Context: an optimization exercise on an open-source flow, tuned for small area. The choices shown serve that exercise and are no tape-out recipe. Where RTL was checked, it was by simulation tests only, not by an equivalence proof against the original. Some runs may be left out. An edit can pass the tests and still lose a function that they never use. No functional check of the RTL was part of runs 4 and 5.

File: flow/design.v
`timescale 1ns / 1ps
`timescale 1ns / 1ps
`timescale 1ns / 1ps
module create_frequency(input clock, input rst, input [18:0] limit, output tick);
reg [18:0] count;
reg phase;
wire wrap = (count >= limit);
assign tick = wrap && !phase;
always @(posedge clock) begin
    if (rst) begin
        count <= 0;
        phase <= 0;
    end
    else if (wrap) begin
        count <= 0;
        phase <= ~phase;
    end
    else
        count <= count + 1'b1;
end
endmodule
`timescale 1ns / 1ps
module set_frequency(input clk, input rst, input en_4hz, input [8:0] pre,
input [3:0] placeValue,
output reg [3:0] one, output reg [3:0] ten, output reg [3:0] hundred,
output reg [3:0] thousand, output reg [18:0] limit);
localparam [18:0] N = 19'd500000;
reg [13:0] f;             
reg [18:0] cand0, cand1, cand2, cand3;
reg [13:0] r;
wire onehot = (placeValue == 4'b0001) || (placeValue == 4'b0010) ||
              (placeValue == 4'b0100) || (placeValue == 4'b1000);
wire [1:0] pv = {placeValue[3] | placeValue[2], placeValue[3] | placeValue[1]};
wire [1:0] k = en_4hz ? pv : pre[6:5];
reg [3:0] digit;
reg wrap;
reg [13:0] delta;
always @(*) begin
    case (k)
        2'd0: begin digit = one;      wrap = (one == 4'd9);      delta = wrap ? -14'd9   : 14'd1;    end
        2'd1: begin digit = ten;      wrap = (ten == 4'd9);      delta = wrap ? -14'd90  : 14'd10;   end
        2'd2: begin digit = hundred;  wrap = (hundred == 4'd9);  delta = wrap ? -14'd900 : 14'd100;  end
        default: begin digit = thousand; wrap = (thousand == 4'd8); delta = wrap ? -14'd8000 : 14'd1000; end
    endcase
end
wire [13:0] fnext = f + delta;
wire [3:0] dnext = wrap ? 4'd0 : digit + 1'b1;
wire [13:0] d = {fnext[13:1], fnext[0] | (fnext == 14'd0)};
wire [4:0] s = pre[4:0];
wire active = (pre[8:7] == 2'b01);
wire stepping = active && (s != 5'd0) && (s <= 5'd19);
wire nbit = N[5'd19 - s];
wire [14:0] a = {r, nbit};
wire [15:0] diff = {1'b0, a} - {2'b00, d};
wire ge = !diff[15];
always @(posedge clk) begin
    if (active && s == 5'd0)
        r <= 14'd0;
    else if (stepping)
        r <= ge ? diff[13:0] : a[13:0];
end
always @(posedge clk) begin
    if (stepping) begin
        case (pre[6:5])
            2'd0: cand0 <= {cand0[17:0], ge};
            2'd1: cand1 <= {cand1[17:0], ge};
            2'd2: cand2 <= {cand2[17:0], ge};
            default: cand3 <= {cand3[17:0], ge};
        endcase
    end
end
always @(posedge clk) begin
    if (rst) begin
        one <= 4'd0;
        ten <= 4'd0;
        hundred <= 4'd0;
        thousand <= 4'd1;
        f <= 14'd1000;
        limit <= 19'd500;
    end
    else if (en_4hz && onehot) begin
        f <= fnext;
        case (pv)
            2'd0: begin one <= dnext;      limit <= cand0; end
            2'd1: begin ten <= dnext;      limit <= cand1; end
            2'd2: begin hundred <= dnext;  limit <= cand2; end
            default: begin thousand <= dnext; limit <= cand3; end
        endcase
    end
end
endmodule
`timescale 1ns / 1ps
`timescale 1ns / 1ps
`timescale 1ns / 1ps
module create_pulse(input valid, input [6:0] step, input [1:0] sel,
input [5:0] maxi, input [5:0] mini, input [3:0] duty_ten, input [3:0] duty_one,
output [11:0] value);
wire [5:0] amp = maxi - mini;
wire [6:0] sine_v;
wire [5:0] saw_h;
wire [6:0] tri_h;
sine_tab t0(step, sine_v);
saw_step t1(amp, saw_h);
tri_step t2(amp, tri_h);
wire is_sine = (sel == 2'd0);
wire is_pulse = (sel == 2'd1);
wire is_tri = (sel == 2'd2);
wire down = (step >= 7'd50);
wire [6:0] step50 = down ? step - 7'd50 : step;
wire [6:0] duty = {duty_ten, 3'b000} + {duty_ten, 1'b0} + duty_one;
wire high = (step < duty);
wire [6:0] x = is_sine ? sine_v : (is_tri ? tri_h : {1'b0, saw_h});
wire [6:0] y = is_sine ? {1'b0, amp} : (is_tri ? step50 : step);
wire [11:0] p = is_pulse ? 12'd0 : x * y;
wire neg = is_pulse ? high : (is_tri & down);
wire [5:0] base = neg ? maxi : mini;
wire [11:0] b124 = {base, 7'd0} - {base, 2'd0};
wire [11:0] v = neg ? b124 - p : b124 + p;
assign value = valid ? v : 12'd0;
endmodule
`timescale 1ns / 1ps
module sine_tab(input [6:0] a, output reg [6:0] y);
always @(*) begin
    case (a)
        7'd0: y = 7'd62;
        7'd1: y = 7'd66;
        7'd2: y = 7'd70;
        7'd3: y = 7'd74;
        7'd4: y = 7'd77;
        7'd5: y = 7'd81;
        7'd6: y = 7'd85;
        7'd7: y = 7'd88;
        7'd8: y = 7'd92;
        7'd9: y = 7'd95;
        7'd10: y = 7'd98;
        7'd11: y = 7'd102;
        7'd12: y = 7'd104;
        7'd13: y = 7'd107;
        7'd14: y = 7'd110;
        7'd15: y = 7'd112;
        7'd16: y = 7'd114;
        7'd17: y = 7'd116;
        7'd18: y = 7'd118;
        7'd19: y = 7'd120;
        7'd20: y = 7'd121;
        7'd21: y = 7'd122;
        7'd22: y = 7'd123;
        7'd23: y = 7'd124;
        7'd24: y = 7'd124;
        7'd25: y = 7'd124;
        7'd26: y = 7'd124;
        7'd27: y = 7'd124;
        7'd28: y = 7'd123;
        7'd29: y = 7'd122;
        7'd30: y = 7'd121;
        7'd31: y = 7'd120;
        7'd32: y = 7'd118;
        7'd33: y = 7'd116;
        7'd34: y = 7'd114;
        7'd35: y = 7'd112;
        7'd36: y = 7'd110;
        7'd37: y = 7'd107;
        7'd38: y = 7'd104;
        7'd39: y = 7'd102;
        7'd40: y = 7'd98;
        7'd41: y = 7'd95;
        7'd42: y = 7'd92;
        7'd43: y = 7'd88;
        7'd44: y = 7'd85;
        7'd45: y = 7'd81;
        7'd46: y = 7'd77;
        7'd47: y = 7'd74;
        7'd48: y = 7'd70;
        7'd49: y = 7'd66;
        7'd50: y = 7'd62;
        7'd51: y = 7'd58;
        7'd52: y = 7'd54;
        7'd53: y = 7'd50;
        7'd54: y = 7'd47;
        7'd55: y = 7'd43;
        7'd56: y = 7'd39;
        7'd57: y = 7'd36;
        7'd58: y = 7'd32;
        7'd59: y = 7'd29;
        7'd60: y = 7'd26;
        7'd61: y = 7'd22;
        7'd62: y = 7'd20;
        7'd63: y = 7'd17;
        7'd64: y = 7'd14;
        7'd65: y = 7'd12;
        7'd66: y = 7'd10;
        7'd67: y = 7'd8;
        7'd68: y = 7'd6;
        7'd69: y = 7'd4;
        7'd70: y = 7'd3;
        7'd71: y = 7'd2;
        7'd72: y = 7'd1;
        7'd73: y = 7'd0;
        7'd74: y = 7'd0;
        7'd75: y = 7'd0;
        7'd76: y = 7'd0;
        7'd77: y = 7'd0;
        7'd78: y = 7'd1;
        7'd79: y = 7'd2;
        7'd80: y = 7'd3;
        7'd81: y = 7'd4;
        7'd82: y = 7'd6;
        7'd83: y = 7'd8;
        7'd84: y = 7'd10;
        7'd85: y = 7'd12;
        7'd86: y = 7'd14;
        7'd87: y = 7'd17;
        7'd88: y = 7'd20;
        7'd89: y = 7'd22;
        7'd90: y = 7'd26;
        7'd91: y = 7'd29;
        7'd92: y = 7'd32;
        7'd93: y = 7'd36;
        7'd94: y = 7'd39;
        7'd95: y = 7'd43;
        7'd96: y = 7'd47;
        7'd97: y = 7'd50;
        7'd98: y = 7'd54;
        7'd99: y = 7'd58;
        default: y = 7'd0;
    endcase
end
endmodule
`timescale 1ns / 1ps
module saw_step(input [5:0] a, output reg [5:0] y);
always @(*) begin
    case (a)
        6'd0: y = 6'd0;
        6'd1: y = 6'd1;
        6'd2: y = 6'd2;
        6'd3: y = 6'd3;
        6'd4: y = 6'd5;
        6'd5: y = 6'd6;
        6'd6: y = 6'd7;
        6'd7: y = 6'd8;
        6'd8: y = 6'd10;
        6'd9: y = 6'd11;
        6'd10: y = 6'd12;
        6'd11: y = 6'd13;
        6'd12: y = 6'd15;
        6'd13: y = 6'd16;
        6'd14: y = 6'd17;
        6'd15: y = 6'd18;
        6'd16: y = 6'd20;
        6'd17: y = 6'd21;
        6'd18: y = 6'd22;
        6'd19: y = 6'd23;
        6'd20: y = 6'd25;
        6'd21: y = 6'd26;
        6'd22: y = 6'd27;
        6'd23: y = 6'd28;
        6'd24: y = 6'd30;
        6'd25: y = 6'd31;
        6'd26: y = 6'd32;
        6'd27: y = 6'd33;
        6'd28: y = 6'd35;
        6'd29: y = 6'd36;
        6'd30: y = 6'd37;
        6'd31: y = 6'd38;
        6'd32: y = 6'd40;
        6'd33: y = 6'd41;
        default: y = 6'd0;
    endcase
end
endmodule
`timescale 1ns / 1ps
module tri_step(input [5:0] a, output reg [6:0] y);
always @(*) begin
    case (a)
        6'd0: y = 7'd0;
        6'd1: y = 7'd2;
        6'd2: y = 7'd5;
        6'd3: y = 7'd7;
        6'd4: y = 7'd10;
        6'd5: y = 7'd12;
        6'd6: y = 7'd15;
        6'd7: y = 7'd17;
        6'd8: y = 7'd20;
        6'd9: y = 7'd22;
        6'd10: y = 7'd25;
        6'd11: y = 7'd27;
        6'd12: y = 7'd30;
        6'd13: y = 7'd32;
        6'd14: y = 7'd35;
        6'd15: y = 7'd37;
        6'd16: y = 7'd40;
        6'd17: y = 7'd43;
        6'd18: y = 7'd45;
        6'd19: y = 7'd48;
        6'd20: y = 7'd50;
        6'd21: y = 7'd53;
        6'd22: y = 7'd55;
        6'd23: y = 7'd58;
        6'd24: y = 7'd60;
        6'd25: y = 7'd63;
        6'd26: y = 7'd65;
        6'd27: y = 7'd68;
        6'd28: y = 7'd70;
        6'd29: y = 7'd73;
        6'd30: y = 7'd75;
        6'd31: y = 7'd78;
        6'd32: y = 7'd80;
        6'd33: y = 7'd83;
        default: y = 7'd0;
    endcase
end
endmodule
`timescale 1ns / 1ps
`timescale 1ns / 1ps
module display_7segment(input [1:0] count, input [2:0] mode, input is_pulse,
input [5:0] maxi, input [5:0] mini, input [3:0] duty_ten, input [3:0] duty_one,
input [3:0] f_one, input [3:0] f_ten, input [3:0] f_hundred, input [3:0] f_thousand,
output [11:0] segSeven);
    localparam [4:0] S_U = 5'd16, S_A = 5'd17, S_H = 5'd18, S_L = 5'd19,
                     S_O = 5'd20, S_D = 5'd21, S_C = 5'd22, S_BAR = 5'd23;
    reg [5:0] v;
    reg [1:0] tens;
    reg [3:0] ones;
    always @(*) begin
        case (mode[1:0])
            2'b00: v = maxi - mini;
            2'b10: v = maxi;
            default: v = mini;
        endcase
        if (v >= 6'd30) tens = 2'd3;
        else if (v >= 6'd20) tens = 2'd2;
        else if (v >= 6'd10) tens = 2'd1;
        else tens = 2'd0;
        ones = v - tens * 4'd10;
    end
    reg [4:0] sym;
    reg dpo;
    reg [1:0] pos;
    always @(*) begin
        sym = S_BAR;
        dpo = 1'b1;
        pos = count;
        case (mode)
            3'b000, 3'b001, 3'b010, 3'b111:
                case (count)
                    2'd0: sym = S_U;
                    2'd1: sym = {1'b0, ones};
                    2'd2: begin sym = {3'b000, tens}; dpo = 1'b0; end
                    default: case (mode)
                        3'b000: sym = S_A;
                        3'b001: sym = S_L;
                        3'b010: sym = S_H;
                        default: sym = S_O;
                    endcase
                endcase
            3'b011:
                case (count)
                    2'd0: sym = {1'b0, f_one};
                    2'd1: sym = {1'b0, f_ten};
                    2'd2: sym = {1'b0, f_hundred};
                    default: sym = {1'b0, f_thousand};
                endcase
            3'b110:
                if (is_pulse)
                    case (count)
                        2'd0: sym = {1'b0, duty_one};
                        2'd1: sym = {1'b0, duty_ten};
                        2'd2: begin sym = S_D; pos = 2'd3; end
                        default: begin sym = S_C; pos = 2'd2; end
                    endcase
            default: ;
        endcase
    end
    reg [6:0] segs;
    always @(*) begin
        case (sym)
            5'd0: segs = 7'h40;
            5'd1: segs = 7'h79;
            5'd2: segs = 7'h24;
            5'd3: segs = 7'h30;
            5'd4: segs = 7'h19;
            5'd5: segs = 7'h12;
            5'd6: segs = 7'h02;
            5'd7: segs = 7'h78;
            5'd8: segs = 7'h00;
            5'd9: segs = 7'h18;
            S_U: segs = 7'h41;
            S_A: segs = 7'h08;
            S_H: segs = 7'h09;
            S_L: segs = 7'h47;
            S_O: segs = 7'h1C;
            S_D: segs = 7'h21;
            S_C: segs = 7'h27;
            default: segs = 7'h77;
        endcase
    end
    assign segSeven = {~(4'b0001 << pos), dpo, segs};
endmodule
`timescale 1ns / 1ps
`timescale 1ns / 1ps
module DA2RefComp(input clk,input rst,input en_clk,input dac_rst,
output D1,output D2,output CLK_OUT,output nSYNC,
input [11:0] DATA1,input [11:0] DATA2,input START,output DONE);
localparam [1:0] Idle = 2'd0, ShiftOut = 2'd1, SyncData = 2'd2;
reg [1:0] current_state;
reg [1:0] next_state;
reg [11:0] data1;
reg [11:0] data2;
reg clk_div;
reg [3:0] shiftCounter;
wire clk_div_rise = en_clk && !dac_rst && !clk_div;
always @(posedge clk) begin
    if (rst || dac_rst)
        clk_div <= 1'b0;
    else if (en_clk)
        clk_div <= ~clk_div;
end
assign CLK_OUT = clk_div;
always @(posedge clk) begin
    if (rst) begin
        shiftCounter <= 4'd0;
        data1 <= 12'd0;
        data2 <= 12'd0;
    end
    else if (clk_div_rise) begin
        if (current_state == Idle) begin
            shiftCounter <= 4'd0;
            data1 <= DATA1;
            data2 <= DATA2;
        end
        else if (current_state == ShiftOut)
            shiftCounter <= shiftCounter + 1'b1;
    end
end
wire [15:0] word1 = {4'b0000, data1};
wire [15:0] word2 = {4'b0000, data2};
assign D1 = word1[~shiftCounter];
assign D2 = word2[~shiftCounter];
always @(posedge clk) begin
    if (rst || dac_rst)
        current_state <= Idle;
    else if (clk_div_rise)
        current_state <= next_state;
end
assign DONE = (current_state == Idle);
assign nSYNC = (current_state != ShiftOut);
always @(*) begin
    next_state = current_state;
    case (current_state)
        Idle: if (START) next_state = ShiftOut;
        ShiftOut: if (shiftCounter == 4'hF) next_state = SyncData;
        SyncData: if (!START) next_state = Idle;
        default: next_state = Idle;
    endcase
end
endmodule
`timescale 1ns / 1ps
module myDAC(input CLOCK,input rst,input [3:0] frequencyPlaceValue,
input [3:0] dutycycle,
input minOrMax,input [2:0] mode,input [1:0] waveform,
input btnC,input btnD,input btnL,
input btnR,input btnU,
input load_B,
output [3:0] an, output dp, output [6:0] seg,
output [3:0] JA,output LED,output warning);
reg [8:0] pre;
always @(posedge CLOCK) begin
    if (rst) pre <= 9'd8;
    else pre <= pre + 1'b1;
end
wire HALF_TICK = (pre[1:0] == 2'b01);
wire TICK_4HZ = (pre == 9'd263);
wire [1:0] scan = pre[5:4];
reg [5:0] start_cnt;
reg START;
wire start_wrap = start_cnt[5] & start_cnt[4] & start_cnt[1];    
always @(posedge CLOCK) begin
    if (rst) begin
        start_cnt <= 6'd0;
        START <= 1'b0;
    end
    else if (start_wrap) begin
        start_cnt <= 6'd0;
        START <= ~START;
    end
    else
        start_cnt <= start_cnt + 1'b1;
end
reg [4:0] q1, q2;
always @(posedge CLOCK) begin
    if (rst) begin
        q1 <= 5'd0;
        q2 <= 5'd0;
    end
    else if (TICK_4HZ) begin
        q1 <= {btnC, btnD, btnL, btnR, btnU};
        q2 <= q1;
    end
end
wire [4:0] pulse = q1 & ~q2;
wire RESET = pulse[4];
wire PULSE_D = pulse[3];
wire PULSE_L = pulse[2];
wire PULSE_R = pulse[1];
wire PULSE_U = pulse[0];
wire [3:0] f_one, f_ten, f_hundred, f_thousand;
wire [18:0] limit_A;
set_frequency f1(CLOCK, rst, TICK_4HZ, pre, frequencyPlaceValue,
    f_one, f_ten, f_hundred, f_thousand, limit_A);
reg [3:0] duty_ten, duty_one;
wire [3:0] dsel = (dutycycle > 4'd9) ? 4'd0 : dutycycle;
always @(posedge CLOCK) begin
    if (rst) begin
        duty_ten <= 4'd5;
        duty_one <= 4'd0;
    end
    else if (TICK_4HZ && PULSE_R) begin
        if (duty_ten == dsel && duty_one != 4'd9)
            duty_one <= duty_one + 1'b1;
        else begin
            duty_ten <= dsel;
            duty_one <= 4'd0;
        end
    end
end
reg [5:0] maxi, mini;
wire [5:0] span = maxi - mini;
wire wide = (span >= 6'd2);
always @(posedge CLOCK) begin
    if (rst) begin
        maxi <= 6'd33;
        mini <= 6'd0;
    end
    else if (TICK_4HZ) begin
        if (!minOrMax) begin
            if (PULSE_U && !PULSE_D) begin
                if (wide) mini <= mini + 1'b1;
            end
            else if (!PULSE_U && PULSE_D) begin
                if (mini != 6'd0) mini <= mini - 1'b1;
            end
        end
        else begin
            if (PULSE_U && !PULSE_D) begin
                if (maxi != 6'd33) maxi <= maxi + 1'b1;
            end
            else if (!PULSE_U && PULSE_D) begin
                if (wide) maxi <= maxi - 1'b1;
            end
        end
    end
end
reg [5:0] maxi_B, mini_B;
reg [3:0] dutyB_ten, dutyB_one;
reg [3:0] fB_one, fB_ten, fB_hundred, fB_thousand;
reg [18:0] limit_B;
reg [1:0] wave_B;
always @(posedge CLOCK) begin
    if (rst) begin
        maxi_B <= 6'd33;
        mini_B <= 6'd0;
        dutyB_ten <= 4'd5;
        dutyB_one <= 4'd0;
        fB_one <= 4'd0;
        fB_ten <= 4'd0;
        fB_hundred <= 4'd0;
        fB_thousand <= 4'd1;
        limit_B <= 19'd500;
        wave_B <= 2'd0;
    end
    else if (TICK_4HZ && load_B && PULSE_L) begin
        maxi_B <= maxi;
        mini_B <= mini;
        dutyB_ten <= duty_ten;
        dutyB_one <= duty_one;
        fB_one <= f_one;
        fB_ten <= f_ten;
        fB_hundred <= f_hundred;
        fB_thousand <= f_thousand;
        limit_B <= limit_A;
        wave_B <= waveform;
    end
end
wire tick_A, tick_B;
create_frequency cA(CLOCK, rst, limit_A, tick_A);
create_frequency cB(CLOCK, rst, limit_B, tick_B);
reg valid_A, valid_B;
reg [6:0] step_A, step_B;
reg [5:0] smax_A, smin_A, smax_B, smin_B;
reg [3:0] sdt_A, sdo_A, sdt_B, sdo_B;
always @(posedge CLOCK) begin
    if (rst) begin
        valid_A <= 1'b0;
        step_A <= 7'd0;
        smax_A <= 6'd0;
        smin_A <= 6'd0;
        sdt_A <= 4'd0;
        sdo_A <= 4'd0;
    end
    else if (tick_A) begin
        valid_A <= 1'b1;
        step_A <= (!valid_A || step_A == 7'd99) ? 7'd0 : step_A + 1'b1;
        smax_A <= maxi;
        smin_A <= mini;
        sdt_A <= duty_ten;
        sdo_A <= duty_one;
    end
end
wire nvalid_B = valid_B | tick_B;
wire [6:0] nstep_B = !tick_B ? step_B : ((!valid_B || step_B == 7'd99) ? 7'd0 : step_B + 1'b1);
wire [5:0] nsmax_B = tick_B ? maxi_B : smax_B;
wire [5:0] nsmin_B = tick_B ? mini_B : smin_B;
wire [3:0] nsdt_B = tick_B ? dutyB_ten : sdt_B;
wire [3:0] nsdo_B = tick_B ? dutyB_one : sdo_B;
always @(posedge CLOCK) begin
    if (rst) begin
        valid_B <= 1'b0;
        step_B <= 7'd0;
        smax_B <= 6'd0;
        smin_B <= 6'd0;
        sdt_B <= 4'd0;
        sdo_B <= 4'd0;
    end
    else begin
        valid_B <= nvalid_B;
        step_B <= nstep_B;
        smax_B <= nsmax_B;
        smin_B <= nsmin_B;
        sdt_B <= nsdt_B;
        sdo_B <= nsdo_B;
    end
end
wire use_A = HALF_TICK;
wire [11:0] wave_value;
create_pulse w(use_A ? valid_A : nvalid_B, use_A ? step_A : nstep_B,
    use_A ? waveform : wave_B, use_A ? smax_A : nsmax_B, use_A ? smin_A : nsmin_B,
    use_A ? sdt_A : nsdt_B, use_A ? sdo_A : nsdo_B, wave_value);
reg [11:0] data_B;
always @(posedge CLOCK) begin
    if (pre[1:0] == 2'b00)
        data_B <= wave_value;
end
wire [11:0] DATA_A = wave_value;
wire [11:0] DATA_B = data_B;
wire [11:0] segSeven;
display_7segment s4(scan, mode, load_B ? (wave_B == 2'd1) : (waveform == 2'd1),
    load_B ? maxi_B : maxi, load_B ? mini_B : mini,
    load_B ? dutyB_ten : duty_ten, load_B ? dutyB_one : duty_one,
    load_B ? fB_one : f_one, load_B ? fB_ten : f_ten,
    load_B ? fB_hundred : f_hundred, load_B ? fB_thousand : f_thousand,
    segSeven);
assign an = segSeven[11:8];
assign dp = segSeven[7];
assign seg = segSeven[6:0];
assign warning = load_B;
DA2RefComp MY_BASIC_DAC (
 .clk(CLOCK),
 .rst(rst),
 .en_clk(HALF_TICK),
 .START(START),
 .dac_rst(RESET),
 .D1(JA[1]),
 .D2(JA[2]),
 .CLK_OUT(JA[3]),
 .nSYNC(JA[0]),
 .DATA1(DATA_A),
 .DATA2(DATA_B),
 .DONE(LED)
);
endmodule
File: flow/run.sh
#!/bin/bash
# synth_recipe.tcl (not shown) runs the flow's synth.tcl, then flattens the netlist and writes it again
# the make line also repeats each setting of config.mk as NAME=value (left out here)
make -C /OpenROAD-flow-scripts/flow DESIGN_CONFIG=/design/flow/config.mk WORK_HOME=/design/flow/orfs CLKGATE_MAP_FILE= SYNTH_SCRIPT=/design/flow/synth_recipe.tcl finish
File: flow/config.mk
export PLATFORM = sky130hd
export DESIGN_NAME = myDAC
export DESIGN_NICKNAME = myDAC
export VERILOG_FILES = /design/flow/design.v
export SDC_FILE = /design/flow/constraint.sdc
export NUM_CORES = 4
export LEC_CHECK = 0
export ABC_AREA = 1
export CAP_MARGIN = 20
export CORE_MARGIN = 2
export CORE_UTILIZATION = 55
export SLEW_MARGIN = 20
File: flow/constraint.sdc
create_clock -name core_clock -period 110.0 [get_ports {CLOCK}]
set_input_delay 22.0000 -clock core_clock [delete_from_list [all_inputs] [get_ports {CLOCK}]]
set_output_delay 22.0000 -clock core_clock [all_outputs]
set_load 0.01 [all_outputs]
==> results.ini, run 1 <==
[route]
antenna_left = 0
drcViolationCount = 0
wl_met1_um = 27700
top_layer_used = met4
wl_um = 60700
wl_met2_um = 28600
drt_pre_antenna_iters = 5

[timing]
whs_ns = 0.445
setup_viol = 0
worstMarginPinSlew_ns = 1.09
min_period_over_period_pct = 45.1
finalHoldViolCount = 0
layout_setup_ws_ns = 60.41
fmax_mhz = 20.2

[clock_network]
cts_sinks = 381
hold_buffers = 0
cts_root_buf = clkbuf_16

[layout]
instances_no_fill = 3848
buffers = 57
buffer_area_share_pct = 1.98
n_sequential_cell = 381
multi_input_area_sq_um = 13400
clk_share_pct = 5.25

[critical_path]
rr_startpoint = cB.count[16]$_SDFF_PP0_
cp.required_ns = 88.00
path_class = in2out
rrSetupSlack_ns = 98.74

[synthesis]
ys_types = 68
ys_ff_latch = 381
synth_compound_area_share_pct = 18.6
synth.top_cell.area_share_pct = 24.4
syn_avg_cell_area_sq_um = 7.44
synth_top_family_by_area = simple AND/OR/NAND/NOR gates
synth-edff-count = 88

[floorplanning]
dieArea_sq_um = 45500
fp.dieH_um = 213

[global_routing]
grtUsageTotal_pct = 26.8

[hold_path]
min_from = f1.cand1[2]$_DFFE_PP_

[run]
drv_cap = 0

[run_status]
status = no timing/DRC/antenna violations

[place]
hpwl_um = 44800

-- run 1: cells in the final DEF (no fill, tap or decap), types with 17 or more instances in the layout --
cell | Yosys | layout
nand2_1 | 591 | 591
inv_1 | 428 | 427
o21ai_0 | 339 | 339
a21oi_1 | 317 | 317
dfxtp_1 | 293 | 293
nor2_1 | 293 | 292
ha_1 | 194 | 194
nand3_1 | 124 | 124
edfxtp_1 | 88 | 88
xor2_1 | 56 | 56
nor3_1 | 47 | 42
clkbuf_16 | 0 | 42
clkdlybuf4s50_1 | 0 | 38
fa_1 | 34 | 34
o211ai_1 | 27 | 27
xnor2_1 | 25 | 25
a31oi_1 | 24 | 24
buf_4 | 6 | 18
nor3b_1 | 17 | 17
a22o_1 | 17 | 17
-- run 1: per-layer routing --
| metal | GRT usage (%) | up-vias |
|---|---|---|
| met3 | 3.56 | 106 |
| met2 | 45.5 | 495 |
| met4 | 8.74 | 0 |
| met5 | 0 | - |
| met1 | 35.3 | 9884 |
| li1 | - | 10700 |
-- run 1: worst max-delay path: cells and delay by family --
family / cells / cell delay, ns
buffers and inverters: 6 / 1.77
AO/OA/AOI/OAI: 9 / 1.44
adder cells (fa/ha/maj): 4 / 1.28
AND/OR/NAND/NOR: 8 / 1.10
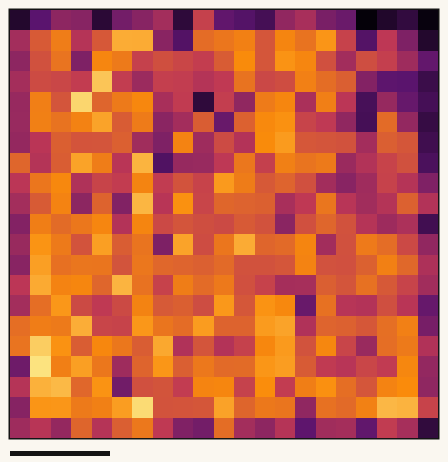
Run 1: local utilization
Bar = 50 um. The die is cut into 21 by 21 equal tiles; black is low, pale yellow is high, 0 to 100% covered.
0.20% of the tiles are nearly empty. The emptiest ninth of the die: upper right. The fullest tile reaches 94%. The mean over all tiles is 56%.
Core Util, Final: 60.9%
Core Region: 43200 sq um
Initial Util: 55.8%

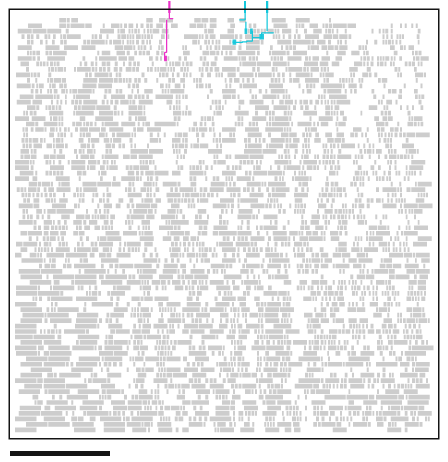
Run 1: I/O nets highlighted
Bar = 50 um.
Magenta stands for dp, bits 1, direction output, end cells 1, buffers 1, wire 27.3 um. Cyan stands for waveform, bits 2, direction input, end cells 4, buffers 2, wire 50.9 um.
# IOs: 40
port bufs: 39

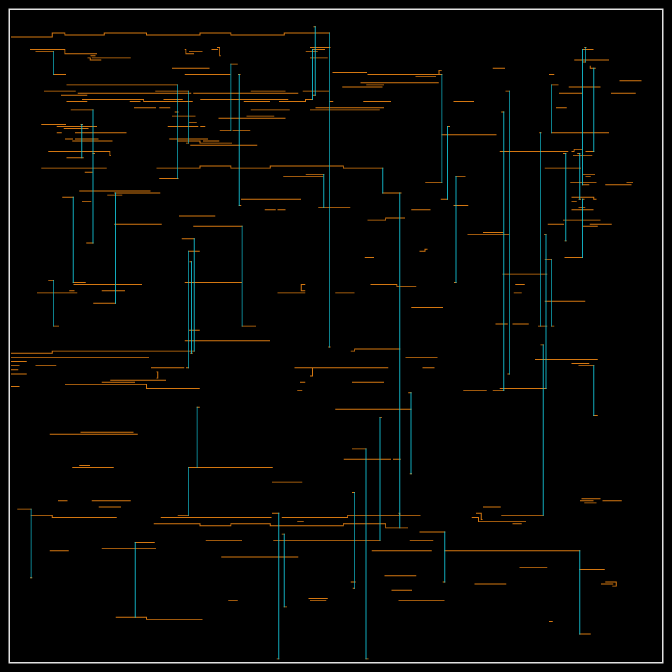
Run 1: routed metal, one color a layer
Two of the layers only.
Cyan stands for met4, wire length 1660 um. Orange stands for met3, wire length 2720 um.

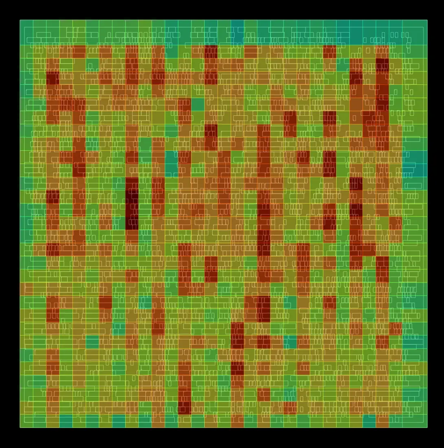
Run 1: routing congestion map
M2 GR Usage: 45.5%
Avg WL per Cell: 15.8 um

==> run 2, diff against run 1 <==
--- a/flow/config.mk
+++ b/flow/config.mk
@@ -9,4 +9,6 @@
 export CAP_MARGIN = 20
 export CORE_MARGIN = 2
 export CORE_UTILIZATION = 55
+export CTS_BUF_LIST = sky130_fd_sc_hd__clkbuf_4
+export CTS_CLUSTER_SIZE = 30
 export SLEW_MARGIN = 20
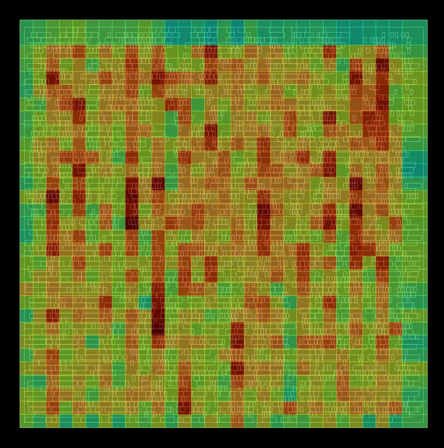
Run 2: routing congestion map
met1 Use GR: 34.9%
Avg WL per Cell: 15.5 um

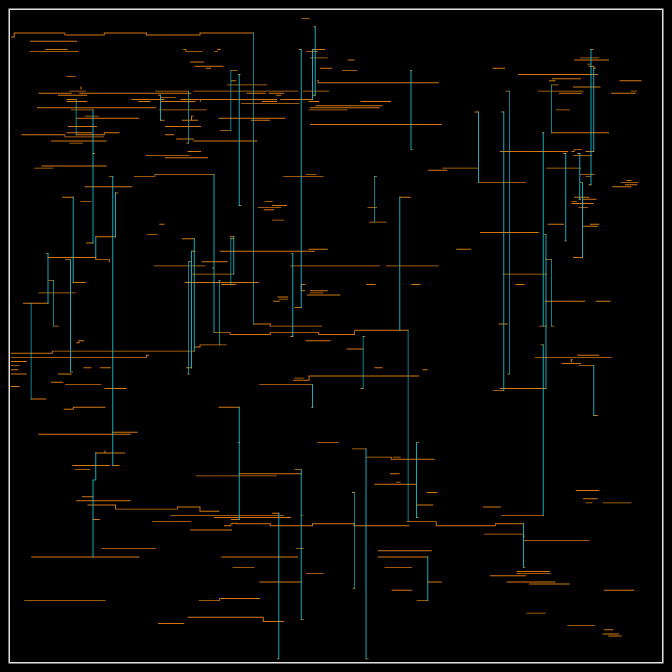
Run 2: routed metal, one color a layer
Two of the layers only.
Cyan stands for met4, wire length 1900 um. Orange stands for met3, wire length 2890 um.

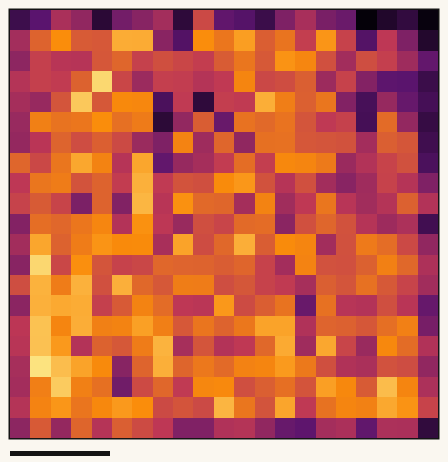
Run 2: local utilization
Bar = 50 um. The die is cut into 21 by 21 equal tiles; black is low, pale yellow is high, 0 to 100% covered.
13% of the tiles are over 75% full. 0.20% of the tiles are nearly empty. The fullest tile reaches 94%.

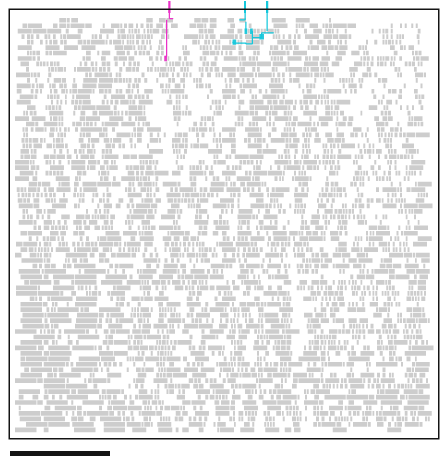
Run 2: I/O nets highlighted
Bar = 50 um.
Magenta stands for dp, bits 1, direction output, end cells 1, buffers 1, wire 25.4 um. Cyan stands for waveform, bits 2, direction input, end cells 4, buffers 2, wire 52.2 um.

==> run 2 against run 1 <==
Still clean. Worst setup slack barely moved. Cell area fell by 0.27%. Critical path depth did not move. Critical path type unchanged. Critical endpoint unchanged. Highest routed layer unchanged.
==> results.ini, run 2 <==
[route]
top_layer_used = met4  ; unchanged
antenna_left = 0  ; unchanged
wl_met2_um = 28700  ; was 28600 um
wl_met1_um = 27700  ; about the same
wl_um = 61200  ; was 60700 um
drt_pre_antenna_iters = 6  ; was 5

[synthesis]
synth-edff-count = 88  ; unchanged
synth.top_cell.area_share_pct = 24.4  ; unchanged
ys_types = 68  ; unchanged
seq_area_frac_synth_pct = 35.3  ; unchanged
syn_avg_cell_area_sq_um = 7.44  ; unchanged
ys_ff_latch = 381  ; unchanged
ys_top_cells_by_area = dfxtp_1 (24%), edfxtp_1 (11%), ha_1 (10%)  ; unchanged

[critical_path]
path_class = in2out  ; unchanged
path_delay_family = buffers and inverters  ; unchanged
rr_startpoint = limit_B[16]$_SDFFE_PP0P_  ; was cB.count[16]$_SDFF_PP0_
cp.required_ns = 88.00  ; about the same
crit_buf_inv = 6  ; unchanged
rrSetupSlack_ns = 98.74  ; about the same

[layout]
multi_input_area_sq_um = 13400  ; unchanged
buffers = 57  ; unchanged
buffer_area_share_pct = 1.99  ; was 1.98%
post-route-util_pct = 60.7  ; was 60.9%
layout_commonest_cell = nand2_1  ; unchanged
clk_share_pct = 4.96  ; was 5.25%
final_cell_mix = nand2_1 (591), inv_1 (427), o21ai_0 (339), a21oi_1 (317), dfxtp_1 (293)  ; unchanged
inverters_excl_clock = 448  ; unchanged

[run]
drv_cap = 0  ; unchanged

[global_routing]
top_usage_layer = met2  ; unchanged
grtUsageMet3_pct = 4.25  ; was 3.56%
grtUsageTotal_pct = 27.0  ; was 26.8%

[hold_path]
min_from = f1.cand3[10]$_DFFE_PP_  ; was f1.cand1[2]$_DFFE_PP_

[timing]
setup_viol = 0  ; unchanged
layout_setup_ws_ns = 60.41  ; about the same
fmax_mhz = 20.2  ; about the same
worstMarginPinSlew_ns = 1.08  ; was 1.09 ns
finalHoldViolCount = 0  ; unchanged

[place]
hpwl_um = 44800  ; unchanged
port_buffers = 39  ; unchanged

[floorplanning]
ios = 40  ; unchanged
core_sq_um = 43200  ; unchanged
dieArea_sq_um = 45500  ; unchanged
fp.dieH_um = 213  ; unchanged

[clock_network]
path_clk_slew_ns = 0.07  ; was 0.06 ns

[run_status]
status = no timing/DRC/antenna violations  ; unchanged

-- run 2: cell families (layout without fill, tap and decap cells) --
kind of cell | Yosys count | in the layout | synth area share (%)
other | 0 | 4 | 0
muxes | 4 | 4 | 0.166
adders and majority gates | 228 | 228 | 12.9
xor gates and xnor gates | 81 | 81 | 2.95
and+or+nand+nor | 1171 | 1171 | 21.1
buffers and inverters | 553 | 681 | 8.92
DFF | 381 | 381 | 35.3
AOI/OAI and AO/OA | 817 | 817 | 18.6
-- run 2: how the worst max path moves through the flow --
stage                      start  endpoint  slack, ns  cells after the start
after CTS                 load_B    seg[1]      60.51                     27
after floorplan           load_B    seg[0]      61.76                     26
after detailed placement  load_B    seg[1]      60.53                     27
final                     load_B    seg[1]      60.41                     27
after global placement    load_B    seg[0]      60.64                     26
after global routing      load_B    seg[1]      59.92                     28
==> run 3, diff against run 2 <==
--- a/flow/config.mk
+++ b/flow/config.mk
@@ -9,6 +9,5 @@
 export CAP_MARGIN = 20
 export CORE_MARGIN = 2
 export CORE_UTILIZATION = 55
-export CTS_BUF_LIST = sky130_fd_sc_hd__clkbuf_4
-export CTS_CLUSTER_SIZE = 30
+export CTS_BUF_LIST = sky130_fd_sc_hd__clkbuf_2 sky130_fd_sc_hd__clkbuf_4 sky130_fd_sc_hd__clkbuf_8
 export SLEW_MARGIN = 20
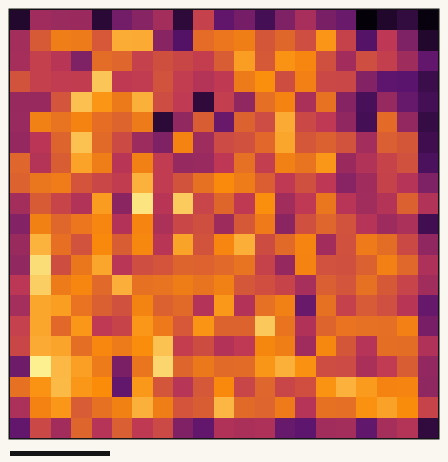
Run 3: local utilization
Bar = 50 um. The die is cut into 21 by 21 equal tiles; black is low, pale yellow is high, 0 to 100% covered.
13% of the tiles are over 75% full. 0.20% of the tiles are nearly empty. The fullest tile reaches 97%.

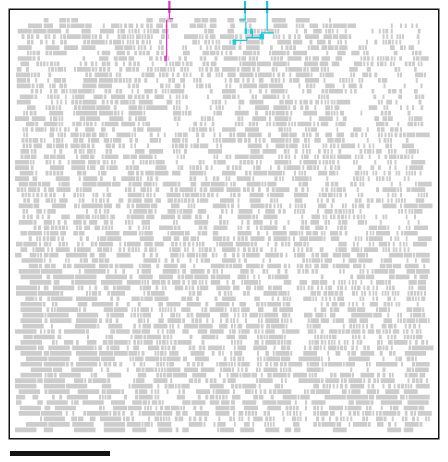
Run 3: I/O nets highlighted
Bar = 50 um.
Cyan stands for waveform, bits 2, direction input, end cells 4, buffers 2, wire 49.9 um. Magenta stands for dp, bits 1, direction output, end cells 1, buffers 1, wire 25.4 um.

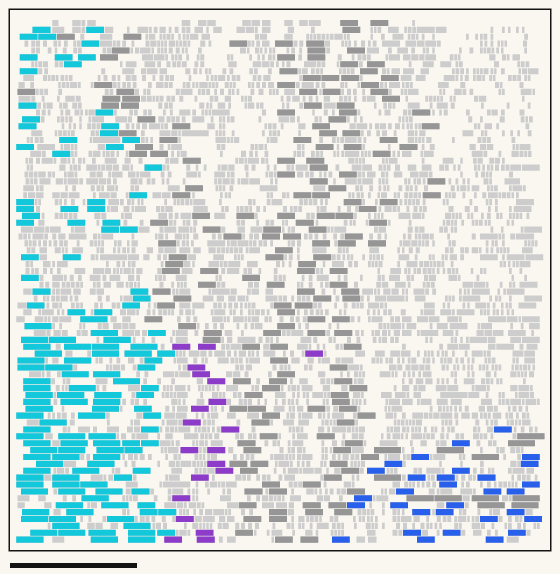
Run 3: sequential cells colored by instance or generate block
Bar = 50 um.
Blue stands for MY_BASIC_DAC, placed flops 31, where lower right. Purple stands for cA, placed flops 20. Cyan stands for f1, placed flops 139, where a vertical strip on the left.
Another 191 sequential cells are not colored.
Core Util, Final: 61.2%
area of the die: 45500 sq um
Non-Filler Instances: 3895

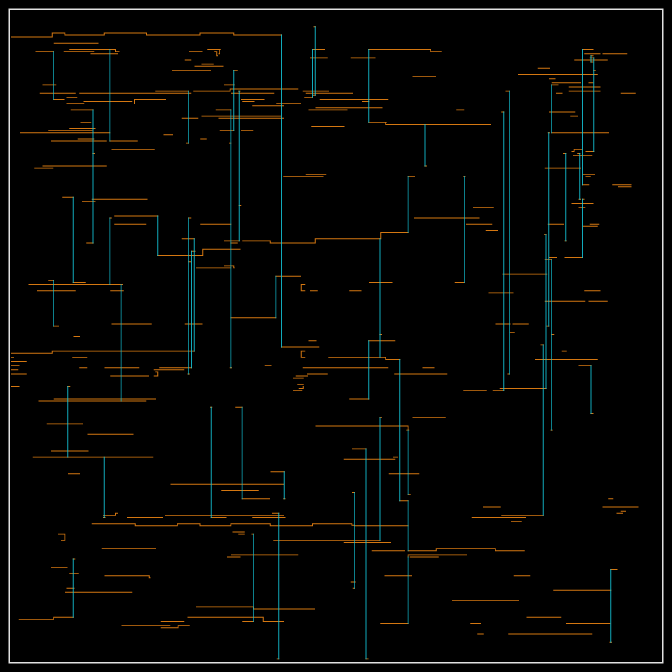
Run 3: routed metal, one color a layer
Two of the layers only.
Cyan stands for met4, wire length 1860 um. Orange stands for met3, wire length 2710 um.

==> run 3 against run 2 <==
Still clean on timing, DRC and antenna. Critical path depth did not move. Sequential cell count did not move. First-iteration DRC count rose by 3.1%. Non-clock buffer count did not move. Critical path type unchanged.
==> results.ini, run 3 <==
[clock_network]
hold_buffers = 0  ; unchanged
path_clk_slew_ns = 0.05  ; was 0.07 ns

[timing]
fmax_mhz = 20.1  ; was 20.2 MHz
setup_viol = 0  ; unchanged
whs_ns = 0.442  ; was 0.419 ns
worstMarginPinSlew_ns = 1.04  ; was 1.08 ns
min_period_over_period_pct = 45.1  ; about the same

[synthesis]
synth_top_family_by_area = simple AND/OR/NAND/NOR gates  ; unchanged
ys_top_cells_by_area = dfxtp_1 (24%), edfxtp_1 (11%), ha_1 (10%)  ; unchanged
syn_avg_cell_area_sq_um = 7.44  ; unchanged
synth_compound_area_share_pct = 18.6  ; unchanged
yosys.area_share.xor_xnor_pct = 2.95  ; unchanged
ys_ff_latch = 381  ; unchanged
ys_types = 68  ; unchanged
synth.top_cell.area_share_pct = 24.4  ; unchanged
synth-simple-area-share_pct = 21.1  ; unchanged
seq_area_frac_synth_pct = 35.3  ; unchanged
synth-edff-count = 88  ; unchanged
synth.area.mux_share_pct = 0.166  ; unchanged

[critical_path]
path_delay_family = buffers and inverters  ; unchanged
rr_startpoint = cB.count[16]$_SDFF_PP0_  ; was limit_B[16]$_SDFFE_PP0P_
worst-path-stages = 27  ; unchanged
endpoint = seg[1]  ; unchanged
crit_buf_inv = 6  ; unchanged

[route]
wl_um = 61100  ; was 61200 um
antenna_left = 0  ; unchanged
drt_pre_antenna_iters = 7  ; was 6
drcViolationCount = 0  ; unchanged
wl_per_cell_um = 15.7  ; was 15.5 um

[floorplanning]
core_sq_um = 43200  ; unchanged
start_util_pct = 55.8  ; unchanged

[layout]
final_cell_mix = nand2_1 (591), inv_1 (427), o21ai_0 (339), a21oi_1 (317), dfxtp_1 (293)  ; unchanged

[run_status]
status = no timing/DRC/antenna violations  ; unchanged

[run]
drv_cap = 0  ; unchanged

[place]
hpwl_um = 44800  ; unchanged
port_buffers = 39  ; unchanged

run 3: changes by cell type in the layout (fill, tap and decap cells not counted), moves of 3 or more:
cell	change
inv_12	+3
clkbuf_8	+75
clkbuf_4	-123
clkinv_1	-13
diode_2	-3
bufinv_16	+3
run 3: layout make-up:
class | instances | area share (%)
multi-input combinational | 2301 | 50.9
sequential | 381 | 32.2
inverter | 448 | 6.40
clock buffer | 97 | 4.53
tap | 585 | 2.77
timing repair buffer | 57 | 1.97
clock inverter | 25 | 1.20
antenna | 1 | 0.00948
run 3: routing by layer:
metal	track usage [%]	share of wire [%]
met4	9.94	3.0
met2	45.3	47
met3	4.38	4.4
met1	35.3	46
met5	0	0
==> run 4, diff against run 3 <==
--- a/flow/design.v
+++ b/flow/design.v
@@ -47,28 +47,24 @@
 wire [3:0] dnext = wrap ? 4'd0 : digit + 1'b1;
 wire [13:0] d = {fnext[13:1], fnext[0] | (fnext == 14'd0)};
 wire [4:0] s = pre[4:0];
-wire active = (pre[8:7] == 2'b01);
-wire stepping = active && (s != 5'd0) && (s <= 5'd19);
-wire nbit = N[5'd19 - s];
-wire [14:0] a = {r, nbit};
+wire active = (pre[8:7] == 2'b01) && (s <= 5'd18);
+wire nbit = N[5'd18 - s];
+wire [14:0] a = {(s == 5'd0) ? 14'd0 : r, nbit};
 wire [15:0] diff = {1'b0, a} - {2'b00, d};
 wire ge = !diff[15];
+always @(posedge clk)
+    r <= ge ? diff[13:0] : a[13:0];
+wire [1:0] j = pre[6:5];
 always @(posedge clk) begin
-    if (active && s == 5'd0)
-        r <= 14'd0;
-    else if (stepping)
-        r <= ge ? diff[13:0] : a[13:0];
-end
-always @(posedge clk) begin
-    if (stepping) begin
-        case (pre[6:5])
-            2'd0: cand0 <= {cand0[17:0], ge};
-            2'd1: cand1 <= {cand1[17:0], ge};
-            2'd2: cand2 <= {cand2[17:0], ge};
-            default: cand3 <= {cand3[17:0], ge};
-        endcase
-    end
-end
+    cand0 <= {cand0[17:0], (active && j == 2'd0) ? ge : cand0[18]};
+    cand1 <= {cand1[17:0], (active && j == 2'd1) ? ge : cand1[18]};
+    cand2 <= {cand2[17:0], (active && j == 2'd2) ? ge : cand2[18]};
+    cand3 <= {cand3[17:0], (active && j == 2'd3) ? ge : cand3[18]};
+end
+wire [18:0] q0 = {cand0[1:0], cand0[18:2]};
+wire [18:0] q1 = {cand1[7:0], cand1[18:8]};
+wire [18:0] q2 = {cand2[13:0], cand2[18:14]};
+wire [18:0] q3 = {cand3[0], cand3[18:1]};
 always @(posedge clk) begin
     if (rst) begin
         one <= 4'd0;
@@ -81,10 +77,10 @@
     else if (en_4hz && onehot) begin
         f <= fnext;
         case (pv)
-            2'd0: begin one <= dnext;      limit <= cand0; end
-            2'd1: begin ten <= dnext;      limit <= cand1; end
-            2'd2: begin hundred <= dnext;  limit <= cand2; end
-            default: begin thousand <= dnext; limit <= cand3; end
+            2'd0: begin one <= dnext;      limit <= q0; end
+            2'd1: begin ten <= dnext;      limit <= q1; end
+            2'd2: begin hundred <= dnext;  limit <= q2; end
+            default: begin thousand <= dnext; limit <= q3; end
         endcase
     end
 end
@@ -93,7 +89,7 @@
 `timescale 1ns / 1ps
 `timescale 1ns / 1ps
 module create_pulse(input valid, input [6:0] step, input [1:0] sel,
-input [5:0] maxi, input [5:0] mini, input [3:0] duty_ten, input [3:0] duty_one,
+input [5:0] maxi, input [5:0] mini, input high,
 output [11:0] value);
 wire [5:0] amp = maxi - mini;
 wire [6:0] sine_v;
@@ -107,8 +103,6 @@
 wire is_tri = (sel == 2'd2);
 wire down = (step >= 7'd50);
 wire [6:0] step50 = down ? step - 7'd50 : step;
-wire [6:0] duty = {duty_ten, 3'b000} + {duty_ten, 1'b0} + duty_one;
-wire high = (step < duty);
 wire [6:0] x = is_sine ? sine_v : (is_tri ? tri_h : {1'b0, saw_h});
 wire [6:0] y = is_sine ? {1'b0, amp} : (is_tri ? step50 : step);
 wire [11:0] p = is_pulse ? 12'd0 : x * y;
@@ -587,54 +581,50 @@
 reg valid_A, valid_B;
 reg [6:0] step_A, step_B;
 reg [5:0] smax_A, smin_A, smax_B, smin_B;
-reg [3:0] sdt_A, sdo_A, sdt_B, sdo_B;
+reg high_A, high_B;
+wire [6:0] nstep_A = (!valid_A || step_A == 7'd99) ? 7'd0 : step_A + 1'b1;
 always @(posedge CLOCK) begin
     if (rst) begin
         valid_A <= 1'b0;
         step_A <= 7'd0;
         smax_A <= 6'd0;
         smin_A <= 6'd0;
-        sdt_A <= 4'd0;
-        sdo_A <= 4'd0;
+        high_A <= 1'b0;
     end
     else if (tick_A) begin
         valid_A <= 1'b1;
-        step_A <= (!valid_A || step_A == 7'd99) ? 7'd0 : step_A + 1'b1;
+        step_A <= nstep_A;
         smax_A <= maxi;
         smin_A <= mini;
-        sdt_A <= duty_ten;
-        sdo_A <= duty_one;
+        high_A <= (nstep_A < {duty_ten, 3'b000} + {duty_ten, 1'b0} + duty_one);
     end
 end
 wire nvalid_B = valid_B | tick_B;
 wire [6:0] nstep_B = !tick_B ? step_B : ((!valid_B || step_B == 7'd99) ? 7'd0 : step_B + 1'b1);
 wire [5:0] nsmax_B = tick_B ? maxi_B : smax_B;
 wire [5:0] nsmin_B = tick_B ? mini_B : smin_B;
-wire [3:0] nsdt_B = tick_B ? dutyB_ten : sdt_B;
-wire [3:0] nsdo_B = tick_B ? dutyB_one : sdo_B;
+wire nhigh_B = tick_B ? (nstep_B < {dutyB_ten, 3'b000} + {dutyB_ten, 1'b0} + dutyB_one) : high_B;
 always @(posedge CLOCK) begin
     if (rst) begin
         valid_B <= 1'b0;
         step_B <= 7'd0;
         smax_B <= 6'd0;
         smin_B <= 6'd0;
-        sdt_B <= 4'd0;
-        sdo_B <= 4'd0;
+        high_B <= 1'b0;
     end
     else begin
         valid_B <= nvalid_B;
         step_B <= nstep_B;
         smax_B <= nsmax_B;
         smin_B <= nsmin_B;
-        sdt_B <= nsdt_B;
-        sdo_B <= nsdo_B;
+        high_B <= nhigh_B;
     end
 end
 wire use_A = HALF_TICK;
 wire [11:0] wave_value;
 create_pulse w(use_A ? valid_A : nvalid_B, use_A ? step_A : nstep_B,
     use_A ? waveform : wave_B, use_A ? smax_A : nsmax_B, use_A ? smin_A : nsmin_B,
-    use_A ? sdt_A : nsdt_B, use_A ? sdo_A : nsdo_B, wave_value);
+    use_A ? high_A : nhigh_B, wave_value);
 reg [11:0] data_B;
 always @(posedge CLOCK) begin
     if (pre[1:0] == 2'b00)
--- a/flow/config.mk
+++ b/flow/config.mk
@@ -9,5 +9,4 @@
 export CAP_MARGIN = 20
 export CORE_MARGIN = 2
 export CORE_UTILIZATION = 55
-export CTS_BUF_LIST = sky130_fd_sc_hd__clkbuf_2 sky130_fd_sc_hd__clkbuf_4 sky130_fd_sc_hd__clkbuf_8
 export SLEW_MARGIN = 20
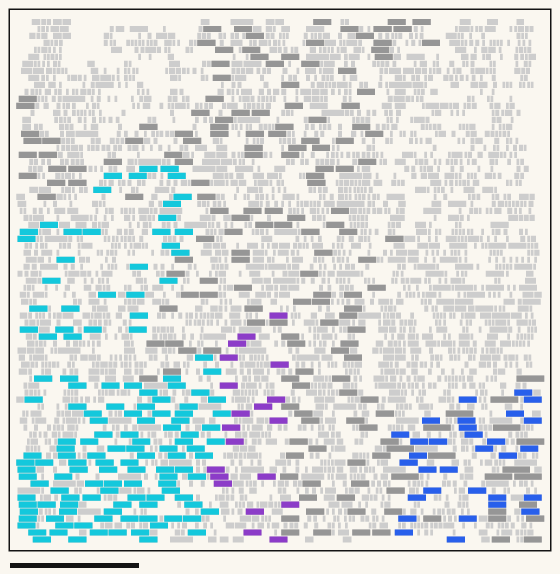
Run 4: sequential cells colored by instance or generate block
Bar = 50 um.
Purple stands for cA, placed flops 20, where bottom center. Blue stands for MY_BASIC_DAC, placed flops 31, where lower right. Cyan stands for f1, placed flops 139.

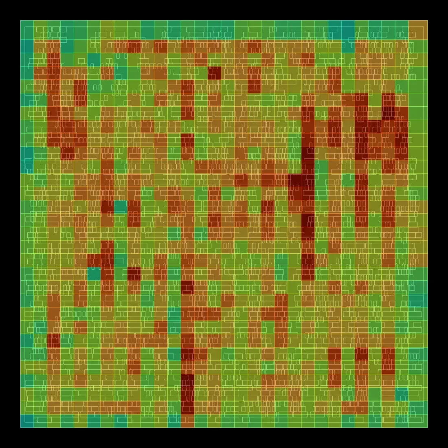
Run 4: routing congestion map
GRT Max-Usage Layer: met2
grt met3 use: 3.62%
GRT Resource Usage Total: 27.9%

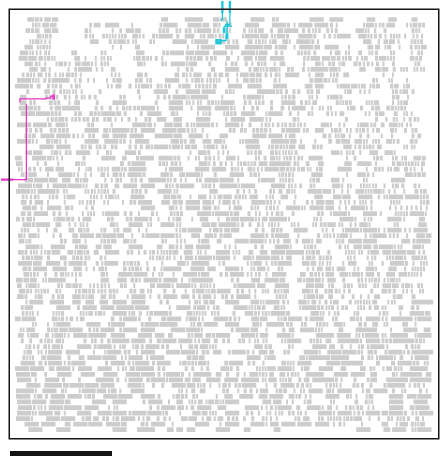
Run 4: I/O nets highlighted
Bar = 50 um.
Cyan stands for waveform, bits 2, direction input, end cells 3, buffers 2, wire 34.0 um. Magenta stands for dp, bits 1, direction output, end cells 1, buffers 1, wire 64.1 um.

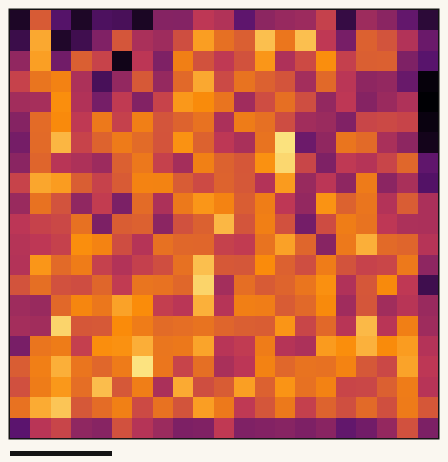
Run 4: local utilization
Bar = 50 um. The die is cut into 21 by 21 equal tiles; black is low, pale yellow is high, 0 to 100% covered.
The mean over all tiles is 56%. 0.50% of the tiles are nearly empty. 12% of the tiles are over 75% full.

==> run 4 against run 3 <==
Clock-buffer cell count decreased by 42. Cell count is 2.4% lower. Highest routed layer unchanged.
==> results.ini, run 4 <==
[clock_network]
cts_root_buf = clkbuf_16  ; was clkbuf_8
hold_buffers = 0  ; unchanged
cts_sinks = 367  ; was 381
path_clk_slew_ns = 0.06  ; was 0.05 ns

[synthesis]
synth_compound_area_share_pct = 18.6  ; about the same
ys_top_cells_by_area = dfxtp_1 (30%), ha_1 (11%), nand2_1 (9.2%)  ; was dfxtp_1 (24%), edfxtp_1 (11%), ha_1 (10%)
syn_avg_cell_area_sq_um = 7.20  ; was 7.44 sq um
ys_types = 69  ; was 68
ys_ff_latch = 367  ; was 381
synth_top_family_by_area = simple AND/OR/NAND/NOR gates  ; unchanged
synth_fa_ha_area_share_pct = 14.1  ; was 12.9%
synth-edff-count = 12  ; was 88
synth-simple-area-share_pct = 22.2  ; was 21.1%
seq_area_frac_synth_pct = 32.0  ; was 35.3%
yosys.area_share.xor_xnor_pct = 3.15  ; was 2.95%
synth.area.mux_share_pct = 0.0429  ; was 0.166%

[route]
drt_pre_antenna_iters = 5  ; was 7
drcViolationCount = 0  ; unchanged
wl_per_cell_um = 16.2  ; was 15.7 um
wl_um = 61600  ; was 61100 um
antenna_left = 0  ; unchanged
wl_met1_um = 28800  ; was 27900 um
wl_met2_um = 28100  ; was 28600 um
routed-wl-met3_um = 2920  ; was 2710 um

[layout]
final_cell_mix = nand2_1 (574), inv_1 (475), dfxtp_1 (355), o21ai_0 (302), nor2_1 (290)  ; was nand2_1 (591), inv_1 (427), o21ai_0 (339), a21oi_1 (317), dfxtp_1 (293)
antennaDiodeCount = 0  ; was 1
multi_input_area_sq_um = 13600  ; was 13400 sq um
layout_commonest_cell = nand2_1  ; unchanged

[global_routing]
grt_use_met1_pct = 37.8  ; was 35.3%
grt_use_met2_pct = 46.3  ; was 45.3%

[timing]
finalHoldViolCount = 0  ; unchanged
setup_viol = 0  ; unchanged
worstMarginPinSlew_ns = 1.04  ; about the same
min_period_over_period_pct = 45.2  ; was 45.1%

[floorplanning]
start_util_pct = 55.7  ; was 55.8%
ios = 40  ; unchanged
core_sq_um = 41900  ; was 43200 sq um
dieArea_sq_um = 44100  ; was 45500 sq um
fp.dieH_um = 210  ; was 213 um

[critical_path]
crit_start = load_B  ; unchanged
path_delay_family = buffers and inverters  ; unchanged
r2r-end = data_B[11]$_DFFE_PN_  ; was data_B[11]$_DFFE_PP_
worst-path-stages = 26  ; was 27
cp.required_ns = 88.00  ; about the same
crit_buf_inv = 7  ; was 6
rr_startpoint = limit_B[14]$_SDFFE_PP0P_  ; was cB.count[16]$_SDFF_PP0_
path_class = in2out  ; unchanged
endpoint = seg[4]  ; was seg[1]
rrSetupSlack_ns = 99.29  ; was 98.78 ns

[place]
port_buffers = 39  ; unchanged

[run]
drv_cap = 0  ; unchanged

[hold_path]
min_from = f1.cand1[10]$_DFF_P_  ; was start_cnt[0]$_SDFF_PP0_

[run_status]
status = no timing/DRC/antenna violations  ; unchanged

==> run 4: cell types whose count changed after synthesis, sizes merged, moves of 11 or more <==
| cell | before | now |
|---|---|---|
| o21ai | 356 | 318 |
| dfxtp | 293 | 355 |
| nor3 | 47 | 36 |
| edfxtp | 88 | 12 |
| ha | 194 | 205 |
| inv | 445 | 483 |
| a21oi | 317 | 290 |
==> run 4: cell type report <==
class | instances | share of cell area (%)
Timing Repair Buffer | 51 | 1.87
Sequential cell | 367 | 29.4
Clock inverter | 19 | 0.715
Clock buffer | 55 | 4.56
Multi-Input combinational cell | 2281 | 53.5
Inverter | 491 | 7.27
Tap cell | 539 | 2.66
==> run 4: per-stage QoR <==
step                instance area, sq um  setup WS [ns]  util [%]  std cells  hold WS (ns)
floorplan                          23300          61.61         -       3243         0.326
global placement                   24000          60.55      57.3       3729         0.330
detailed placement                 24000          60.45      57.3       3729         0.332
CTS                                25400          60.43      60.4       3803         0.348
global route                       25400          59.72      60.5       3803         0.351
finish                             25400          60.26      60.5       3803         0.347
==> run 5, diff against run 4 <==
==> flow/flow/run.sh (new file) <==
#!/bin/bash
# Standard synthesis, then the combinational logic is re-mapped for area
# with a stronger ABC script (flip-flops untouched), then the standard
# layout from that netlist.
set -euo pipefail
W=$PWD
R=$W/orfs/results/$FLOW_PLATFORM/myDAC/base
bash standard.sh synth > $W/synth_standard.log 2>&1
cp $R/1_2_yosys.v $W/standard_1_2_yosys.v
LIB=$FLOW_HOME/platforms/sky130hd/lib/sky130_fd_sc_hd__tt_025C_1v80.lib \
DONTUSE=$W/flow/dontuse.txt IN_V=$W/standard_1_2_yosys.v TOP=$FLOW_TOP OUTDIR=$W \
OUT_V=$W/reopt_1_2_yosys.v ABC_SCRIPT=$W/flow/area.abc \
  yosys -c $W/flow/reopt.tcl > $W/reopt.log 2>&1
cp $W/reopt_1_2_yosys.v $R/1_2_yosys.v
rm -f $R/1_synth.odb
bash standard.sh > $W/layout_standard.log 2>&1
==> flow/flow/area.abc (new file) <==
strash
&get -n
&fraig -x
&put
scorr
dc2
dretime
strash
&get -n
&dch -f
&nf -R 1000
&put
==> flow/flow/dontuse.txt (new file) <==
-dont_use sky130_fd_sc_hd__lpflow_bleeder_1 -dont_use sky130_fd_sc_hd__lpflow_clkbufkapwr_1 -dont_use sky130_fd_sc_hd__lpflow_clkbufkapwr_16 -dont_use sky130_fd_sc_hd__lpflow_clkbufkapwr_2 -dont_use sky130_fd_sc_hd__lpflow_clkbufkapwr_4 -dont_use sky130_fd_sc_hd__lpflow_clkbufkapwr_8 -dont_use sky130_fd_sc_hd__lpflow_clkinvkapwr_1 -dont_use sky130_fd_sc_hd__lpflow_clkinvkapwr_16 -dont_use sky130_fd_sc_hd__lpflow_clkinvkapwr_2 -dont_use sky130_fd_sc_hd__lpflow_clkinvkapwr_4 -dont_use sky130_fd_sc_hd__lpflow_clkinvkapwr_8 -dont_use sky130_fd_sc_hd__lpflow_decapkapwr_12 -dont_use sky130_fd_sc_hd__lpflow_decapkapwr_3 -dont_use sky130_fd_sc_hd__lpflow_decapkapwr_4 -dont_use sky130_fd_sc_hd__lpflow_decapkapwr_6 -dont_use sky130_fd_sc_hd__lpflow_decapkapwr_8 -dont_use sky130_fd_sc_hd__lpflow_inputiso0n_1 -dont_use sky130_fd_sc_hd__lpflow_inputiso0p_1 -dont_use sky130_fd_sc_hd__lpflow_inputiso1n_1 -dont_use sky130_fd_sc_hd__lpflow_inputiso1p_1 -dont_use sky130_fd_sc_hd__lpflow_inputisolatch_1 -dont_use sky130_fd_sc_hd__lpflow_isobufsrc_1 -dont_use sky130_fd_sc_hd__lpflow_isobufsrc_16 -dont_use sky130_fd_sc_hd__lpflow_isobufsrc_2 -dont_use sky130_fd_sc_hd__lpflow_isobufsrc_4 -dont_use sky130_fd_sc_hd__lpflow_isobufsrc_8 -dont_use sky130_fd_sc_hd__lpflow_isobufsrckapwr_16 -dont_use sky130_fd_sc_hd__lpflow_lsbuf_lh_hl_isowell_tap_1 -dont_use sky130_fd_sc_hd__lpflow_lsbuf_lh_hl_isowell_tap_2 -dont_use sky130_fd_sc_hd__lpflow_lsbuf_lh_hl_isowell_tap_4 -dont_use sky130_fd_sc_hd__lpflow_lsbuf_lh_isowell_4 -dont_use sky130_fd_sc_hd__lpflow_lsbuf_lh_isowell_tap_1 -dont_use sky130_fd_sc_hd__lpflow_lsbuf_lh_isowell_tap_2 -dont_use sky130_fd_sc_hd__lpflow_lsbuf_lh_isowell_tap_4 -dont_use sky130_fd_sc_hd__probe_p_8 -dont_use sky130_fd_sc_hd__probec_p_8 
==> flow/flow/reopt.tcl (new file) <==
# Re-map the combinational logic of the standard synthesis netlist for area.
# Flip-flops stay as they are (same instances, names and cell types).
yosys -import
set lib $::env(LIB)
set dont [exec cat $::env(DONTUSE)]
read_liberty -wb -ignore_miss_func $lib
blackbox =sky130_fd_sc_hd__df* =sky130_fd_sc_hd__edf* =sky130_fd_sc_hd__sdf* =sky130_fd_sc_hd__sedf* =sky130_fd_sc_hd__dl*
read_verilog $::env(IN_V)
hierarchy -top $::env(TOP)
flatten -wb
opt -purge
eval abc -liberty $lib $dont -script $::env(ABC_SCRIPT)
opt_clean -purge
hilomap -singleton -hicell sky130_fd_sc_hd__conb_1 HI -locell sky130_fd_sc_hd__conb_1 LO
insbuf -buf sky130_fd_sc_hd__buf_4 A X
splitnets
opt_clean -purge
tee -o $::env(OUTDIR)/reopt_stat.txt stat -liberty $lib
write_verilog -noattr -nohex -nodec $::env(OUT_V)
==> flow/standard.sh (new file) <==
#!/bin/bash
# synth_recipe.tcl (not shown) runs the flow's synth.tcl, then flattens the netlist and writes it again
# the make line also repeats each setting of config.mk as NAME=value (left out here)
make -C /OpenROAD-flow-scripts/flow DESIGN_CONFIG=/design/flow/config.mk WORK_HOME=/design/flow/orfs CLKGATE_MAP_FILE= SYNTH_SCRIPT=/design/flow/synth_recipe.tcl "${@:-finish}"
removed: flow/run.sh
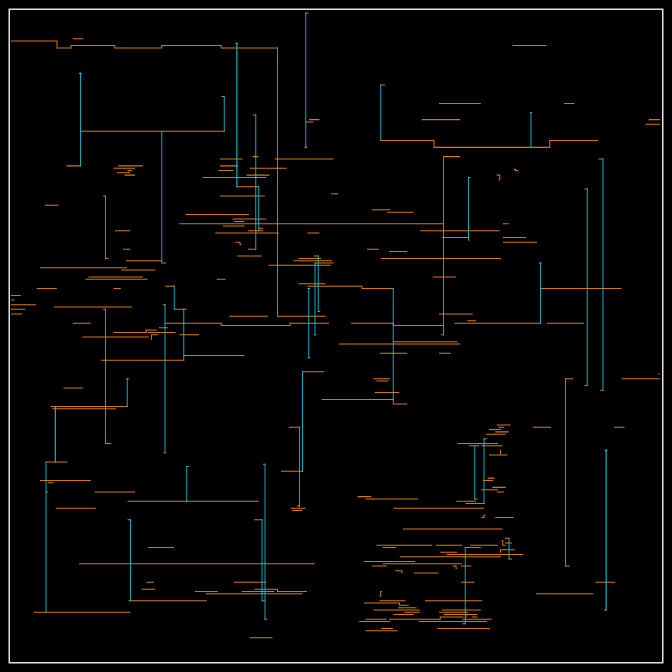
Run 5: routed metal, one color a layer
Two of the layers only.
Orange stands for met3, wire length 2160 um. Cyan stands for met4, wire length 1130 um.

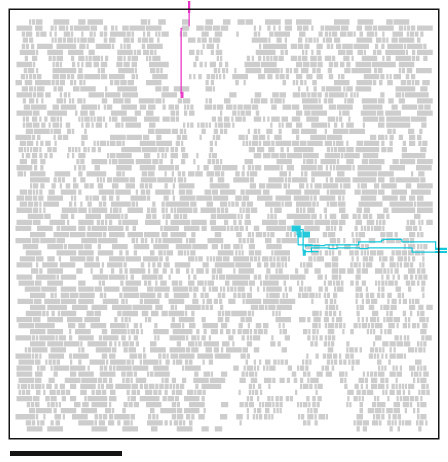
Run 5: I/O nets highlighted
Bar = 50 um.
Cyan stands for waveform, bits 2, direction input, end cells 5, buffers 2, wire 163 um. Magenta stands for dp, bits 1, direction output, end cells 1, buffers 1, wire 36.8 um.

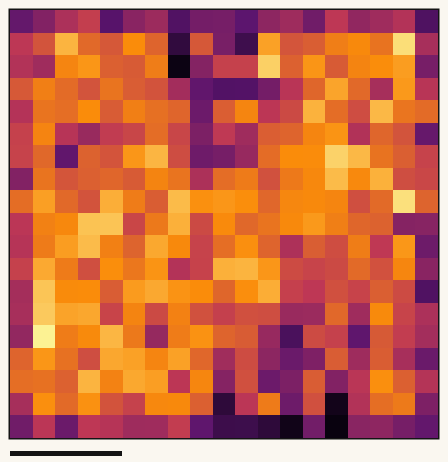
Run 5: local utilization
Bar = 50 um. The die is cut into 19 by 19 equal tiles; black is low, pale yellow is high, 0 to 100% covered.
18% of the tiles are over 75% full. The mean over all tiles is 58%. The fullest tile reaches 97%.

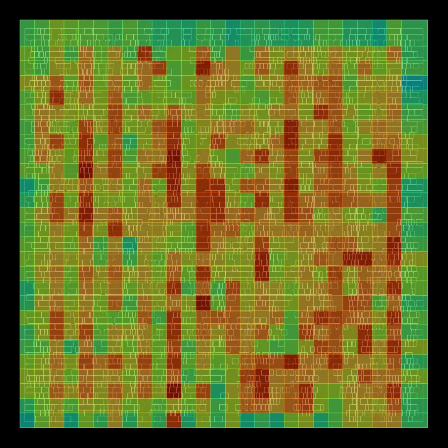
Run 5: routing congestion map
Core Util, Final: 63.1%
grt met3 use: 3.65%
M2 GR Usage: 47.8%
GRT Resource Usage Total: 27.0%

==> run 5 against run 4 <==
First-iteration DRC count decreased by 23%. Clock-buffer cell count decreased by 1. Utilization increased by 2.7 points. Synthesized cell count decreased by 25%. Die area decreased by 17%.
==> results.ini, run 5 <==
[run_status]
status = no timing/DRC/antenna violations  ; unchanged

[route]
routed-wl-met3_um = 2160  ; was 2920 um
top_layer_used = met4  ; unchanged
wl_met2_um = 24200  ; was 28100 um
wl_um = 49900  ; was 61600 um
wl_per_cell_um = 16.6  ; was 16.2 um
drcViolationCount = 0  ; unchanged
antenna_left = 0  ; unchanged
drt_pre_antenna_iters = 8  ; was 5
wl_met1_um = 22400  ; was 28800 um

[timing]
layout_setup_ws_ns = 59.73  ; was 60.26 ns
fmax_mhz = 19.9  ; was 20.1 MHz
setup_viol = 0  ; unchanged
whs_ns = 0.338  ; was 0.347 ns
finalHoldViolCount = 0  ; unchanged
min_period_over_period_pct = 45.7  ; was 45.2%

[layout]
final_cell_mix = dfxtp_1 (355), nor2_1 (326), nand2_1 (302), a21oi_1 (236), o21ai_0 (141)  ; was nand2_1 (574), inv_1 (475), dfxtp_1 (355), o21ai_0 (302), nor2_1 (290)
buffer_area_share_pct = 2.63  ; was 1.87%
multi_input_area_share_pct = 53.2  ; was 53.5%
multi_input_cells = 1971  ; was 2281
antennaDiodeCount = 0  ; unchanged
seq_share_pct = 34.2  ; was 29.4%
buffers = 64  ; was 51
n_sequential_cell = 367  ; unchanged
clk_share_pct = 6.06  ; was 5.28%
clock_buffers = 54  ; was 55
largestClassByArea = multi-input gates  ; unchanged
instances_no_fill = 3007  ; was 3803
inverters_excl_clock = 80  ; was 491

[floorplanning]
row_count = 68  ; was 75
fp.dieH_um = 192  ; was 210 um
core_sq_um = 34600  ; was 41900 sq um
ios = 40  ; unchanged
start_util_pct = 56.0  ; was 55.7%
dieArea_sq_um = 36700  ; was 44100 sq um

[clock_network]
path_clk_slew_ns = 0.06  ; about the same
htreeDepth = 2  ; unchanged
hold_buffers = 0  ; unchanged
cts_root_buf = clkbuf_16  ; unchanged

[critical_path]
cp.required_ns = 88.00  ; about the same
rr_startpoint = limit_B[10]$_SDFFE_PP0P_  ; was limit_B[14]$_SDFFE_PP0P_
r2r-end = MY_BASIC_DAC.data1[11]$_SDFFE_PP0P_  ; was data_B[11]$_DFFE_PN_
rrSetupSlack_ns = 97.53  ; was 99.29 ns

[synthesis]
syn_avg_cell_area_sq_um = 8.01  ; was 7.20 sq um

[place]
dpl_cell_area_sq_um = 20500  ; was 24000 sq um
port_buffers = 39  ; unchanged
pre_cts_slack_ns = 59.77  ; was 60.45 ns
placed_cells = 2936  ; was 3729
hpwl_um = 35900  ; was 46300 um

[global_routing]
top_usage_layer = met2  ; unchanged
grt_use_met1_pct = 34.4  ; was 37.8%

[run]
drv_cap = 0  ; unchanged

==> run 5: worst max path at each step <==
stage,cells after the start,startpoint,end
after floorplan,19,load_B,seg[2]
after global placement,22,load_B,seg[2]
after detailed placement,22,load_B,seg[2]
after CTS,22,load_B,seg[2]
after global routing,22,load_B,seg[2]
final,22,load_B,seg[2]
==> run 5: worst max-delay path, stage by stage <==
cell and delay [ns]:
clkdlybuf4s50_1 0.45, buf_4 0.36, mux2i_1 0.38, clkinv_1 0.13, maj3_1 0.39, maj3_1 0.40
a21oi_1 0.26, xnor2_1 0.10, o21ai_0 0.35, nor3_1 0.10, a221oi_1 0.30, o31a_1 0.20
o21ai_0 0.21, xnor2_1 0.21, xnor2_1 0.14, o21ai_0 0.73, clkinv_1 0.24, nand2_1 0.14
a21oi_1 0.15, o31a_1 0.19, nor3_1 0.22, clkdlybuf4s50_1 0.58
==> run 6, diff against run 5 <==
--- a/flow/design.v
+++ b/flow/design.v
@@ -88,7 +88,7 @@
 `timescale 1ns / 1ps
 `timescale 1ns / 1ps
 `timescale 1ns / 1ps
-module create_pulse(input valid, input [6:0] step, input [1:0] sel,
+module create_pulse(input [6:0] step, input [1:0] sel,
 input [5:0] maxi, input [5:0] mini, input high,
 output [11:0] value);
 wire [5:0] amp = maxi - mini;
@@ -103,14 +103,13 @@
 wire is_tri = (sel == 2'd2);
 wire down = (step >= 7'd50);
 wire [6:0] step50 = down ? step - 7'd50 : step;
-wire [6:0] x = is_sine ? sine_v : (is_tri ? tri_h : {1'b0, saw_h});
-wire [6:0] y = is_sine ? {1'b0, amp} : (is_tri ? step50 : step);
+wire [6:0] x = is_sine ? sine_v : (is_tri ? tri_h : step);
+wire [5:0] y = is_sine ? amp : (is_tri ? step50[5:0] : saw_h);
 wire [11:0] p = is_pulse ? 12'd0 : x * y;
 wire neg = is_pulse ? high : (is_tri & down);
 wire [5:0] base = neg ? maxi : mini;
 wire [11:0] b124 = {base, 7'd0} - {base, 2'd0};
-wire [11:0] v = neg ? b124 - p : b124 + p;
-assign value = valid ? v : 12'd0;
+assign value = neg ? b124 - p : b124 + p;
 endmodule
 `timescale 1ns / 1ps
 module sine_tab(input [6:0] a, output reg [6:0] y);
@@ -392,7 +391,7 @@
 endmodule
 `timescale 1ns / 1ps
 `timescale 1ns / 1ps
-module DA2RefComp(input clk,input rst,input en_clk,input dac_rst,
+module DA2RefComp(input clk,input rst,input en_clk,input en_pre,input dac_rst,
 output D1,output D2,output CLK_OUT,output nSYNC,
 input [11:0] DATA1,input [11:0] DATA2,input START,output DONE);
 localparam [1:0] Idle = 2'd0, ShiftOut = 2'd1, SyncData = 2'd2;
@@ -403,6 +402,9 @@
 reg clk_div;
 reg [3:0] shiftCounter;
 wire clk_div_rise = en_clk && !dac_rst && !clk_div;
+wire load = clk_div_rise && (current_state == Idle);
+wire preload = en_pre && !dac_rst && !clk_div && (current_state == Idle);
+reg d2_last;
 always @(posedge clk) begin
     if (rst || dac_rst)
         clk_div <= 1'b0;
@@ -416,20 +418,25 @@
         data1 <= 12'd0;
         data2 <= 12'd0;
     end
-    else if (clk_div_rise) begin
-        if (current_state == Idle) begin
-            shiftCounter <= 4'd0;
-            data1 <= DATA1;
+    else begin
+        if (preload)
             data2 <= DATA2;
+        if (clk_div_rise) begin
+            if (current_state == Idle) begin
+                shiftCounter <= 4'd0;
+                data1 <= DATA1;
+            end
+            else if (current_state == ShiftOut)
+                shiftCounter <= shiftCounter + 1'b1;
         end
-        else if (current_state == ShiftOut)
-            shiftCounter <= shiftCounter + 1'b1;
     end
 end
 wire [15:0] word1 = {4'b0000, data1};
 wire [15:0] word2 = {4'b0000, data2};
 assign D1 = word1[~shiftCounter];
-assign D2 = word2[~shiftCounter];
+assign D2 = load ? d2_last : word2[~shiftCounter];
+always @(posedge clk)
+    d2_last <= D2;
 always @(posedge clk) begin
     if (rst || dac_rst)
         current_state <= Idle;
@@ -578,42 +585,36 @@
 wire tick_A, tick_B;
 create_frequency cA(CLOCK, rst, limit_A, tick_A);
 create_frequency cB(CLOCK, rst, limit_B, tick_B);
-reg valid_A, valid_B;
 reg [6:0] step_A, step_B;
 reg [5:0] smax_A, smin_A, smax_B, smin_B;
 reg high_A, high_B;
-wire [6:0] nstep_A = (!valid_A || step_A == 7'd99) ? 7'd0 : step_A + 1'b1;
+wire [6:0] nstep_A = (step_A == 7'd99) ? 7'd0 : step_A + 1'b1;
 always @(posedge CLOCK) begin
     if (rst) begin
-        valid_A <= 1'b0;
-        step_A <= 7'd0;
+        step_A <= 7'd99;
         smax_A <= 6'd0;
         smin_A <= 6'd0;
         high_A <= 1'b0;
     end
     else if (tick_A) begin
-        valid_A <= 1'b1;
         step_A <= nstep_A;
         smax_A <= maxi;
         smin_A <= mini;
         high_A <= (nstep_A < {duty_ten, 3'b000} + {duty_ten, 1'b0} + duty_one);
     end
 end
-wire nvalid_B = valid_B | tick_B;
-wire [6:0] nstep_B = !tick_B ? step_B : ((!valid_B || step_B == 7'd99) ? 7'd0 : step_B + 1'b1);
+wire [6:0] nstep_B = !tick_B ? step_B : ((step_B == 7'd99) ? 7'd0 : step_B + 1'b1);
 wire [5:0] nsmax_B = tick_B ? maxi_B : smax_B;
 wire [5:0] nsmin_B = tick_B ? mini_B : smin_B;
 wire nhigh_B = tick_B ? (nstep_B < {dutyB_ten, 3'b000} + {dutyB_ten, 1'b0} + dutyB_one) : high_B;
 always @(posedge CLOCK) begin
     if (rst) begin
-        valid_B <= 1'b0;
-        step_B <= 7'd0;
+        step_B <= 7'd99;
         smax_B <= 6'd0;
         smin_B <= 6'd0;
         high_B <= 1'b0;
     end
     else begin
-        valid_B <= nvalid_B;
         step_B <= nstep_B;
         smax_B <= nsmax_B;
         smin_B <= nsmin_B;
@@ -622,16 +623,9 @@
 end
 wire use_A = HALF_TICK;
 wire [11:0] wave_value;
-create_pulse w(use_A ? valid_A : nvalid_B, use_A ? step_A : nstep_B,
-    use_A ? waveform : wave_B, use_A ? smax_A : nsmax_B, use_A ? smin_A : nsmin_B,
+create_pulse w(use_A ? step_A : nstep_B, use_A ? waveform : wave_B,
+    use_A ? smax_A : nsmax_B, use_A ? smin_A : nsmin_B,
     use_A ? high_A : nhigh_B, wave_value);
-reg [11:0] data_B;
-always @(posedge CLOCK) begin
-    if (pre[1:0] == 2'b00)
-        data_B <= wave_value;
-end
-wire [11:0] DATA_A = wave_value;
-wire [11:0] DATA_B = data_B;
 wire [11:0] segSeven;
 display_7segment s4(scan, mode, load_B ? (wave_B == 2'd1) : (waveform == 2'd1),
     load_B ? maxi_B : maxi, load_B ? mini_B : mini,
@@ -647,14 +641,15 @@
  .clk(CLOCK),
  .rst(rst),
  .en_clk(HALF_TICK),
+ .en_pre(pre[1:0] == 2'b00),
  .START(START),
  .dac_rst(RESET),
  .D1(JA[1]),
  .D2(JA[2]),
  .CLK_OUT(JA[3]),
  .nSYNC(JA[0]),
- .DATA1(DATA_A),
- .DATA2(DATA_B),
+ .DATA1(wave_value),
+ .DATA2(wave_value),
  .DONE(LED)
 );
 endmodule
--- a/flow/config.mk
+++ b/flow/config.mk
@@ -9,4 +9,6 @@
 export CAP_MARGIN = 20
 export CORE_MARGIN = 2
 export CORE_UTILIZATION = 55
+export CTS_CLUSTER_DIAMETER = 500
+export CTS_CLUSTER_SIZE = 30
 export SLEW_MARGIN = 20
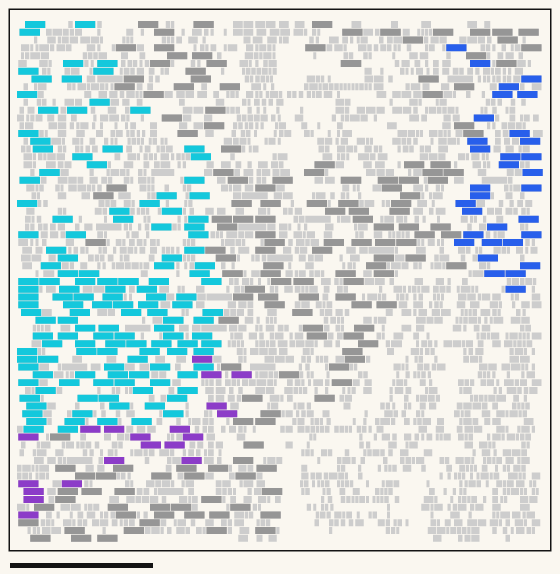
Run 6: sequential cells colored by instance or generate block
Bar = 50 um.
Purple stands for cA, placed flops 20. Blue stands for MY_BASIC_DAC, placed flops 32. Cyan stands for f1, placed flops 139.
Non-Filler Instances: 2889
Core Util, Final: 60.5%
area of the die: 35600 sq um

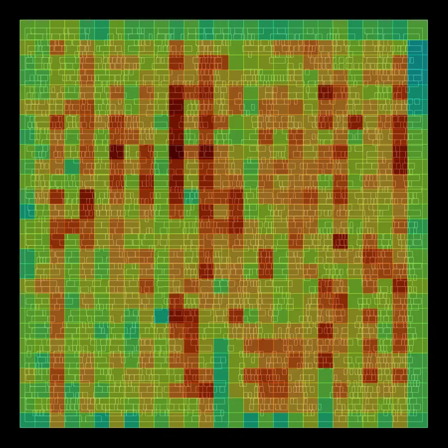
Run 6: routing congestion map
GRT Resource Usage Total: 26.6%
M2 GR Usage: 49.0%
grt met3 use: 2.24%
Avg WL per Cell: 16.6 um

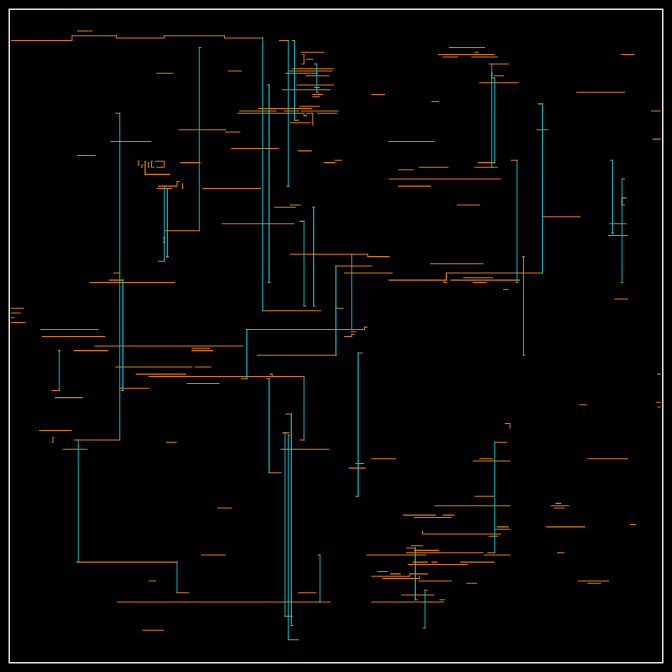
Run 6: routed metal, one color a layer
Two of the layers only.
Orange stands for met3, wire length 1640 um. Cyan stands for met4, wire length 1150 um.

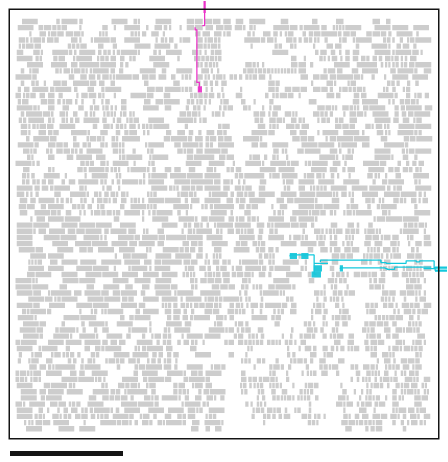
Run 6: I/O nets highlighted
Bar = 50 um.
Magenta stands for dp, bits 1, direction output, end cells 1, buffers 1, wire 37.7 um. Cyan stands for waveform, bits 2, direction input, end cells 5, buffers 2, wire 134 um.

==> run 6 against run 5 <==
Clock-buffer cell count is 39 lower. Worst setup slack better by 0.52 ns. Cell count is 3.9% lower. Critical path depth rose by 2. Cell area is 7.2% lower. Die area decreased by 3.1%. Highest routed layer unchanged. Sequential share of layout area rose by 0.76 points. Largest cell class unchanged. Clock skew rose by 0.0071 ns. Hold slack improved by 0.0099 ns.
==> results.ini, run 6 <==
[run_status]
status = no timing/DRC/antenna violations  ; unchanged

[timing]
worstMarginPinSlew_ns = 1.05  ; was 1.06 ns
min_period_over_period_pct = 45.2  ; was 45.7%
finalHoldViolCount = 0  ; unchanged
layout_setup_ws_ns = 60.25  ; was 59.73 ns
clock_skew_ns = 0.0277  ; was 0.0207 ns
setup_viol = 0  ; unchanged

[route]
drcViolationCount = 0  ; unchanged
top_layer_used = met4  ; unchanged
antenna_left = 0  ; unchanged
wl_um = 48000  ; was 49900 um
wl_met1_um = 21100  ; was 22400 um
wl_met2_um = 24100  ; was 24200 um
drt_pre_antenna_iters = 8  ; unchanged
routed-wl-met3_um = 1640  ; was 2160 um

[floorplanning]
ios = 40  ; unchanged
fp.dieH_um = 189  ; was 192 um
core_sq_um = 33500  ; was 34600 sq um
start_util_pct = 55.9  ; was 56.0%
row_count = 67  ; was 68

[critical_path]
critPathSlowestCell = buf_2  ; was o21ai_0
rrSetupSlack_ns = 98.04  ; was 97.53 ns
cpPeakStageDelay_ns = 0.63  ; was 0.73 ns
path_cells = buf_2, mux2i_1, nand2_1, a21oi_1, nor2b_1, a21oi_1, maj3_1, maj3_1, xnor2_1, nor3_1, nor4_1, nand2_1, and2_0, nor2_1, o21ai_0, o311ai_0, nand2_1, a21oi_1, a21oi_1, nor2_1, o21ai_0, a22oi_1, a21oi_1, clkdlybuf4s50_1  ; was clkdlybuf4s50_1, buf_4, mux2i_1, clkinv_1, maj3_1, maj3_1, a21oi_1, xnor2_1, o21ai_0, nor3_1, a221oi_1, o31a_1, o21ai_0, xnor2_1, xnor2_1, o21ai_0, clkinv_1, nand2_1, a21oi_1, o31a_1, nor3_1, clkdlybuf4s50_1
crit_buf_inv = 2  ; was 5
path_delay_family = simple AND/OR/NAND/NOR gates  ; was compound AO/OA/AOI/OAI gates
rr_startpoint = cB.count[0]$_SDFF_PP0_  ; was limit_B[10]$_SDFFE_PP0P_
r2r-end = MY_BASIC_DAC.data1[11]$_SDFFE_PP0P_  ; unchanged
path_class = in2out  ; unchanged
cp.required_ns = 88.00  ; about the same
endpoint = seg[6]  ; was seg[2]
worst-path-stages = 24  ; was 22
crit_start = load_B  ; unchanged

[hold_path]
min_from = f1.cand1[5]$_DFF_P_  ; was f1.cand3[6]$_DFF_P_

[layout]
final_cell_mix = dfxtp_1 (354), nor2_1 (338), nand2_1 (301), a21oi_1 (195), o21ai_0 (152)  ; was dfxtp_1 (355), nor2_1 (326), nand2_1 (302), a21oi_1 (236), o21ai_0 (141)
final_cell_area_sq_um = 20300  ; was 21900 sq um
antennaDiodeCount = 0  ; unchanged

[synthesis]
ys_warn_count = 8  ; unchanged

[clock_network]
path_clk_slew_ns = 0.12  ; was 0.06 ns
hold_buffers = 0  ; unchanged
htreeDepth = 1  ; was 2
cts_sinks = 354  ; was 367
cts_root_buf = clkbuf_16  ; unchanged

[run]
drv_cap = 0  ; unchanged

[place]
pre_cts_slack_ns = 60.37  ; was 59.77 ns
hpwl_um = 35500  ; was 35900 um
dpl_cell_area_sq_um = 19900  ; was 20500 sq um
placed_cells = 2870  ; was 2936
port_buffers = 39  ; unchanged

[global_routing]
grt_use_met1_pct = 33.4  ; was 34.4%

[run 6: layout make-up]
| cell class | instances | area [sq um] | share of cell area (%) |
|---|---|---|---|
| multi-input cells | 1924 | 11400 | 56.0 |
| well taps | 448 | 561 | 2.76 |
| inverters | 86 | 323 | 1.59 |
| clock inverters | 2 | 17.5 | 0.0863 |
| flip-flops and latches | 354 | 7090 | 34.9 |
| repair buffers | 60 | 564 | 2.78 |
| clock buffers | 15 | 375 | 1.85 |
[run 6: worst min-delay path by stage]
stage,to,slack (ns),depth (start not counted)
final,f1.cand1[6]$_DFF_P_,0.35,0
after global routing,f1.cand0[7]$_DFF_P_,0.36,0
after CTS,f1.cand3[11]$_DFF_P_,0.36,0
after detailed placement,f1.cand1[9]$_DFF_P_,0.34,0
after global placement,f1.cand2[7]$_DFF_P_,0.33,0
after floorplan,f1.cand2[11]$_DFF_P_,0.33,0
==> run 7, diff against run 6 <==
--- a/flow/config.mk
+++ b/flow/config.mk
@@ -9,6 +9,6 @@
 export CAP_MARGIN = 20
 export CORE_MARGIN = 2
 export CORE_UTILIZATION = 55
-export CTS_CLUSTER_DIAMETER = 500
+export CTS_CLUSTER_DIAMETER = 150
 export CTS_CLUSTER_SIZE = 30
 export SLEW_MARGIN = 20
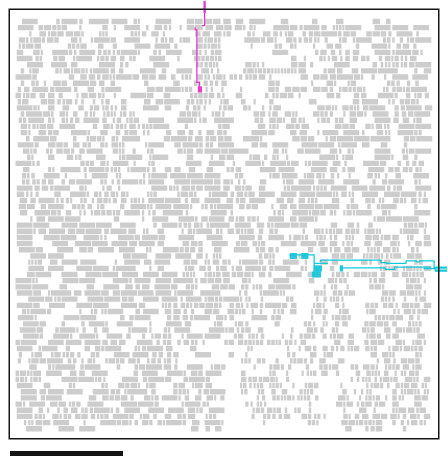
Run 7: I/O nets highlighted
Bar = 50 um.
Magenta stands for dp, bits 1, direction output, end cells 1, buffers 1, wire 37.7 um. Cyan stands for waveform, bits 2, direction input, end cells 5, buffers 2, wire 134 um.

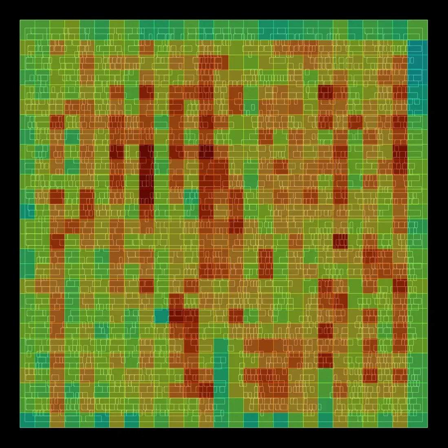
Run 7: routing congestion map
met1 Use GR: 33.5%
GRT Resource Usage Total: 26.6%
M2 GR Usage: 48.9%
Core Util, Final: 60.5%

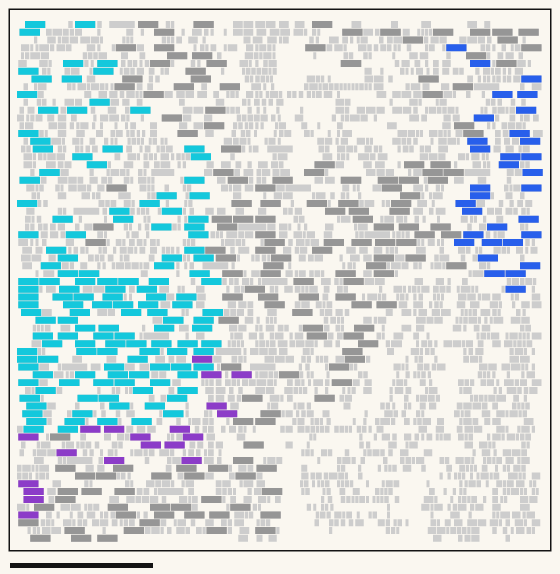
Run 7: sequential cells colored by instance or generate block
Bar = 50 um.
Purple stands for cA, placed flops 20. Blue stands for MY_BASIC_DAC, placed flops 32. Cyan stands for f1, placed flops 139.
Another 163 sequential cells are not colored.
Non-Filler Instances: 2888

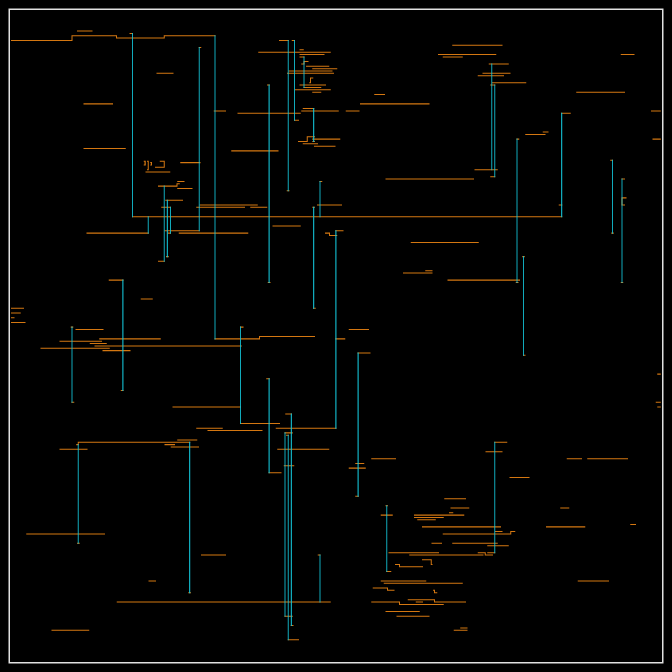
Run 7: routed metal, one color a layer
Two of the layers only.
Cyan stands for met4, wire length 1150 um. Orange stands for met3, wire length 1540 um.

==> run 7 against run 6 <==
Area after synthesis unchanged. Clock-buffer cell count stayed put. Clock skew rose by 0.0017 ns. Non-clock buffer count is the same. Cell area about the same. Critical path depth unchanged. Sequential cell count unchanged. Register-to-register slack about the same.
==> results.ini, run 7 <==
[run_status]
status = no timing/DRC/antenna violations  ; unchanged

[run]
drv_cap = 0  ; unchanged

[clock_network]
cts_root_buf = clkbuf_16  ; unchanged
htreeDepth = 1  ; unchanged

[critical_path]
cpMostUsedCell = a21oi_1  ; unchanged
rr_startpoint = cB.count[0]$_SDFF_PP0_  ; unchanged
endpoint = seg[6]  ; unchanged
crit_start = load_B  ; unchanged
r2r-end = MY_BASIC_DAC.data1[11]$_SDFFE_PP0P_  ; unchanged
path_delay_family = simple AND/OR/NAND/NOR gates  ; unchanged
path_cells = buf_2, mux2i_1, nand2_1, a21oi_1, nor2b_1, a21oi_1, maj3_1, maj3_1, xnor2_1, nor3_1, nor4_1, nand2_1, and2_0, nor2_1, o21ai_0, o311ai_0, nand2_1, a21oi_1, a21oi_1, nor2_1, o21ai_0, a22oi_1, a21oi_1, clkdlybuf4s50_1  ; unchanged
crit_buf_inv = 2  ; unchanged
critPathSlowestCell = buf_2  ; unchanged

[timing]
setup_viol = 0  ; unchanged
fmax_mhz = 20.1  ; about the same
worstMarginPinSlew_ns = 1.06  ; was 1.05 ns
min_period_over_period_pct = 45.2  ; about the same

[hold_path]
hold_end = f1.cand1[6]$_DFF_P_  ; unchanged
hold_depth = 0  ; unchanged

[floorplanning]
ios = 40  ; unchanged
start_util_pct = 55.9  ; unchanged
dieArea_sq_um = 35600  ; unchanged
fp.dieH_um = 189  ; unchanged

[layout]
layout_commonest_cell = dfxtp_1  ; unchanged

[route]
drcViolationCount = 0  ; unchanged
wl_per_cell_um = 16.6  ; about the same

## run 7: per-stage QoR
stage	instances	worst slack (ns)
after floorplan	2366	62.27
after global placement	2870	60.67
after detailed placement	2870	60.37
after CTS	2886	60.34
after global routing	2888	59.69
final	2888	60.23
## run 7: layer usage
metal  share of wire [%]  GRT usage, %  wire (um)
met1                  44          33.5      21400
met2                  50          48.9      24000
met3                 3.2          1.94       1540
met4                 2.4          7.39       1150
met5                   0             0          0
## run 7: final cells by class
| class | instances | area [sq um] | area share [%] |
|---|---|---|---|
| Clock buffer | 15 | 375 | 1.85 |
| Clock inverter | 1 | 8.76 | 0.0432 |
| Inverter | 86 | 323 | 1.59 |
| Multi-Input combinational cell | 1924 | 11400 | 56.0 |
| Sequential cell | 354 | 7090 | 34.9 |
| Tap cell | 448 | 561 | 2.76 |
| Timing Repair Buffer | 60 | 564 | 2.78 |
==> run 8, diff against run 7 <==
--- a/flow/config.mk
+++ b/flow/config.mk
@@ -9,6 +9,6 @@
 export CAP_MARGIN = 20
 export CORE_MARGIN = 2
 export CORE_UTILIZATION = 55
-export CTS_CLUSTER_DIAMETER = 150
-export CTS_CLUSTER_SIZE = 30
+export CTS_CLUSTER_DIAMETER = 500
+export CTS_CLUSTER_SIZE = 25
 export SLEW_MARGIN = 20
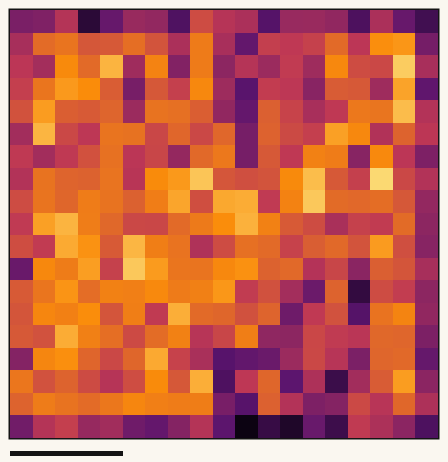
Run 8: local utilization
Bar = 50 um. The die is cut into 19 by 19 equal tiles; black is low, pale yellow is high, 0 to 100% covered.
The mean over all tiles is 56%. The fullest tile reaches 92%. 11% of the tiles are over 75% full.

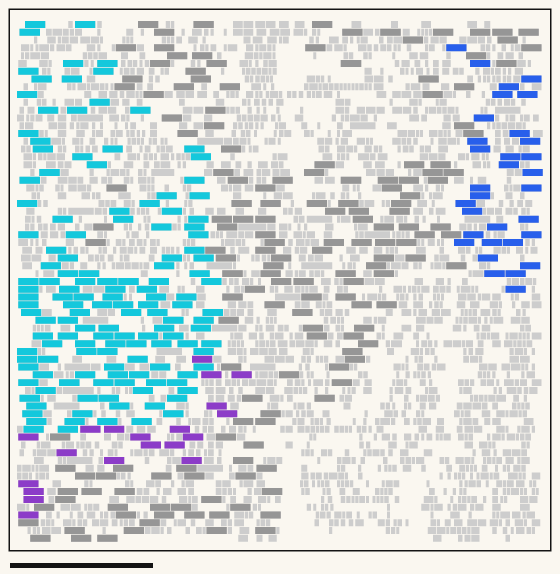
Run 8: sequential cells colored by instance or generate block
Bar = 50 um.
Cyan stands for f1, placed flops 139. Purple stands for cA, placed flops 20. Blue stands for MY_BASIC_DAC, placed flops 32.
Another 163 sequential cells are not colored.
Non-Filler Instances: 2892
Core Util, Final: 60.9%

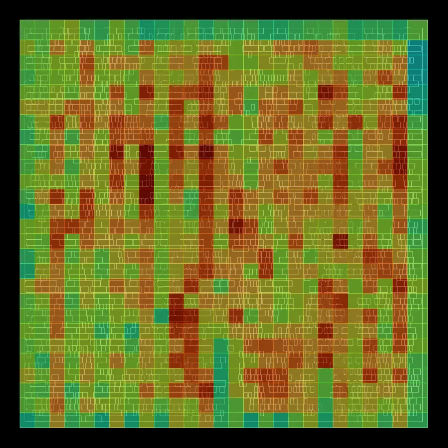
Run 8: routing congestion map
grt met3 use: 2.33%
M2 GR Usage: 49.1%

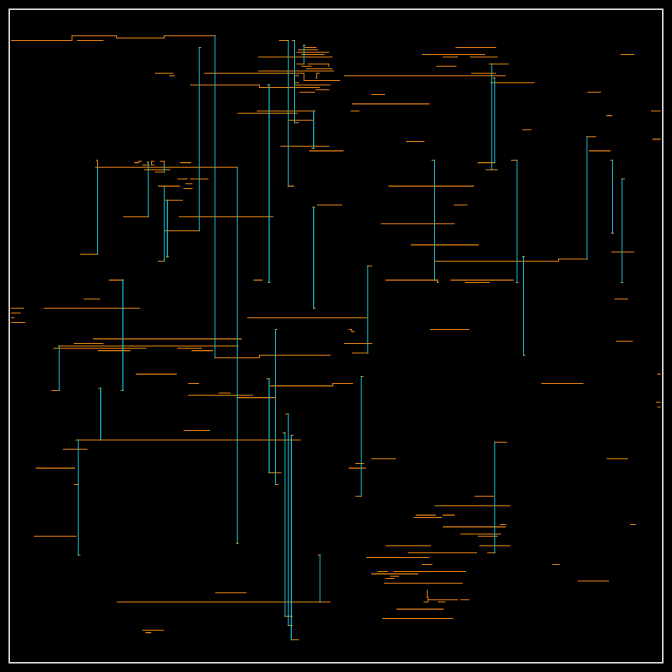
Run 8: routed metal, one color a layer
Two of the layers only.
Orange stands for met3, wire length 1710 um. Cyan stands for met4, wire length 1190 um.

==> run 8 against run 7 <==
Critical path depth did not move. Synthesized cell count did not move. Still clean on timing, DRC and antenna. Register-to-register slack got worse by 0.04 ns. Die area did not move. Sequential share of layout area fell by 0.22 points. Clock-buffer cell count rose by 3. Worst setup slack got worse by 0.0090 ns. Wire length rose by 0.23%. Area after synthesis did not move.
==> results.ini, run 8 <==
[timing]
setup_viol = 0  ; unchanged
fmax_mhz = 20.1  ; about the same

[clock_network]
htreeDepth = 1  ; unchanged
hold_buffers = 0  ; unchanged
cts_sinks = 354  ; unchanged
path_clk_slew_ns = 0.10  ; was 0.12 ns

[floorplanning]
dieArea_sq_um = 35600  ; unchanged
ios = 40  ; unchanged
row_count = 67  ; unchanged
fp.dieH_um = 189  ; unchanged

[critical_path]
crit_buf_inv = 2  ; unchanged
path_delay_family = simple AND/OR/NAND/NOR gates  ; unchanged
cpPeakStageDelay_ns = 0.62  ; was 0.61 ns
crit_start = load_B  ; unchanged
path_cells = buf_2, mux2i_1, nand2_1, a21oi_1, nor2b_1, a21oi_1, maj3_1, maj3_1, xnor2_1, nor3_1, nor4_1, nand2_1, and2_0, nor2_1, o21ai_0, o311ai_0, nand2_1, a21oi_1, a21oi_1, nor2_1, o21ai_0, a22oi_1, a21oi_1, clkdlybuf4s50_1  ; unchanged
rrSetupSlack_ns = 97.99  ; was 98.03 ns
cp.required_ns = 88.00  ; about the same
path_class = in2out  ; unchanged

[place]
dpl_cell_area_sq_um = 19900  ; unchanged
port_buffers = 39  ; unchanged
placed_cells = 2870  ; unchanged

[route]
drcViolationCount = 0  ; unchanged
drt_pre_antenna_iters = 6  ; was 5
wl_um = 48200  ; was 48100 um
antenna_left = 0  ; unchanged
wl_per_cell_um = 16.7  ; was 16.6 um

[hold_path]
min_from = f1.cand1[5]$_DFF_P_  ; unchanged

[run_status]
status = no timing/DRC/antenna violations  ; unchanged

[layout]
layout_commonest_cell = dfxtp_1  ; unchanged

==> run 8: how the worst min path moves through the flow <==
stage | to | slack, ns
6_report | f1.cand1[6]$_DFF_P_ | 0.35
5_1_grt | f1.cand3[8]$_DFF_P_ | 0.35
4_1_cts | f1.cand1[6]$_DFF_P_ | 0.34
3_5_place_dp | f1.cand1[9]$_DFF_P_ | 0.34
3_3_place_gp | f1.cand2[7]$_DFF_P_ | 0.33
2_1_floorplan | f1.cand2[11]$_DFF_P_ | 0.33
==> run 8: area by class of cell <==
class / instances / area (sq um)
fillers: 3054 / 13100
clock buffers: 18 / 450
clock inverters: 2 / 60.1
inverters: 86 / 323
well taps: 448 / 561
multi-input cells: 1924 / 11400
repair buffers: 60 / 564
flip-flops and latches: 354 / 7090
==> run 8: layer usage <==
layer,part of all wire [%],GRT usage (%),up-vias
li1,-,-,8584
met1,44,33.6,8068
met2,50,49.1,344
met3,3.6,2.33,74
met4,2.5,7.18,0
met5,0,0,-
==> run 9, diff against run 8 <==
--- a/flow/design.v
+++ b/flow/design.v
@@ -65,6 +65,8 @@
 wire [18:0] q1 = {cand1[7:0], cand1[18:8]};
 wire [18:0] q2 = {cand2[13:0], cand2[18:14]};
 wire [18:0] q3 = {cand3[0], cand3[18:1]};
+wire [3:0] pvh = placeValue & {4{en_4hz & onehot}};
+wire [18:0] qsel = ({19{pvh[0]}} & q0) | ({19{pvh[1]}} & q1) | ({19{pvh[2]}} & q2) | ({19{pvh[3]}} & q3);
 always @(posedge clk) begin
     if (rst) begin
         one <= 4'd0;
@@ -74,14 +76,15 @@
         f <= 14'd1000;
         limit <= 19'd500;
     end
-    else if (en_4hz && onehot) begin
-        f <= fnext;
-        case (pv)
-            2'd0: begin one <= dnext;      limit <= q0; end
-            2'd1: begin ten <= dnext;      limit <= q1; end
-            2'd2: begin hundred <= dnext;  limit <= q2; end
-            default: begin thousand <= dnext; limit <= q3; end
-        endcase
+    else begin
+        if (|pvh) begin
+            f <= fnext;
+            limit <= qsel;
+        end
+        if (pvh[0]) one <= (one == 4'd9) ? 4'd0 : one + 1'b1;
+        if (pvh[1]) ten <= (ten == 4'd9) ? 4'd0 : ten + 1'b1;
+        if (pvh[2]) hundred <= (hundred == 4'd9) ? 4'd0 : hundred + 1'b1;
+        if (pvh[3]) thousand <= (thousand == 4'd8) ? 4'd0 : thousand + 1'b1;
     end
 end
 endmodule
--- a/flow/flow/run.sh
+++ b/flow/flow/run.sh
@@ -13,4 +13,4 @@
   yosys -c $W/flow/reopt.tcl > $W/reopt.log 2>&1
 cp $W/reopt_1_2_yosys.v $R/1_2_yosys.v
 rm -f $R/1_synth.odb
-bash standard.sh > $W/layout_standard.log 2>&1
+bash standard.sh finish "BUFFER_PORTS_ARGS=-buffer_cell sky130_fd_sc_hd__buf_1" > $W/layout_standard.log 2>&1
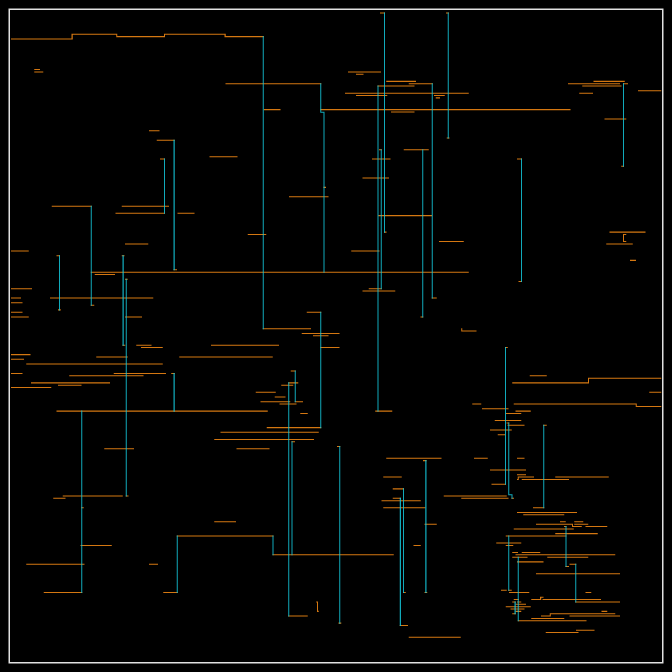
Run 9: routed metal, one color a layer
Two of the layers only.
Orange stands for met3, wire length 1870 um. Cyan stands for met4, wire length 1260 um.
Avg WL per Cell: 16.9 um
final wirelength: 48000 um
Vias: 16800
GRT Resource Usage Total: 26.9%

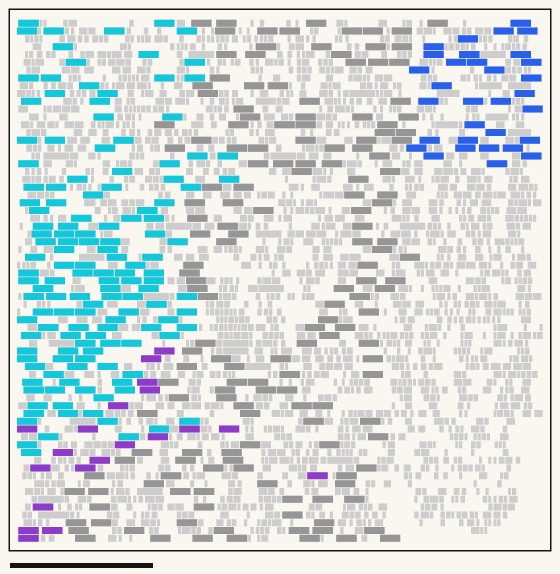
Run 9: sequential cells colored by instance or generate block
Bar = 50 um.
Blue stands for MY_BASIC_DAC, placed flops 32, where upper right. Purple stands for cA, placed flops 20, where lower left. Cyan stands for f1, placed flops 139.

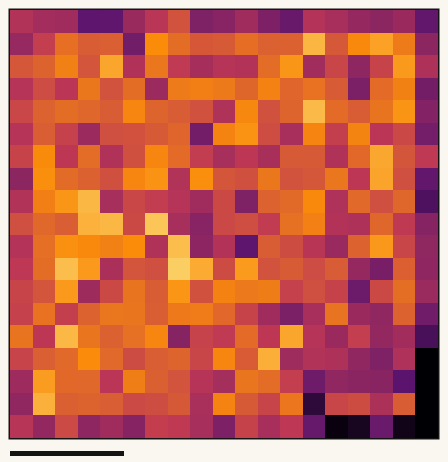
Run 9: local utilization
Bar = 50 um. The die is cut into 19 by 19 equal tiles; black is low, pale yellow is high, 0 to 100% covered.
The mean over all tiles is 55%. 1.1% of the tiles are nearly empty. The fullest tile reaches 89%. 9.7% of the tiles are over 75% full.

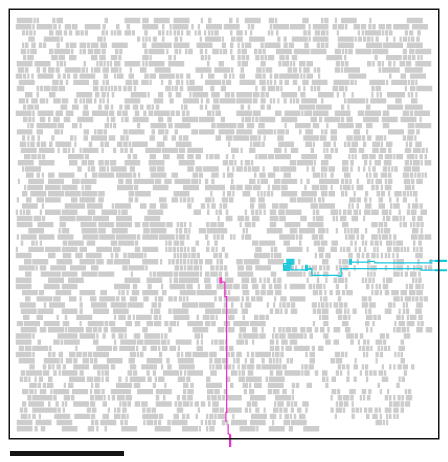
Run 9: I/O nets highlighted
Bar = 50 um.
Magenta stands for dp, bits 1, direction output, end cells 1, buffers 1, wire 70.4 um. Cyan stands for waveform, bits 2, direction input, end cells 4, buffers 2, wire 124 um.

==> run 9 against run 8 <==
Still clean. Sequential share of layout area grew 0.53 points. Largest cell class unchanged. Die area shrank 0.47%. Highest routed layer unchanged. First-iteration DRC count fell by 4.3%. Wire length is 0.35% lower. Hold slack worse by 0.0020 ns.
==> results.ini, run 9 <==
[place]
port_buffers = 39  ; unchanged

[critical_path]
endpoint = seg[0]  ; was seg[6]
critPathSlowestCell = o21ai_0  ; was buf_2
r2r-end = f1.r[0]$_DFF_P_  ; was MY_BASIC_DAC.data1[11]$_SDFFE_PP0P_
rr_startpoint = pre[5]$_SDFF_PP0_  ; was cB.count[0]$_SDFF_PP0_
cp.required_ns = 88.00  ; about the same
path_cells = clkbuf_2, mux2i_1, clkinv_1, nor2_1, a21o_1, maj3_1, clkinv_1, maj3_1, nor2_1, o221ai_1, or4_1, nand3_1, nand2_1, nand2_1, nand2_1, o21ai_0, nor2_1, o21ai_0, a31oi_1, a21oi_1, buf_1  ; was buf_2, mux2i_1, nand2_1, a21oi_1, nor2b_1, a21oi_1, maj3_1, maj3_1, xnor2_1, nor3_1, nor4_1, nand2_1, and2_0, nor2_1, o21ai_0, o311ai_0, nand2_1, a21oi_1, a21oi_1, nor2_1, o21ai_0, a22oi_1, a21oi_1, clkdlybuf4s50_1

[layout]
buffer_area_share_pct = 1.79  ; was 2.76%
multi_input_area_sq_um = 11200  ; was 11400 sq um
seq_area_sq_um = 7090  ; unchanged
multi_input_area_share_pct = 55.9  ; was 55.7%
inverters_excl_clock = 93  ; was 86
n_sequential_cell = 354  ; unchanged
buffers = 65  ; was 60
antennaDiodeCount = 1  ; was 0

[timing]
finalHoldViolCount = 0  ; unchanged
min_period_over_period_pct = 45.0  ; was 45.3%
worstMarginPinSlew_ns = 1.03  ; was 1.10 ns

[floorplanning]
row_count = 67  ; unchanged
ios = 40  ; unchanged
fp.dieH_um = 188  ; was 189 um

[run_status]
status = no timing/DRC/antenna violations  ; unchanged

[synthesis]
ys_warn_count = 8  ; unchanged

[route]
antenna_left = 0  ; unchanged
drcViolationCount = 0  ; unchanged

[clock_network]
hold_buffers = 0  ; unchanged
cts_root_buf = clkbuf_16  ; unchanged
cts_sinks = 354  ; unchanged

## run 9: stage by stage
stage | instances | hold WS, ns | instance area [sq um] | util (%) | worst slack (ns)
5_1_grt | 2848 | 0.352 | 20100 | 60.1 | 59.97
3_5_place_dp | 2826 | 0.335 | 19600 | 58.5 | 60.57
4_1_cts | 2846 | 0.342 | 20100 | 60.0 | 60.57
6_report | 2848 | 0.346 | 20100 | 60.1 | 60.49
3_3_place_gp | 2826 | 0.334 | 19600 | 58.5 | 60.85
2_1_floorplan | 2316 | 0.330 | 18700 | - | 62.28
## run 9: critical path, delay by kind of cell
kind	cells	cell delay (ns)
AOI/OAI and AO/OA	6	1.95
adders and majority gates	2	0.62
buffers and inverters	4	1.06
muxes	1	0.38
and+or+nand+nor	8	1.49
## run 9: metal layers
layer	global-route usage, %	wire length, um	vias up
met4	7.93	1260	0
met3	2.09	1870	79
met5	0	0	-
met2	47.8	23300	362
li1	-	-	8478
met1	34.9	21600	7874
==> run 10, diff against run 9 <==
--- a/flow/config.mk
+++ b/flow/config.mk
@@ -6,9 +6,9 @@
 export NUM_CORES = 4
 export LEC_CHECK = 0
 export ABC_AREA = 1
-export CAP_MARGIN = 20
+export CAP_MARGIN = 0
 export CORE_MARGIN = 2
 export CORE_UTILIZATION = 55
 export CTS_CLUSTER_DIAMETER = 500
 export CTS_CLUSTER_SIZE = 25
-export SLEW_MARGIN = 20
+export SLEW_MARGIN = 0
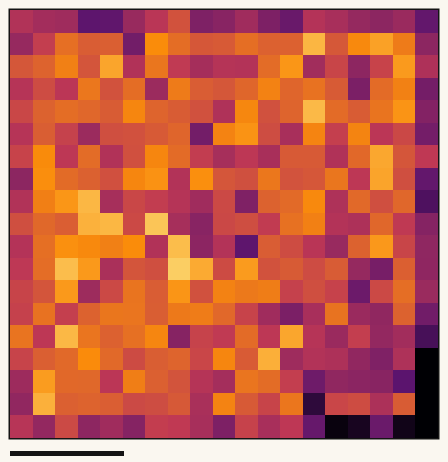
Run 10: local utilization
Bar = 50 um. The die is cut into 19 by 19 equal tiles; black is low, pale yellow is high, 0 to 100% covered.
The mean over all tiles is 55%. The fullest tile reaches 89%. The emptiest ninth of the die: lower right.

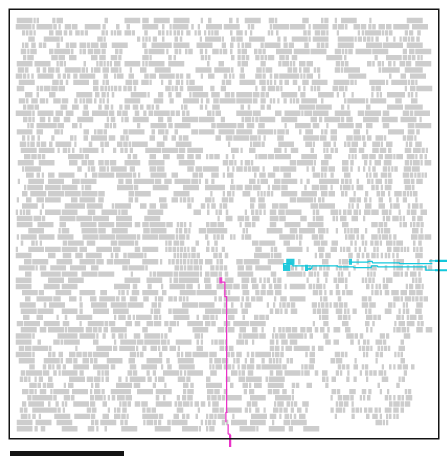
Run 10: I/O nets highlighted
Bar = 50 um.
Magenta stands for dp, bits 1, direction output, end cells 1, buffers 1, wire 70.4 um. Cyan stands for waveform, bits 2, direction input, end cells 4, buffers 2, wire 120 um.

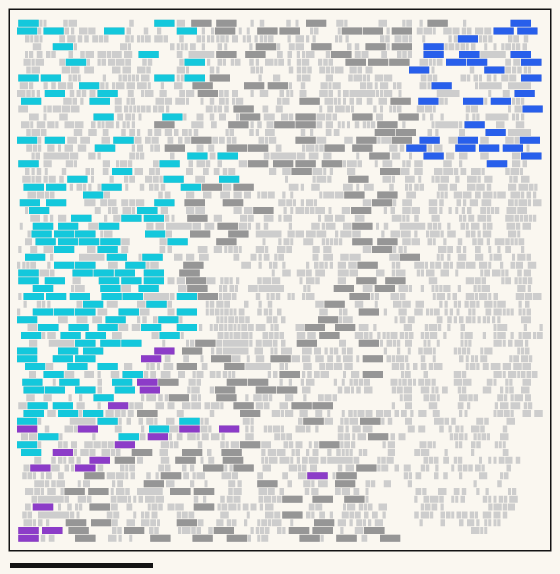
Run 10: sequential cells colored by instance or generate block
Bar = 50 um.
Purple stands for cA, placed flops 20, where lower left. Blue stands for MY_BASIC_DAC, placed flops 32, where upper right. Cyan stands for f1, placed flops 139.

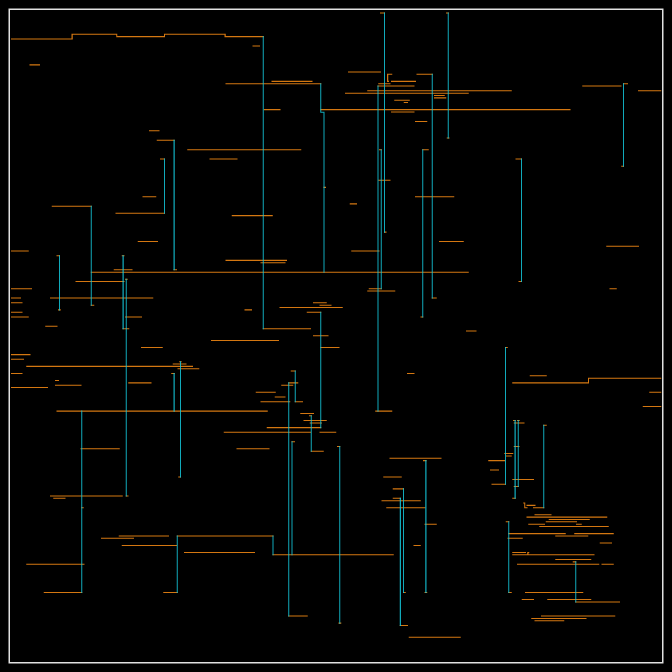
Run 10: routed metal, one color a layer
Two of the layers only.
Cyan stands for met4, wire length 1290 um. Orange stands for met3, wire length 1700 um.
final wirelength: 47900 um
Vias: 16700
Avg WL per Cell: 16.8 um

==> run 10 against run 9 <==
Hold slack better by 0.0014 ns. Non-clock buffer count decreased by 1. Cell area hardly changed. Clock-buffer cell count is the same. Still clean on timing, DRC and antenna. Wire length decreased by 0.17%. Cell count about the same. Utilization is 0.060 points lower. Worst setup slack improved by 0.0084 ns.
==> results.ini, run 10 <==
[run_status]
status = no timing/DRC/antenna violations  ; unchanged

[layout]
seq_area_sq_um = 7090  ; unchanged
final_cell_mix = dfxtp_1 (354), nor2_1 (303), nand2_1 (275), a21oi_1 (209), xnor2_1 (152)  ; unchanged
instances_no_fill = 2847  ; was 2848
layout_commonest_cell = dfxtp_1  ; unchanged
final_cell_area_sq_um = 20100  ; about the same
post-route-util_pct = 60.1  ; about the same
fillers = 3165  ; was 3163

[critical_path]
endpoint = seg[0]  ; unchanged
rrSetupSlack_ns = 97.48  ; about the same
cpPeakStageDelay_ns = 0.66  ; was 0.67 ns
path_delay_family = compound AO/OA/AOI/OAI gates  ; unchanged
crit_start = load_B  ; unchanged
crit_buf_inv = 4  ; unchanged
path_cells = clkbuf_2, mux2i_1, clkinv_1, nor2_1, a21o_1, maj3_1, clkinv_1, maj3_1, nor2_1, o221ai_1, or4_1, nand3_1, nand2_1, nand2_1, nand2_1, o21ai_0, nor2_1, o21ai_0, a31oi_1, a21oi_1, buf_1  ; unchanged
r2r-end = f1.r[0]$_DFF_P_  ; unchanged
worst-path-stages = 21  ; unchanged
cp.required_ns = 88.00  ; about the same
rr_startpoint = pre[5]$_SDFF_PP0_  ; unchanged
critPathSlowestCell = clkbuf_2  ; was o21ai_0
path_class = in2out  ; unchanged

[floorplanning]
start_util_pct = 55.8  ; unchanged
fp.dieH_um = 188  ; unchanged
core_sq_um = 33400  ; unchanged
dieArea_sq_um = 35400  ; unchanged
row_count = 67  ; unchanged
ios = 40  ; unchanged

[timing]
worstMarginPinSlew_ns = 1.15  ; was 1.03 ns
rsz0062_at_grt = false  ; unchanged
setup_viol = 0  ; unchanged
finalHoldViolCount = 0  ; unchanged
min_period_over_period_pct = 45.0  ; about the same
whs_ns = 0.348  ; was 0.346 ns
layout_setup_ws_ns = 60.49  ; about the same
fmax_mhz = 20.2  ; about the same
clock_skew_ns = 0.0366  ; was 0.0360 ns

[hold_path]
min_from = f1.cand1[2]$_DFF_P_  ; unchanged
hold_depth = 0  ; unchanged
hold_end = f1.cand1[3]$_DFF_P_  ; unchanged

[route]
drcViolationCount = 0  ; unchanged
drt_pre_antenna_iters = 8  ; was 5

[run]
drv_cap = 0  ; unchanged

[place]
port_buffers = 39  ; unchanged
hpwl_um = 34900  ; unchanged
dpl_cell_area_sq_um = 19600  ; unchanged
pre_cts_slack_ns = 60.57  ; unchanged
gp_congestion = 0.887  ; unchanged
placed_cells = 2826  ; unchanged

[synthesis]
synth_nets = 2338  ; unchanged
ys_warn_count = 8  ; unchanged
syn_avg_cell_area_sq_um = 8.06  ; unchanged

[clock_network]
cts_root_buf = clkbuf_16  ; unchanged
hold_buffers = 0  ; unchanged
cts_sinks = 354  ; unchanged
path_clk_slew_ns = 0.09  ; about the same
htreeDepth = 1  ; unchanged

[global_routing]
grtUsageTotal_pct = 26.9  ; unchanged

## run 10: layer usage
| metal | share of wire [%] | GRT usage, % | vias up |
|---|---|---|---|
| met3 | 3.5 | 2.09 | 78 |
| met2 | 48 | 47.8 | 328 |
| li1 | - | - | 8482 |
| met1 | 46 | 34.9 | 7859 |
| met4 | 2.7 | 7.93 | 0 |
| met5 | 0 | 0 | - |
## run 10: final cells by class
class / instances / share of cell area (%)
multi-input cells: 1867 / 56.0
well taps: 448 / 2.79
inverters: 93 / 1.74
clock inverters: 1 / 0.149
clock buffers: 19 / 2.37
diodes: 1 / 0.0125
flip-flops and latches: 354 / 35.3
repair buffers: 64 / 1.69
==> run 11, diff against run 10 <==
--- a/flow/config.mk
+++ b/flow/config.mk
@@ -9,6 +9,8 @@
 export CAP_MARGIN = 0
 export CORE_MARGIN = 2
 export CORE_UTILIZATION = 55
+export CTS_BUF_LIST = sky130_fd_sc_hd__clkbuf_8
 export CTS_CLUSTER_DIAMETER = 500
-export CTS_CLUSTER_SIZE = 25
+export CTS_CLUSTER_SIZE = 18
+export GPL_TIMING_DRIVEN = 0
 export SLEW_MARGIN = 0
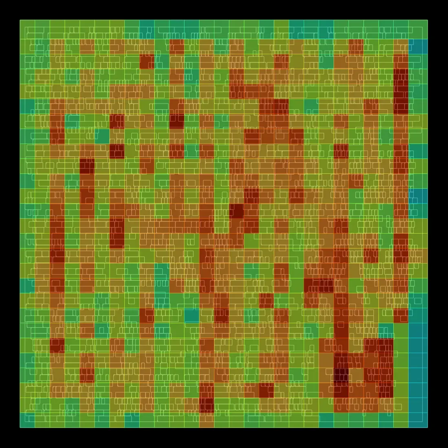
Run 11: routing congestion map
M2 GR Usage: 47.1%
GRT Resource Usage Total: 26.2%
Core Util, Final: 59.6%

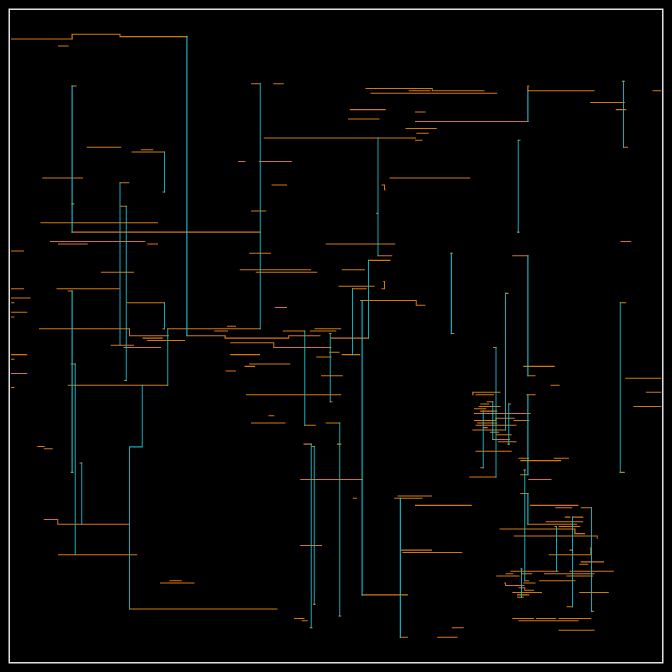
Run 11: routed metal, one color a layer
Two of the layers only.
Cyan stands for met4, wire length 1340 um. Orange stands for met3, wire length 1730 um.
final wirelength: 46900 um
Vias: 16800
Avg WL per Cell: 16.5 um

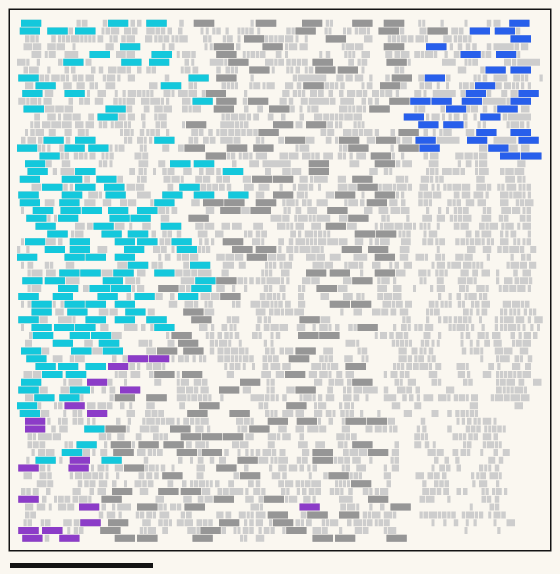
Run 11: sequential cells colored by instance or generate block
Bar = 50 um.
Purple stands for cA, placed flops 20, where lower left. Cyan stands for f1, placed flops 139. Blue stands for MY_BASIC_DAC, placed flops 32, where upper right.

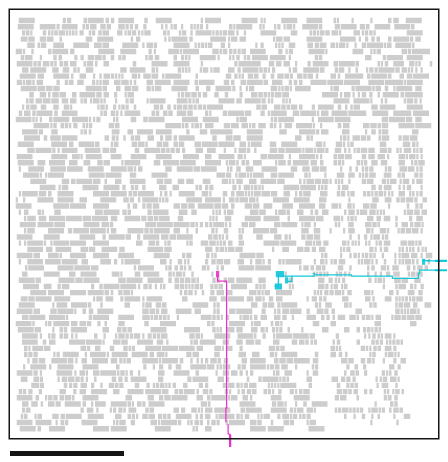
Run 11: I/O nets highlighted
Bar = 50 um.
Cyan stands for waveform, bits 2, direction input, end cells 4, buffers 2, wire 96.8 um. Magenta stands for dp, bits 1, direction output, end cells 1, buffers 1, wire 74.9 um.

==> run 11 against run 10 <==
Worst setup slack improved by 0.097 ns. Utilization decreased by 0.44 points. Still clean. Sequential share of layout area increased by 0.26 points. Sequential cell count unchanged. Area after synthesis unchanged. Hold slack got worse by 0.0012 ns. Highest routed layer unchanged. Clock skew increased by 0.0060 ns. Critical endpoint is now seg[6]. Largest cell class unchanged.
==> results.ini, run 11 <==
[clock_network]
hold_buffers = 0  ; unchanged
path_clk_slew_ns = 0.12  ; was 0.09 ns
htreeDepth = 1  ; unchanged
cts_sinks = 354  ; unchanged

[layout]
n_sequential_cell = 354  ; unchanged
clk_share_pct = 1.69  ; was 2.52%
multi_input_area_sq_um = 11300  ; was 11200 sq um
seq_area_sq_um = 7090  ; unchanged
buffer_area_share_pct = 1.71  ; was 1.69%
instances_no_fill = 2841  ; was 2847
clock_buffers = 23  ; was 19
buffers = 53  ; was 64
largestClassByArea = multi-input gates  ; unchanged
antennaDiodeCount = 1  ; unchanged
inverters_excl_clock = 93  ; unchanged
multi_input_cells = 1867  ; unchanged
multi_input_area_share_pct = 56.5  ; was 56.0%
seq_share_pct = 35.5  ; was 35.3%
fillers = 3071  ; was 3165
final_cell_mix = dfxtp_1 (354), nor2_1 (303), nand2_1 (275), a21oi_1 (208), xnor2_1 (152)  ; was dfxtp_1 (354), nor2_1 (303), nand2_1 (275), a21oi_1 (209), xnor2_1 (152)

[timing]
layout_setup_ws_ns = 60.59  ; was 60.49 ns
finalHoldViolCount = 0  ; unchanged
worstMarginPinSlew_ns = 1.16  ; was 1.15 ns
whs_ns = 0.346  ; was 0.348 ns

[hold_path]
min_from = f1.cand2[13]$_DFF_P_  ; was f1.cand1[2]$_DFF_P_
hold_depth = 0  ; unchanged

[place]
pre_cts_slack_ns = 60.60  ; was 60.57 ns
hpwl_um = 34500  ; was 34900 um
port_buffers = 39  ; unchanged
gp_congestion = 0.879  ; was 0.887
placed_cells = 2814  ; was 2826

[route]
wl_met1_um = 20800  ; was 21800 um
top_layer_used = met4  ; unchanged
antenna_left = 0  ; unchanged
wl_met2_um = 23000  ; was 23100 um
drt_pre_antenna_iters = 6  ; was 8

[run_status]
status = no timing/DRC/antenna violations  ; unchanged

[synthesis]
synth_nets = 2338  ; unchanged
ys_warn_count = 8  ; unchanged
syn_avg_cell_area_sq_um = 8.06  ; unchanged

[floorplanning]
ios = 40  ; unchanged
start_util_pct = 55.8  ; unchanged
row_count = 67  ; unchanged

[critical_path]
rrSetupSlack_ns = 97.38  ; was 97.48 ns
path_class = in2out  ; unchanged
cp.required_ns = 88.00  ; about the same

[global_routing]
grt_use_met1_pct = 33.2  ; was 34.9%

[run]
drv_cap = 0  ; unchanged

run 11: worst max-delay path, cell delays in order:
cell      delay, ns
buf_2          0.64
mux2i_1        0.37
clkinv_1       0.10
nor2_1         0.23
a21o_1         0.20
maj3_1         0.22
clkinv_1       0.08
maj3_1         0.38
nor2_1         0.11
o221ai_1       0.17
or4_1          0.52
nand3_1        0.17
nand2_1        0.12
nand2_1        0.10
nand2_1        0.05
o21ai_0        0.71
nor2_1         0.15
o21ai_0        0.46
nor2_1         0.09
a21oi_1        0.31
buf_1          0.19
run 11: per-stage QoR:
step,cell area [sq um]
after floorplan,18700
after global placement,19400
after detailed placement,19600
after CTS,19900
after global routing,19900
final,19900
run 11: worst max-delay path by stage:
stage	endpoint	slack, ns
2_1_floorplan	seg[6]	62.28
3_3_place_gp	seg[6]	59.88
3_5_place_dp	seg[6]	60.60
4_1_cts	seg[6]	60.59
5_1_grt	seg[6]	60.10
6_report	seg[6]	60.59

## static timing again, ports no longer ideal
The results above use ideal ports. As a check the final layouts listed here were re-extracted and re-timed, cells and wires unchanged.
Step 1: set_driving_cell puts a clkbuf_16 on CLOCK and a buf_2 on each other input, an assumption about the parent block.
Step 2 moves the port delays by t, midway between the first and last clock arrival at a register: inputs arrive t later, outputs are due t later. That takes back most of the time a late clock gives input paths.
Three values: ideal ports, drivers, drivers and shift; two values: the first two.
| run | shift t [ns] | setup slack, ns | hold slack, ns | latest minus earliest clock arrival (ns) | worst data-port slew with drivers (ns) |
|---|---|---|---|---|---|
| run 1 | 0.619 | 60.413 / 60.389 / 60.389 | 0.445 / 0.445 / 0.445 | 0.023 / 0.023 | 0.10 |
| run 2 | 0.881 | 60.413 / 60.389 / 60.389 | 0.419 / 0.419 / 0.419 | 0.105 / 0.105 | 0.10 |
| run 3 | 0.709 | 60.371 / 60.347 / 60.347 | 0.442 / 0.442 / 0.442 | 0.071 / 0.072 | 0.10 |
| run 4 | 0.614 | 60.260 / 60.226 / 60.226 | 0.347 / 0.347 / 0.347 | 0.033 / 0.034 | 0.08 |
| run 5 | 0.597 | 59.726 / 59.699 / 59.699 | 0.338 / 0.338 / 0.338 | 0.024 / 0.024 | 0.07 |
| run 6 | 0.568 | 60.249 / 60.208 / 60.208 | 0.347 / 0.347 / 0.347 | 0.031 / 0.031 | 0.07 |
| run 7 | 0.558 | 60.231 / 60.193 / 60.193 | 0.349 / 0.349 / 0.349 | 0.031 / 0.030 | 0.07 |
| run 8 | 0.589 | 60.222 / 60.181 / 60.181 | 0.348 / 0.348 / 0.348 | 0.032 / 0.032 | 0.07 |
| run 9 | 0.571 | 60.485 / 60.433 / 60.433 | 0.346 / 0.346 / 0.346 | 0.036 / 0.036 | 0.08 |
| run 10 | 0.571 | 60.494 / 60.442 / 60.442 | 0.348 / 0.348 / 0.348 | 0.037 / 0.037 | 0.08 |
| run 11 | 0.652 | 60.590 / 60.541 / 60.541 | 0.346 / 0.346 / 0.346 | 0.044 / 0.044 | 0.08 |
After both steps every run listed still meets setup and hold.
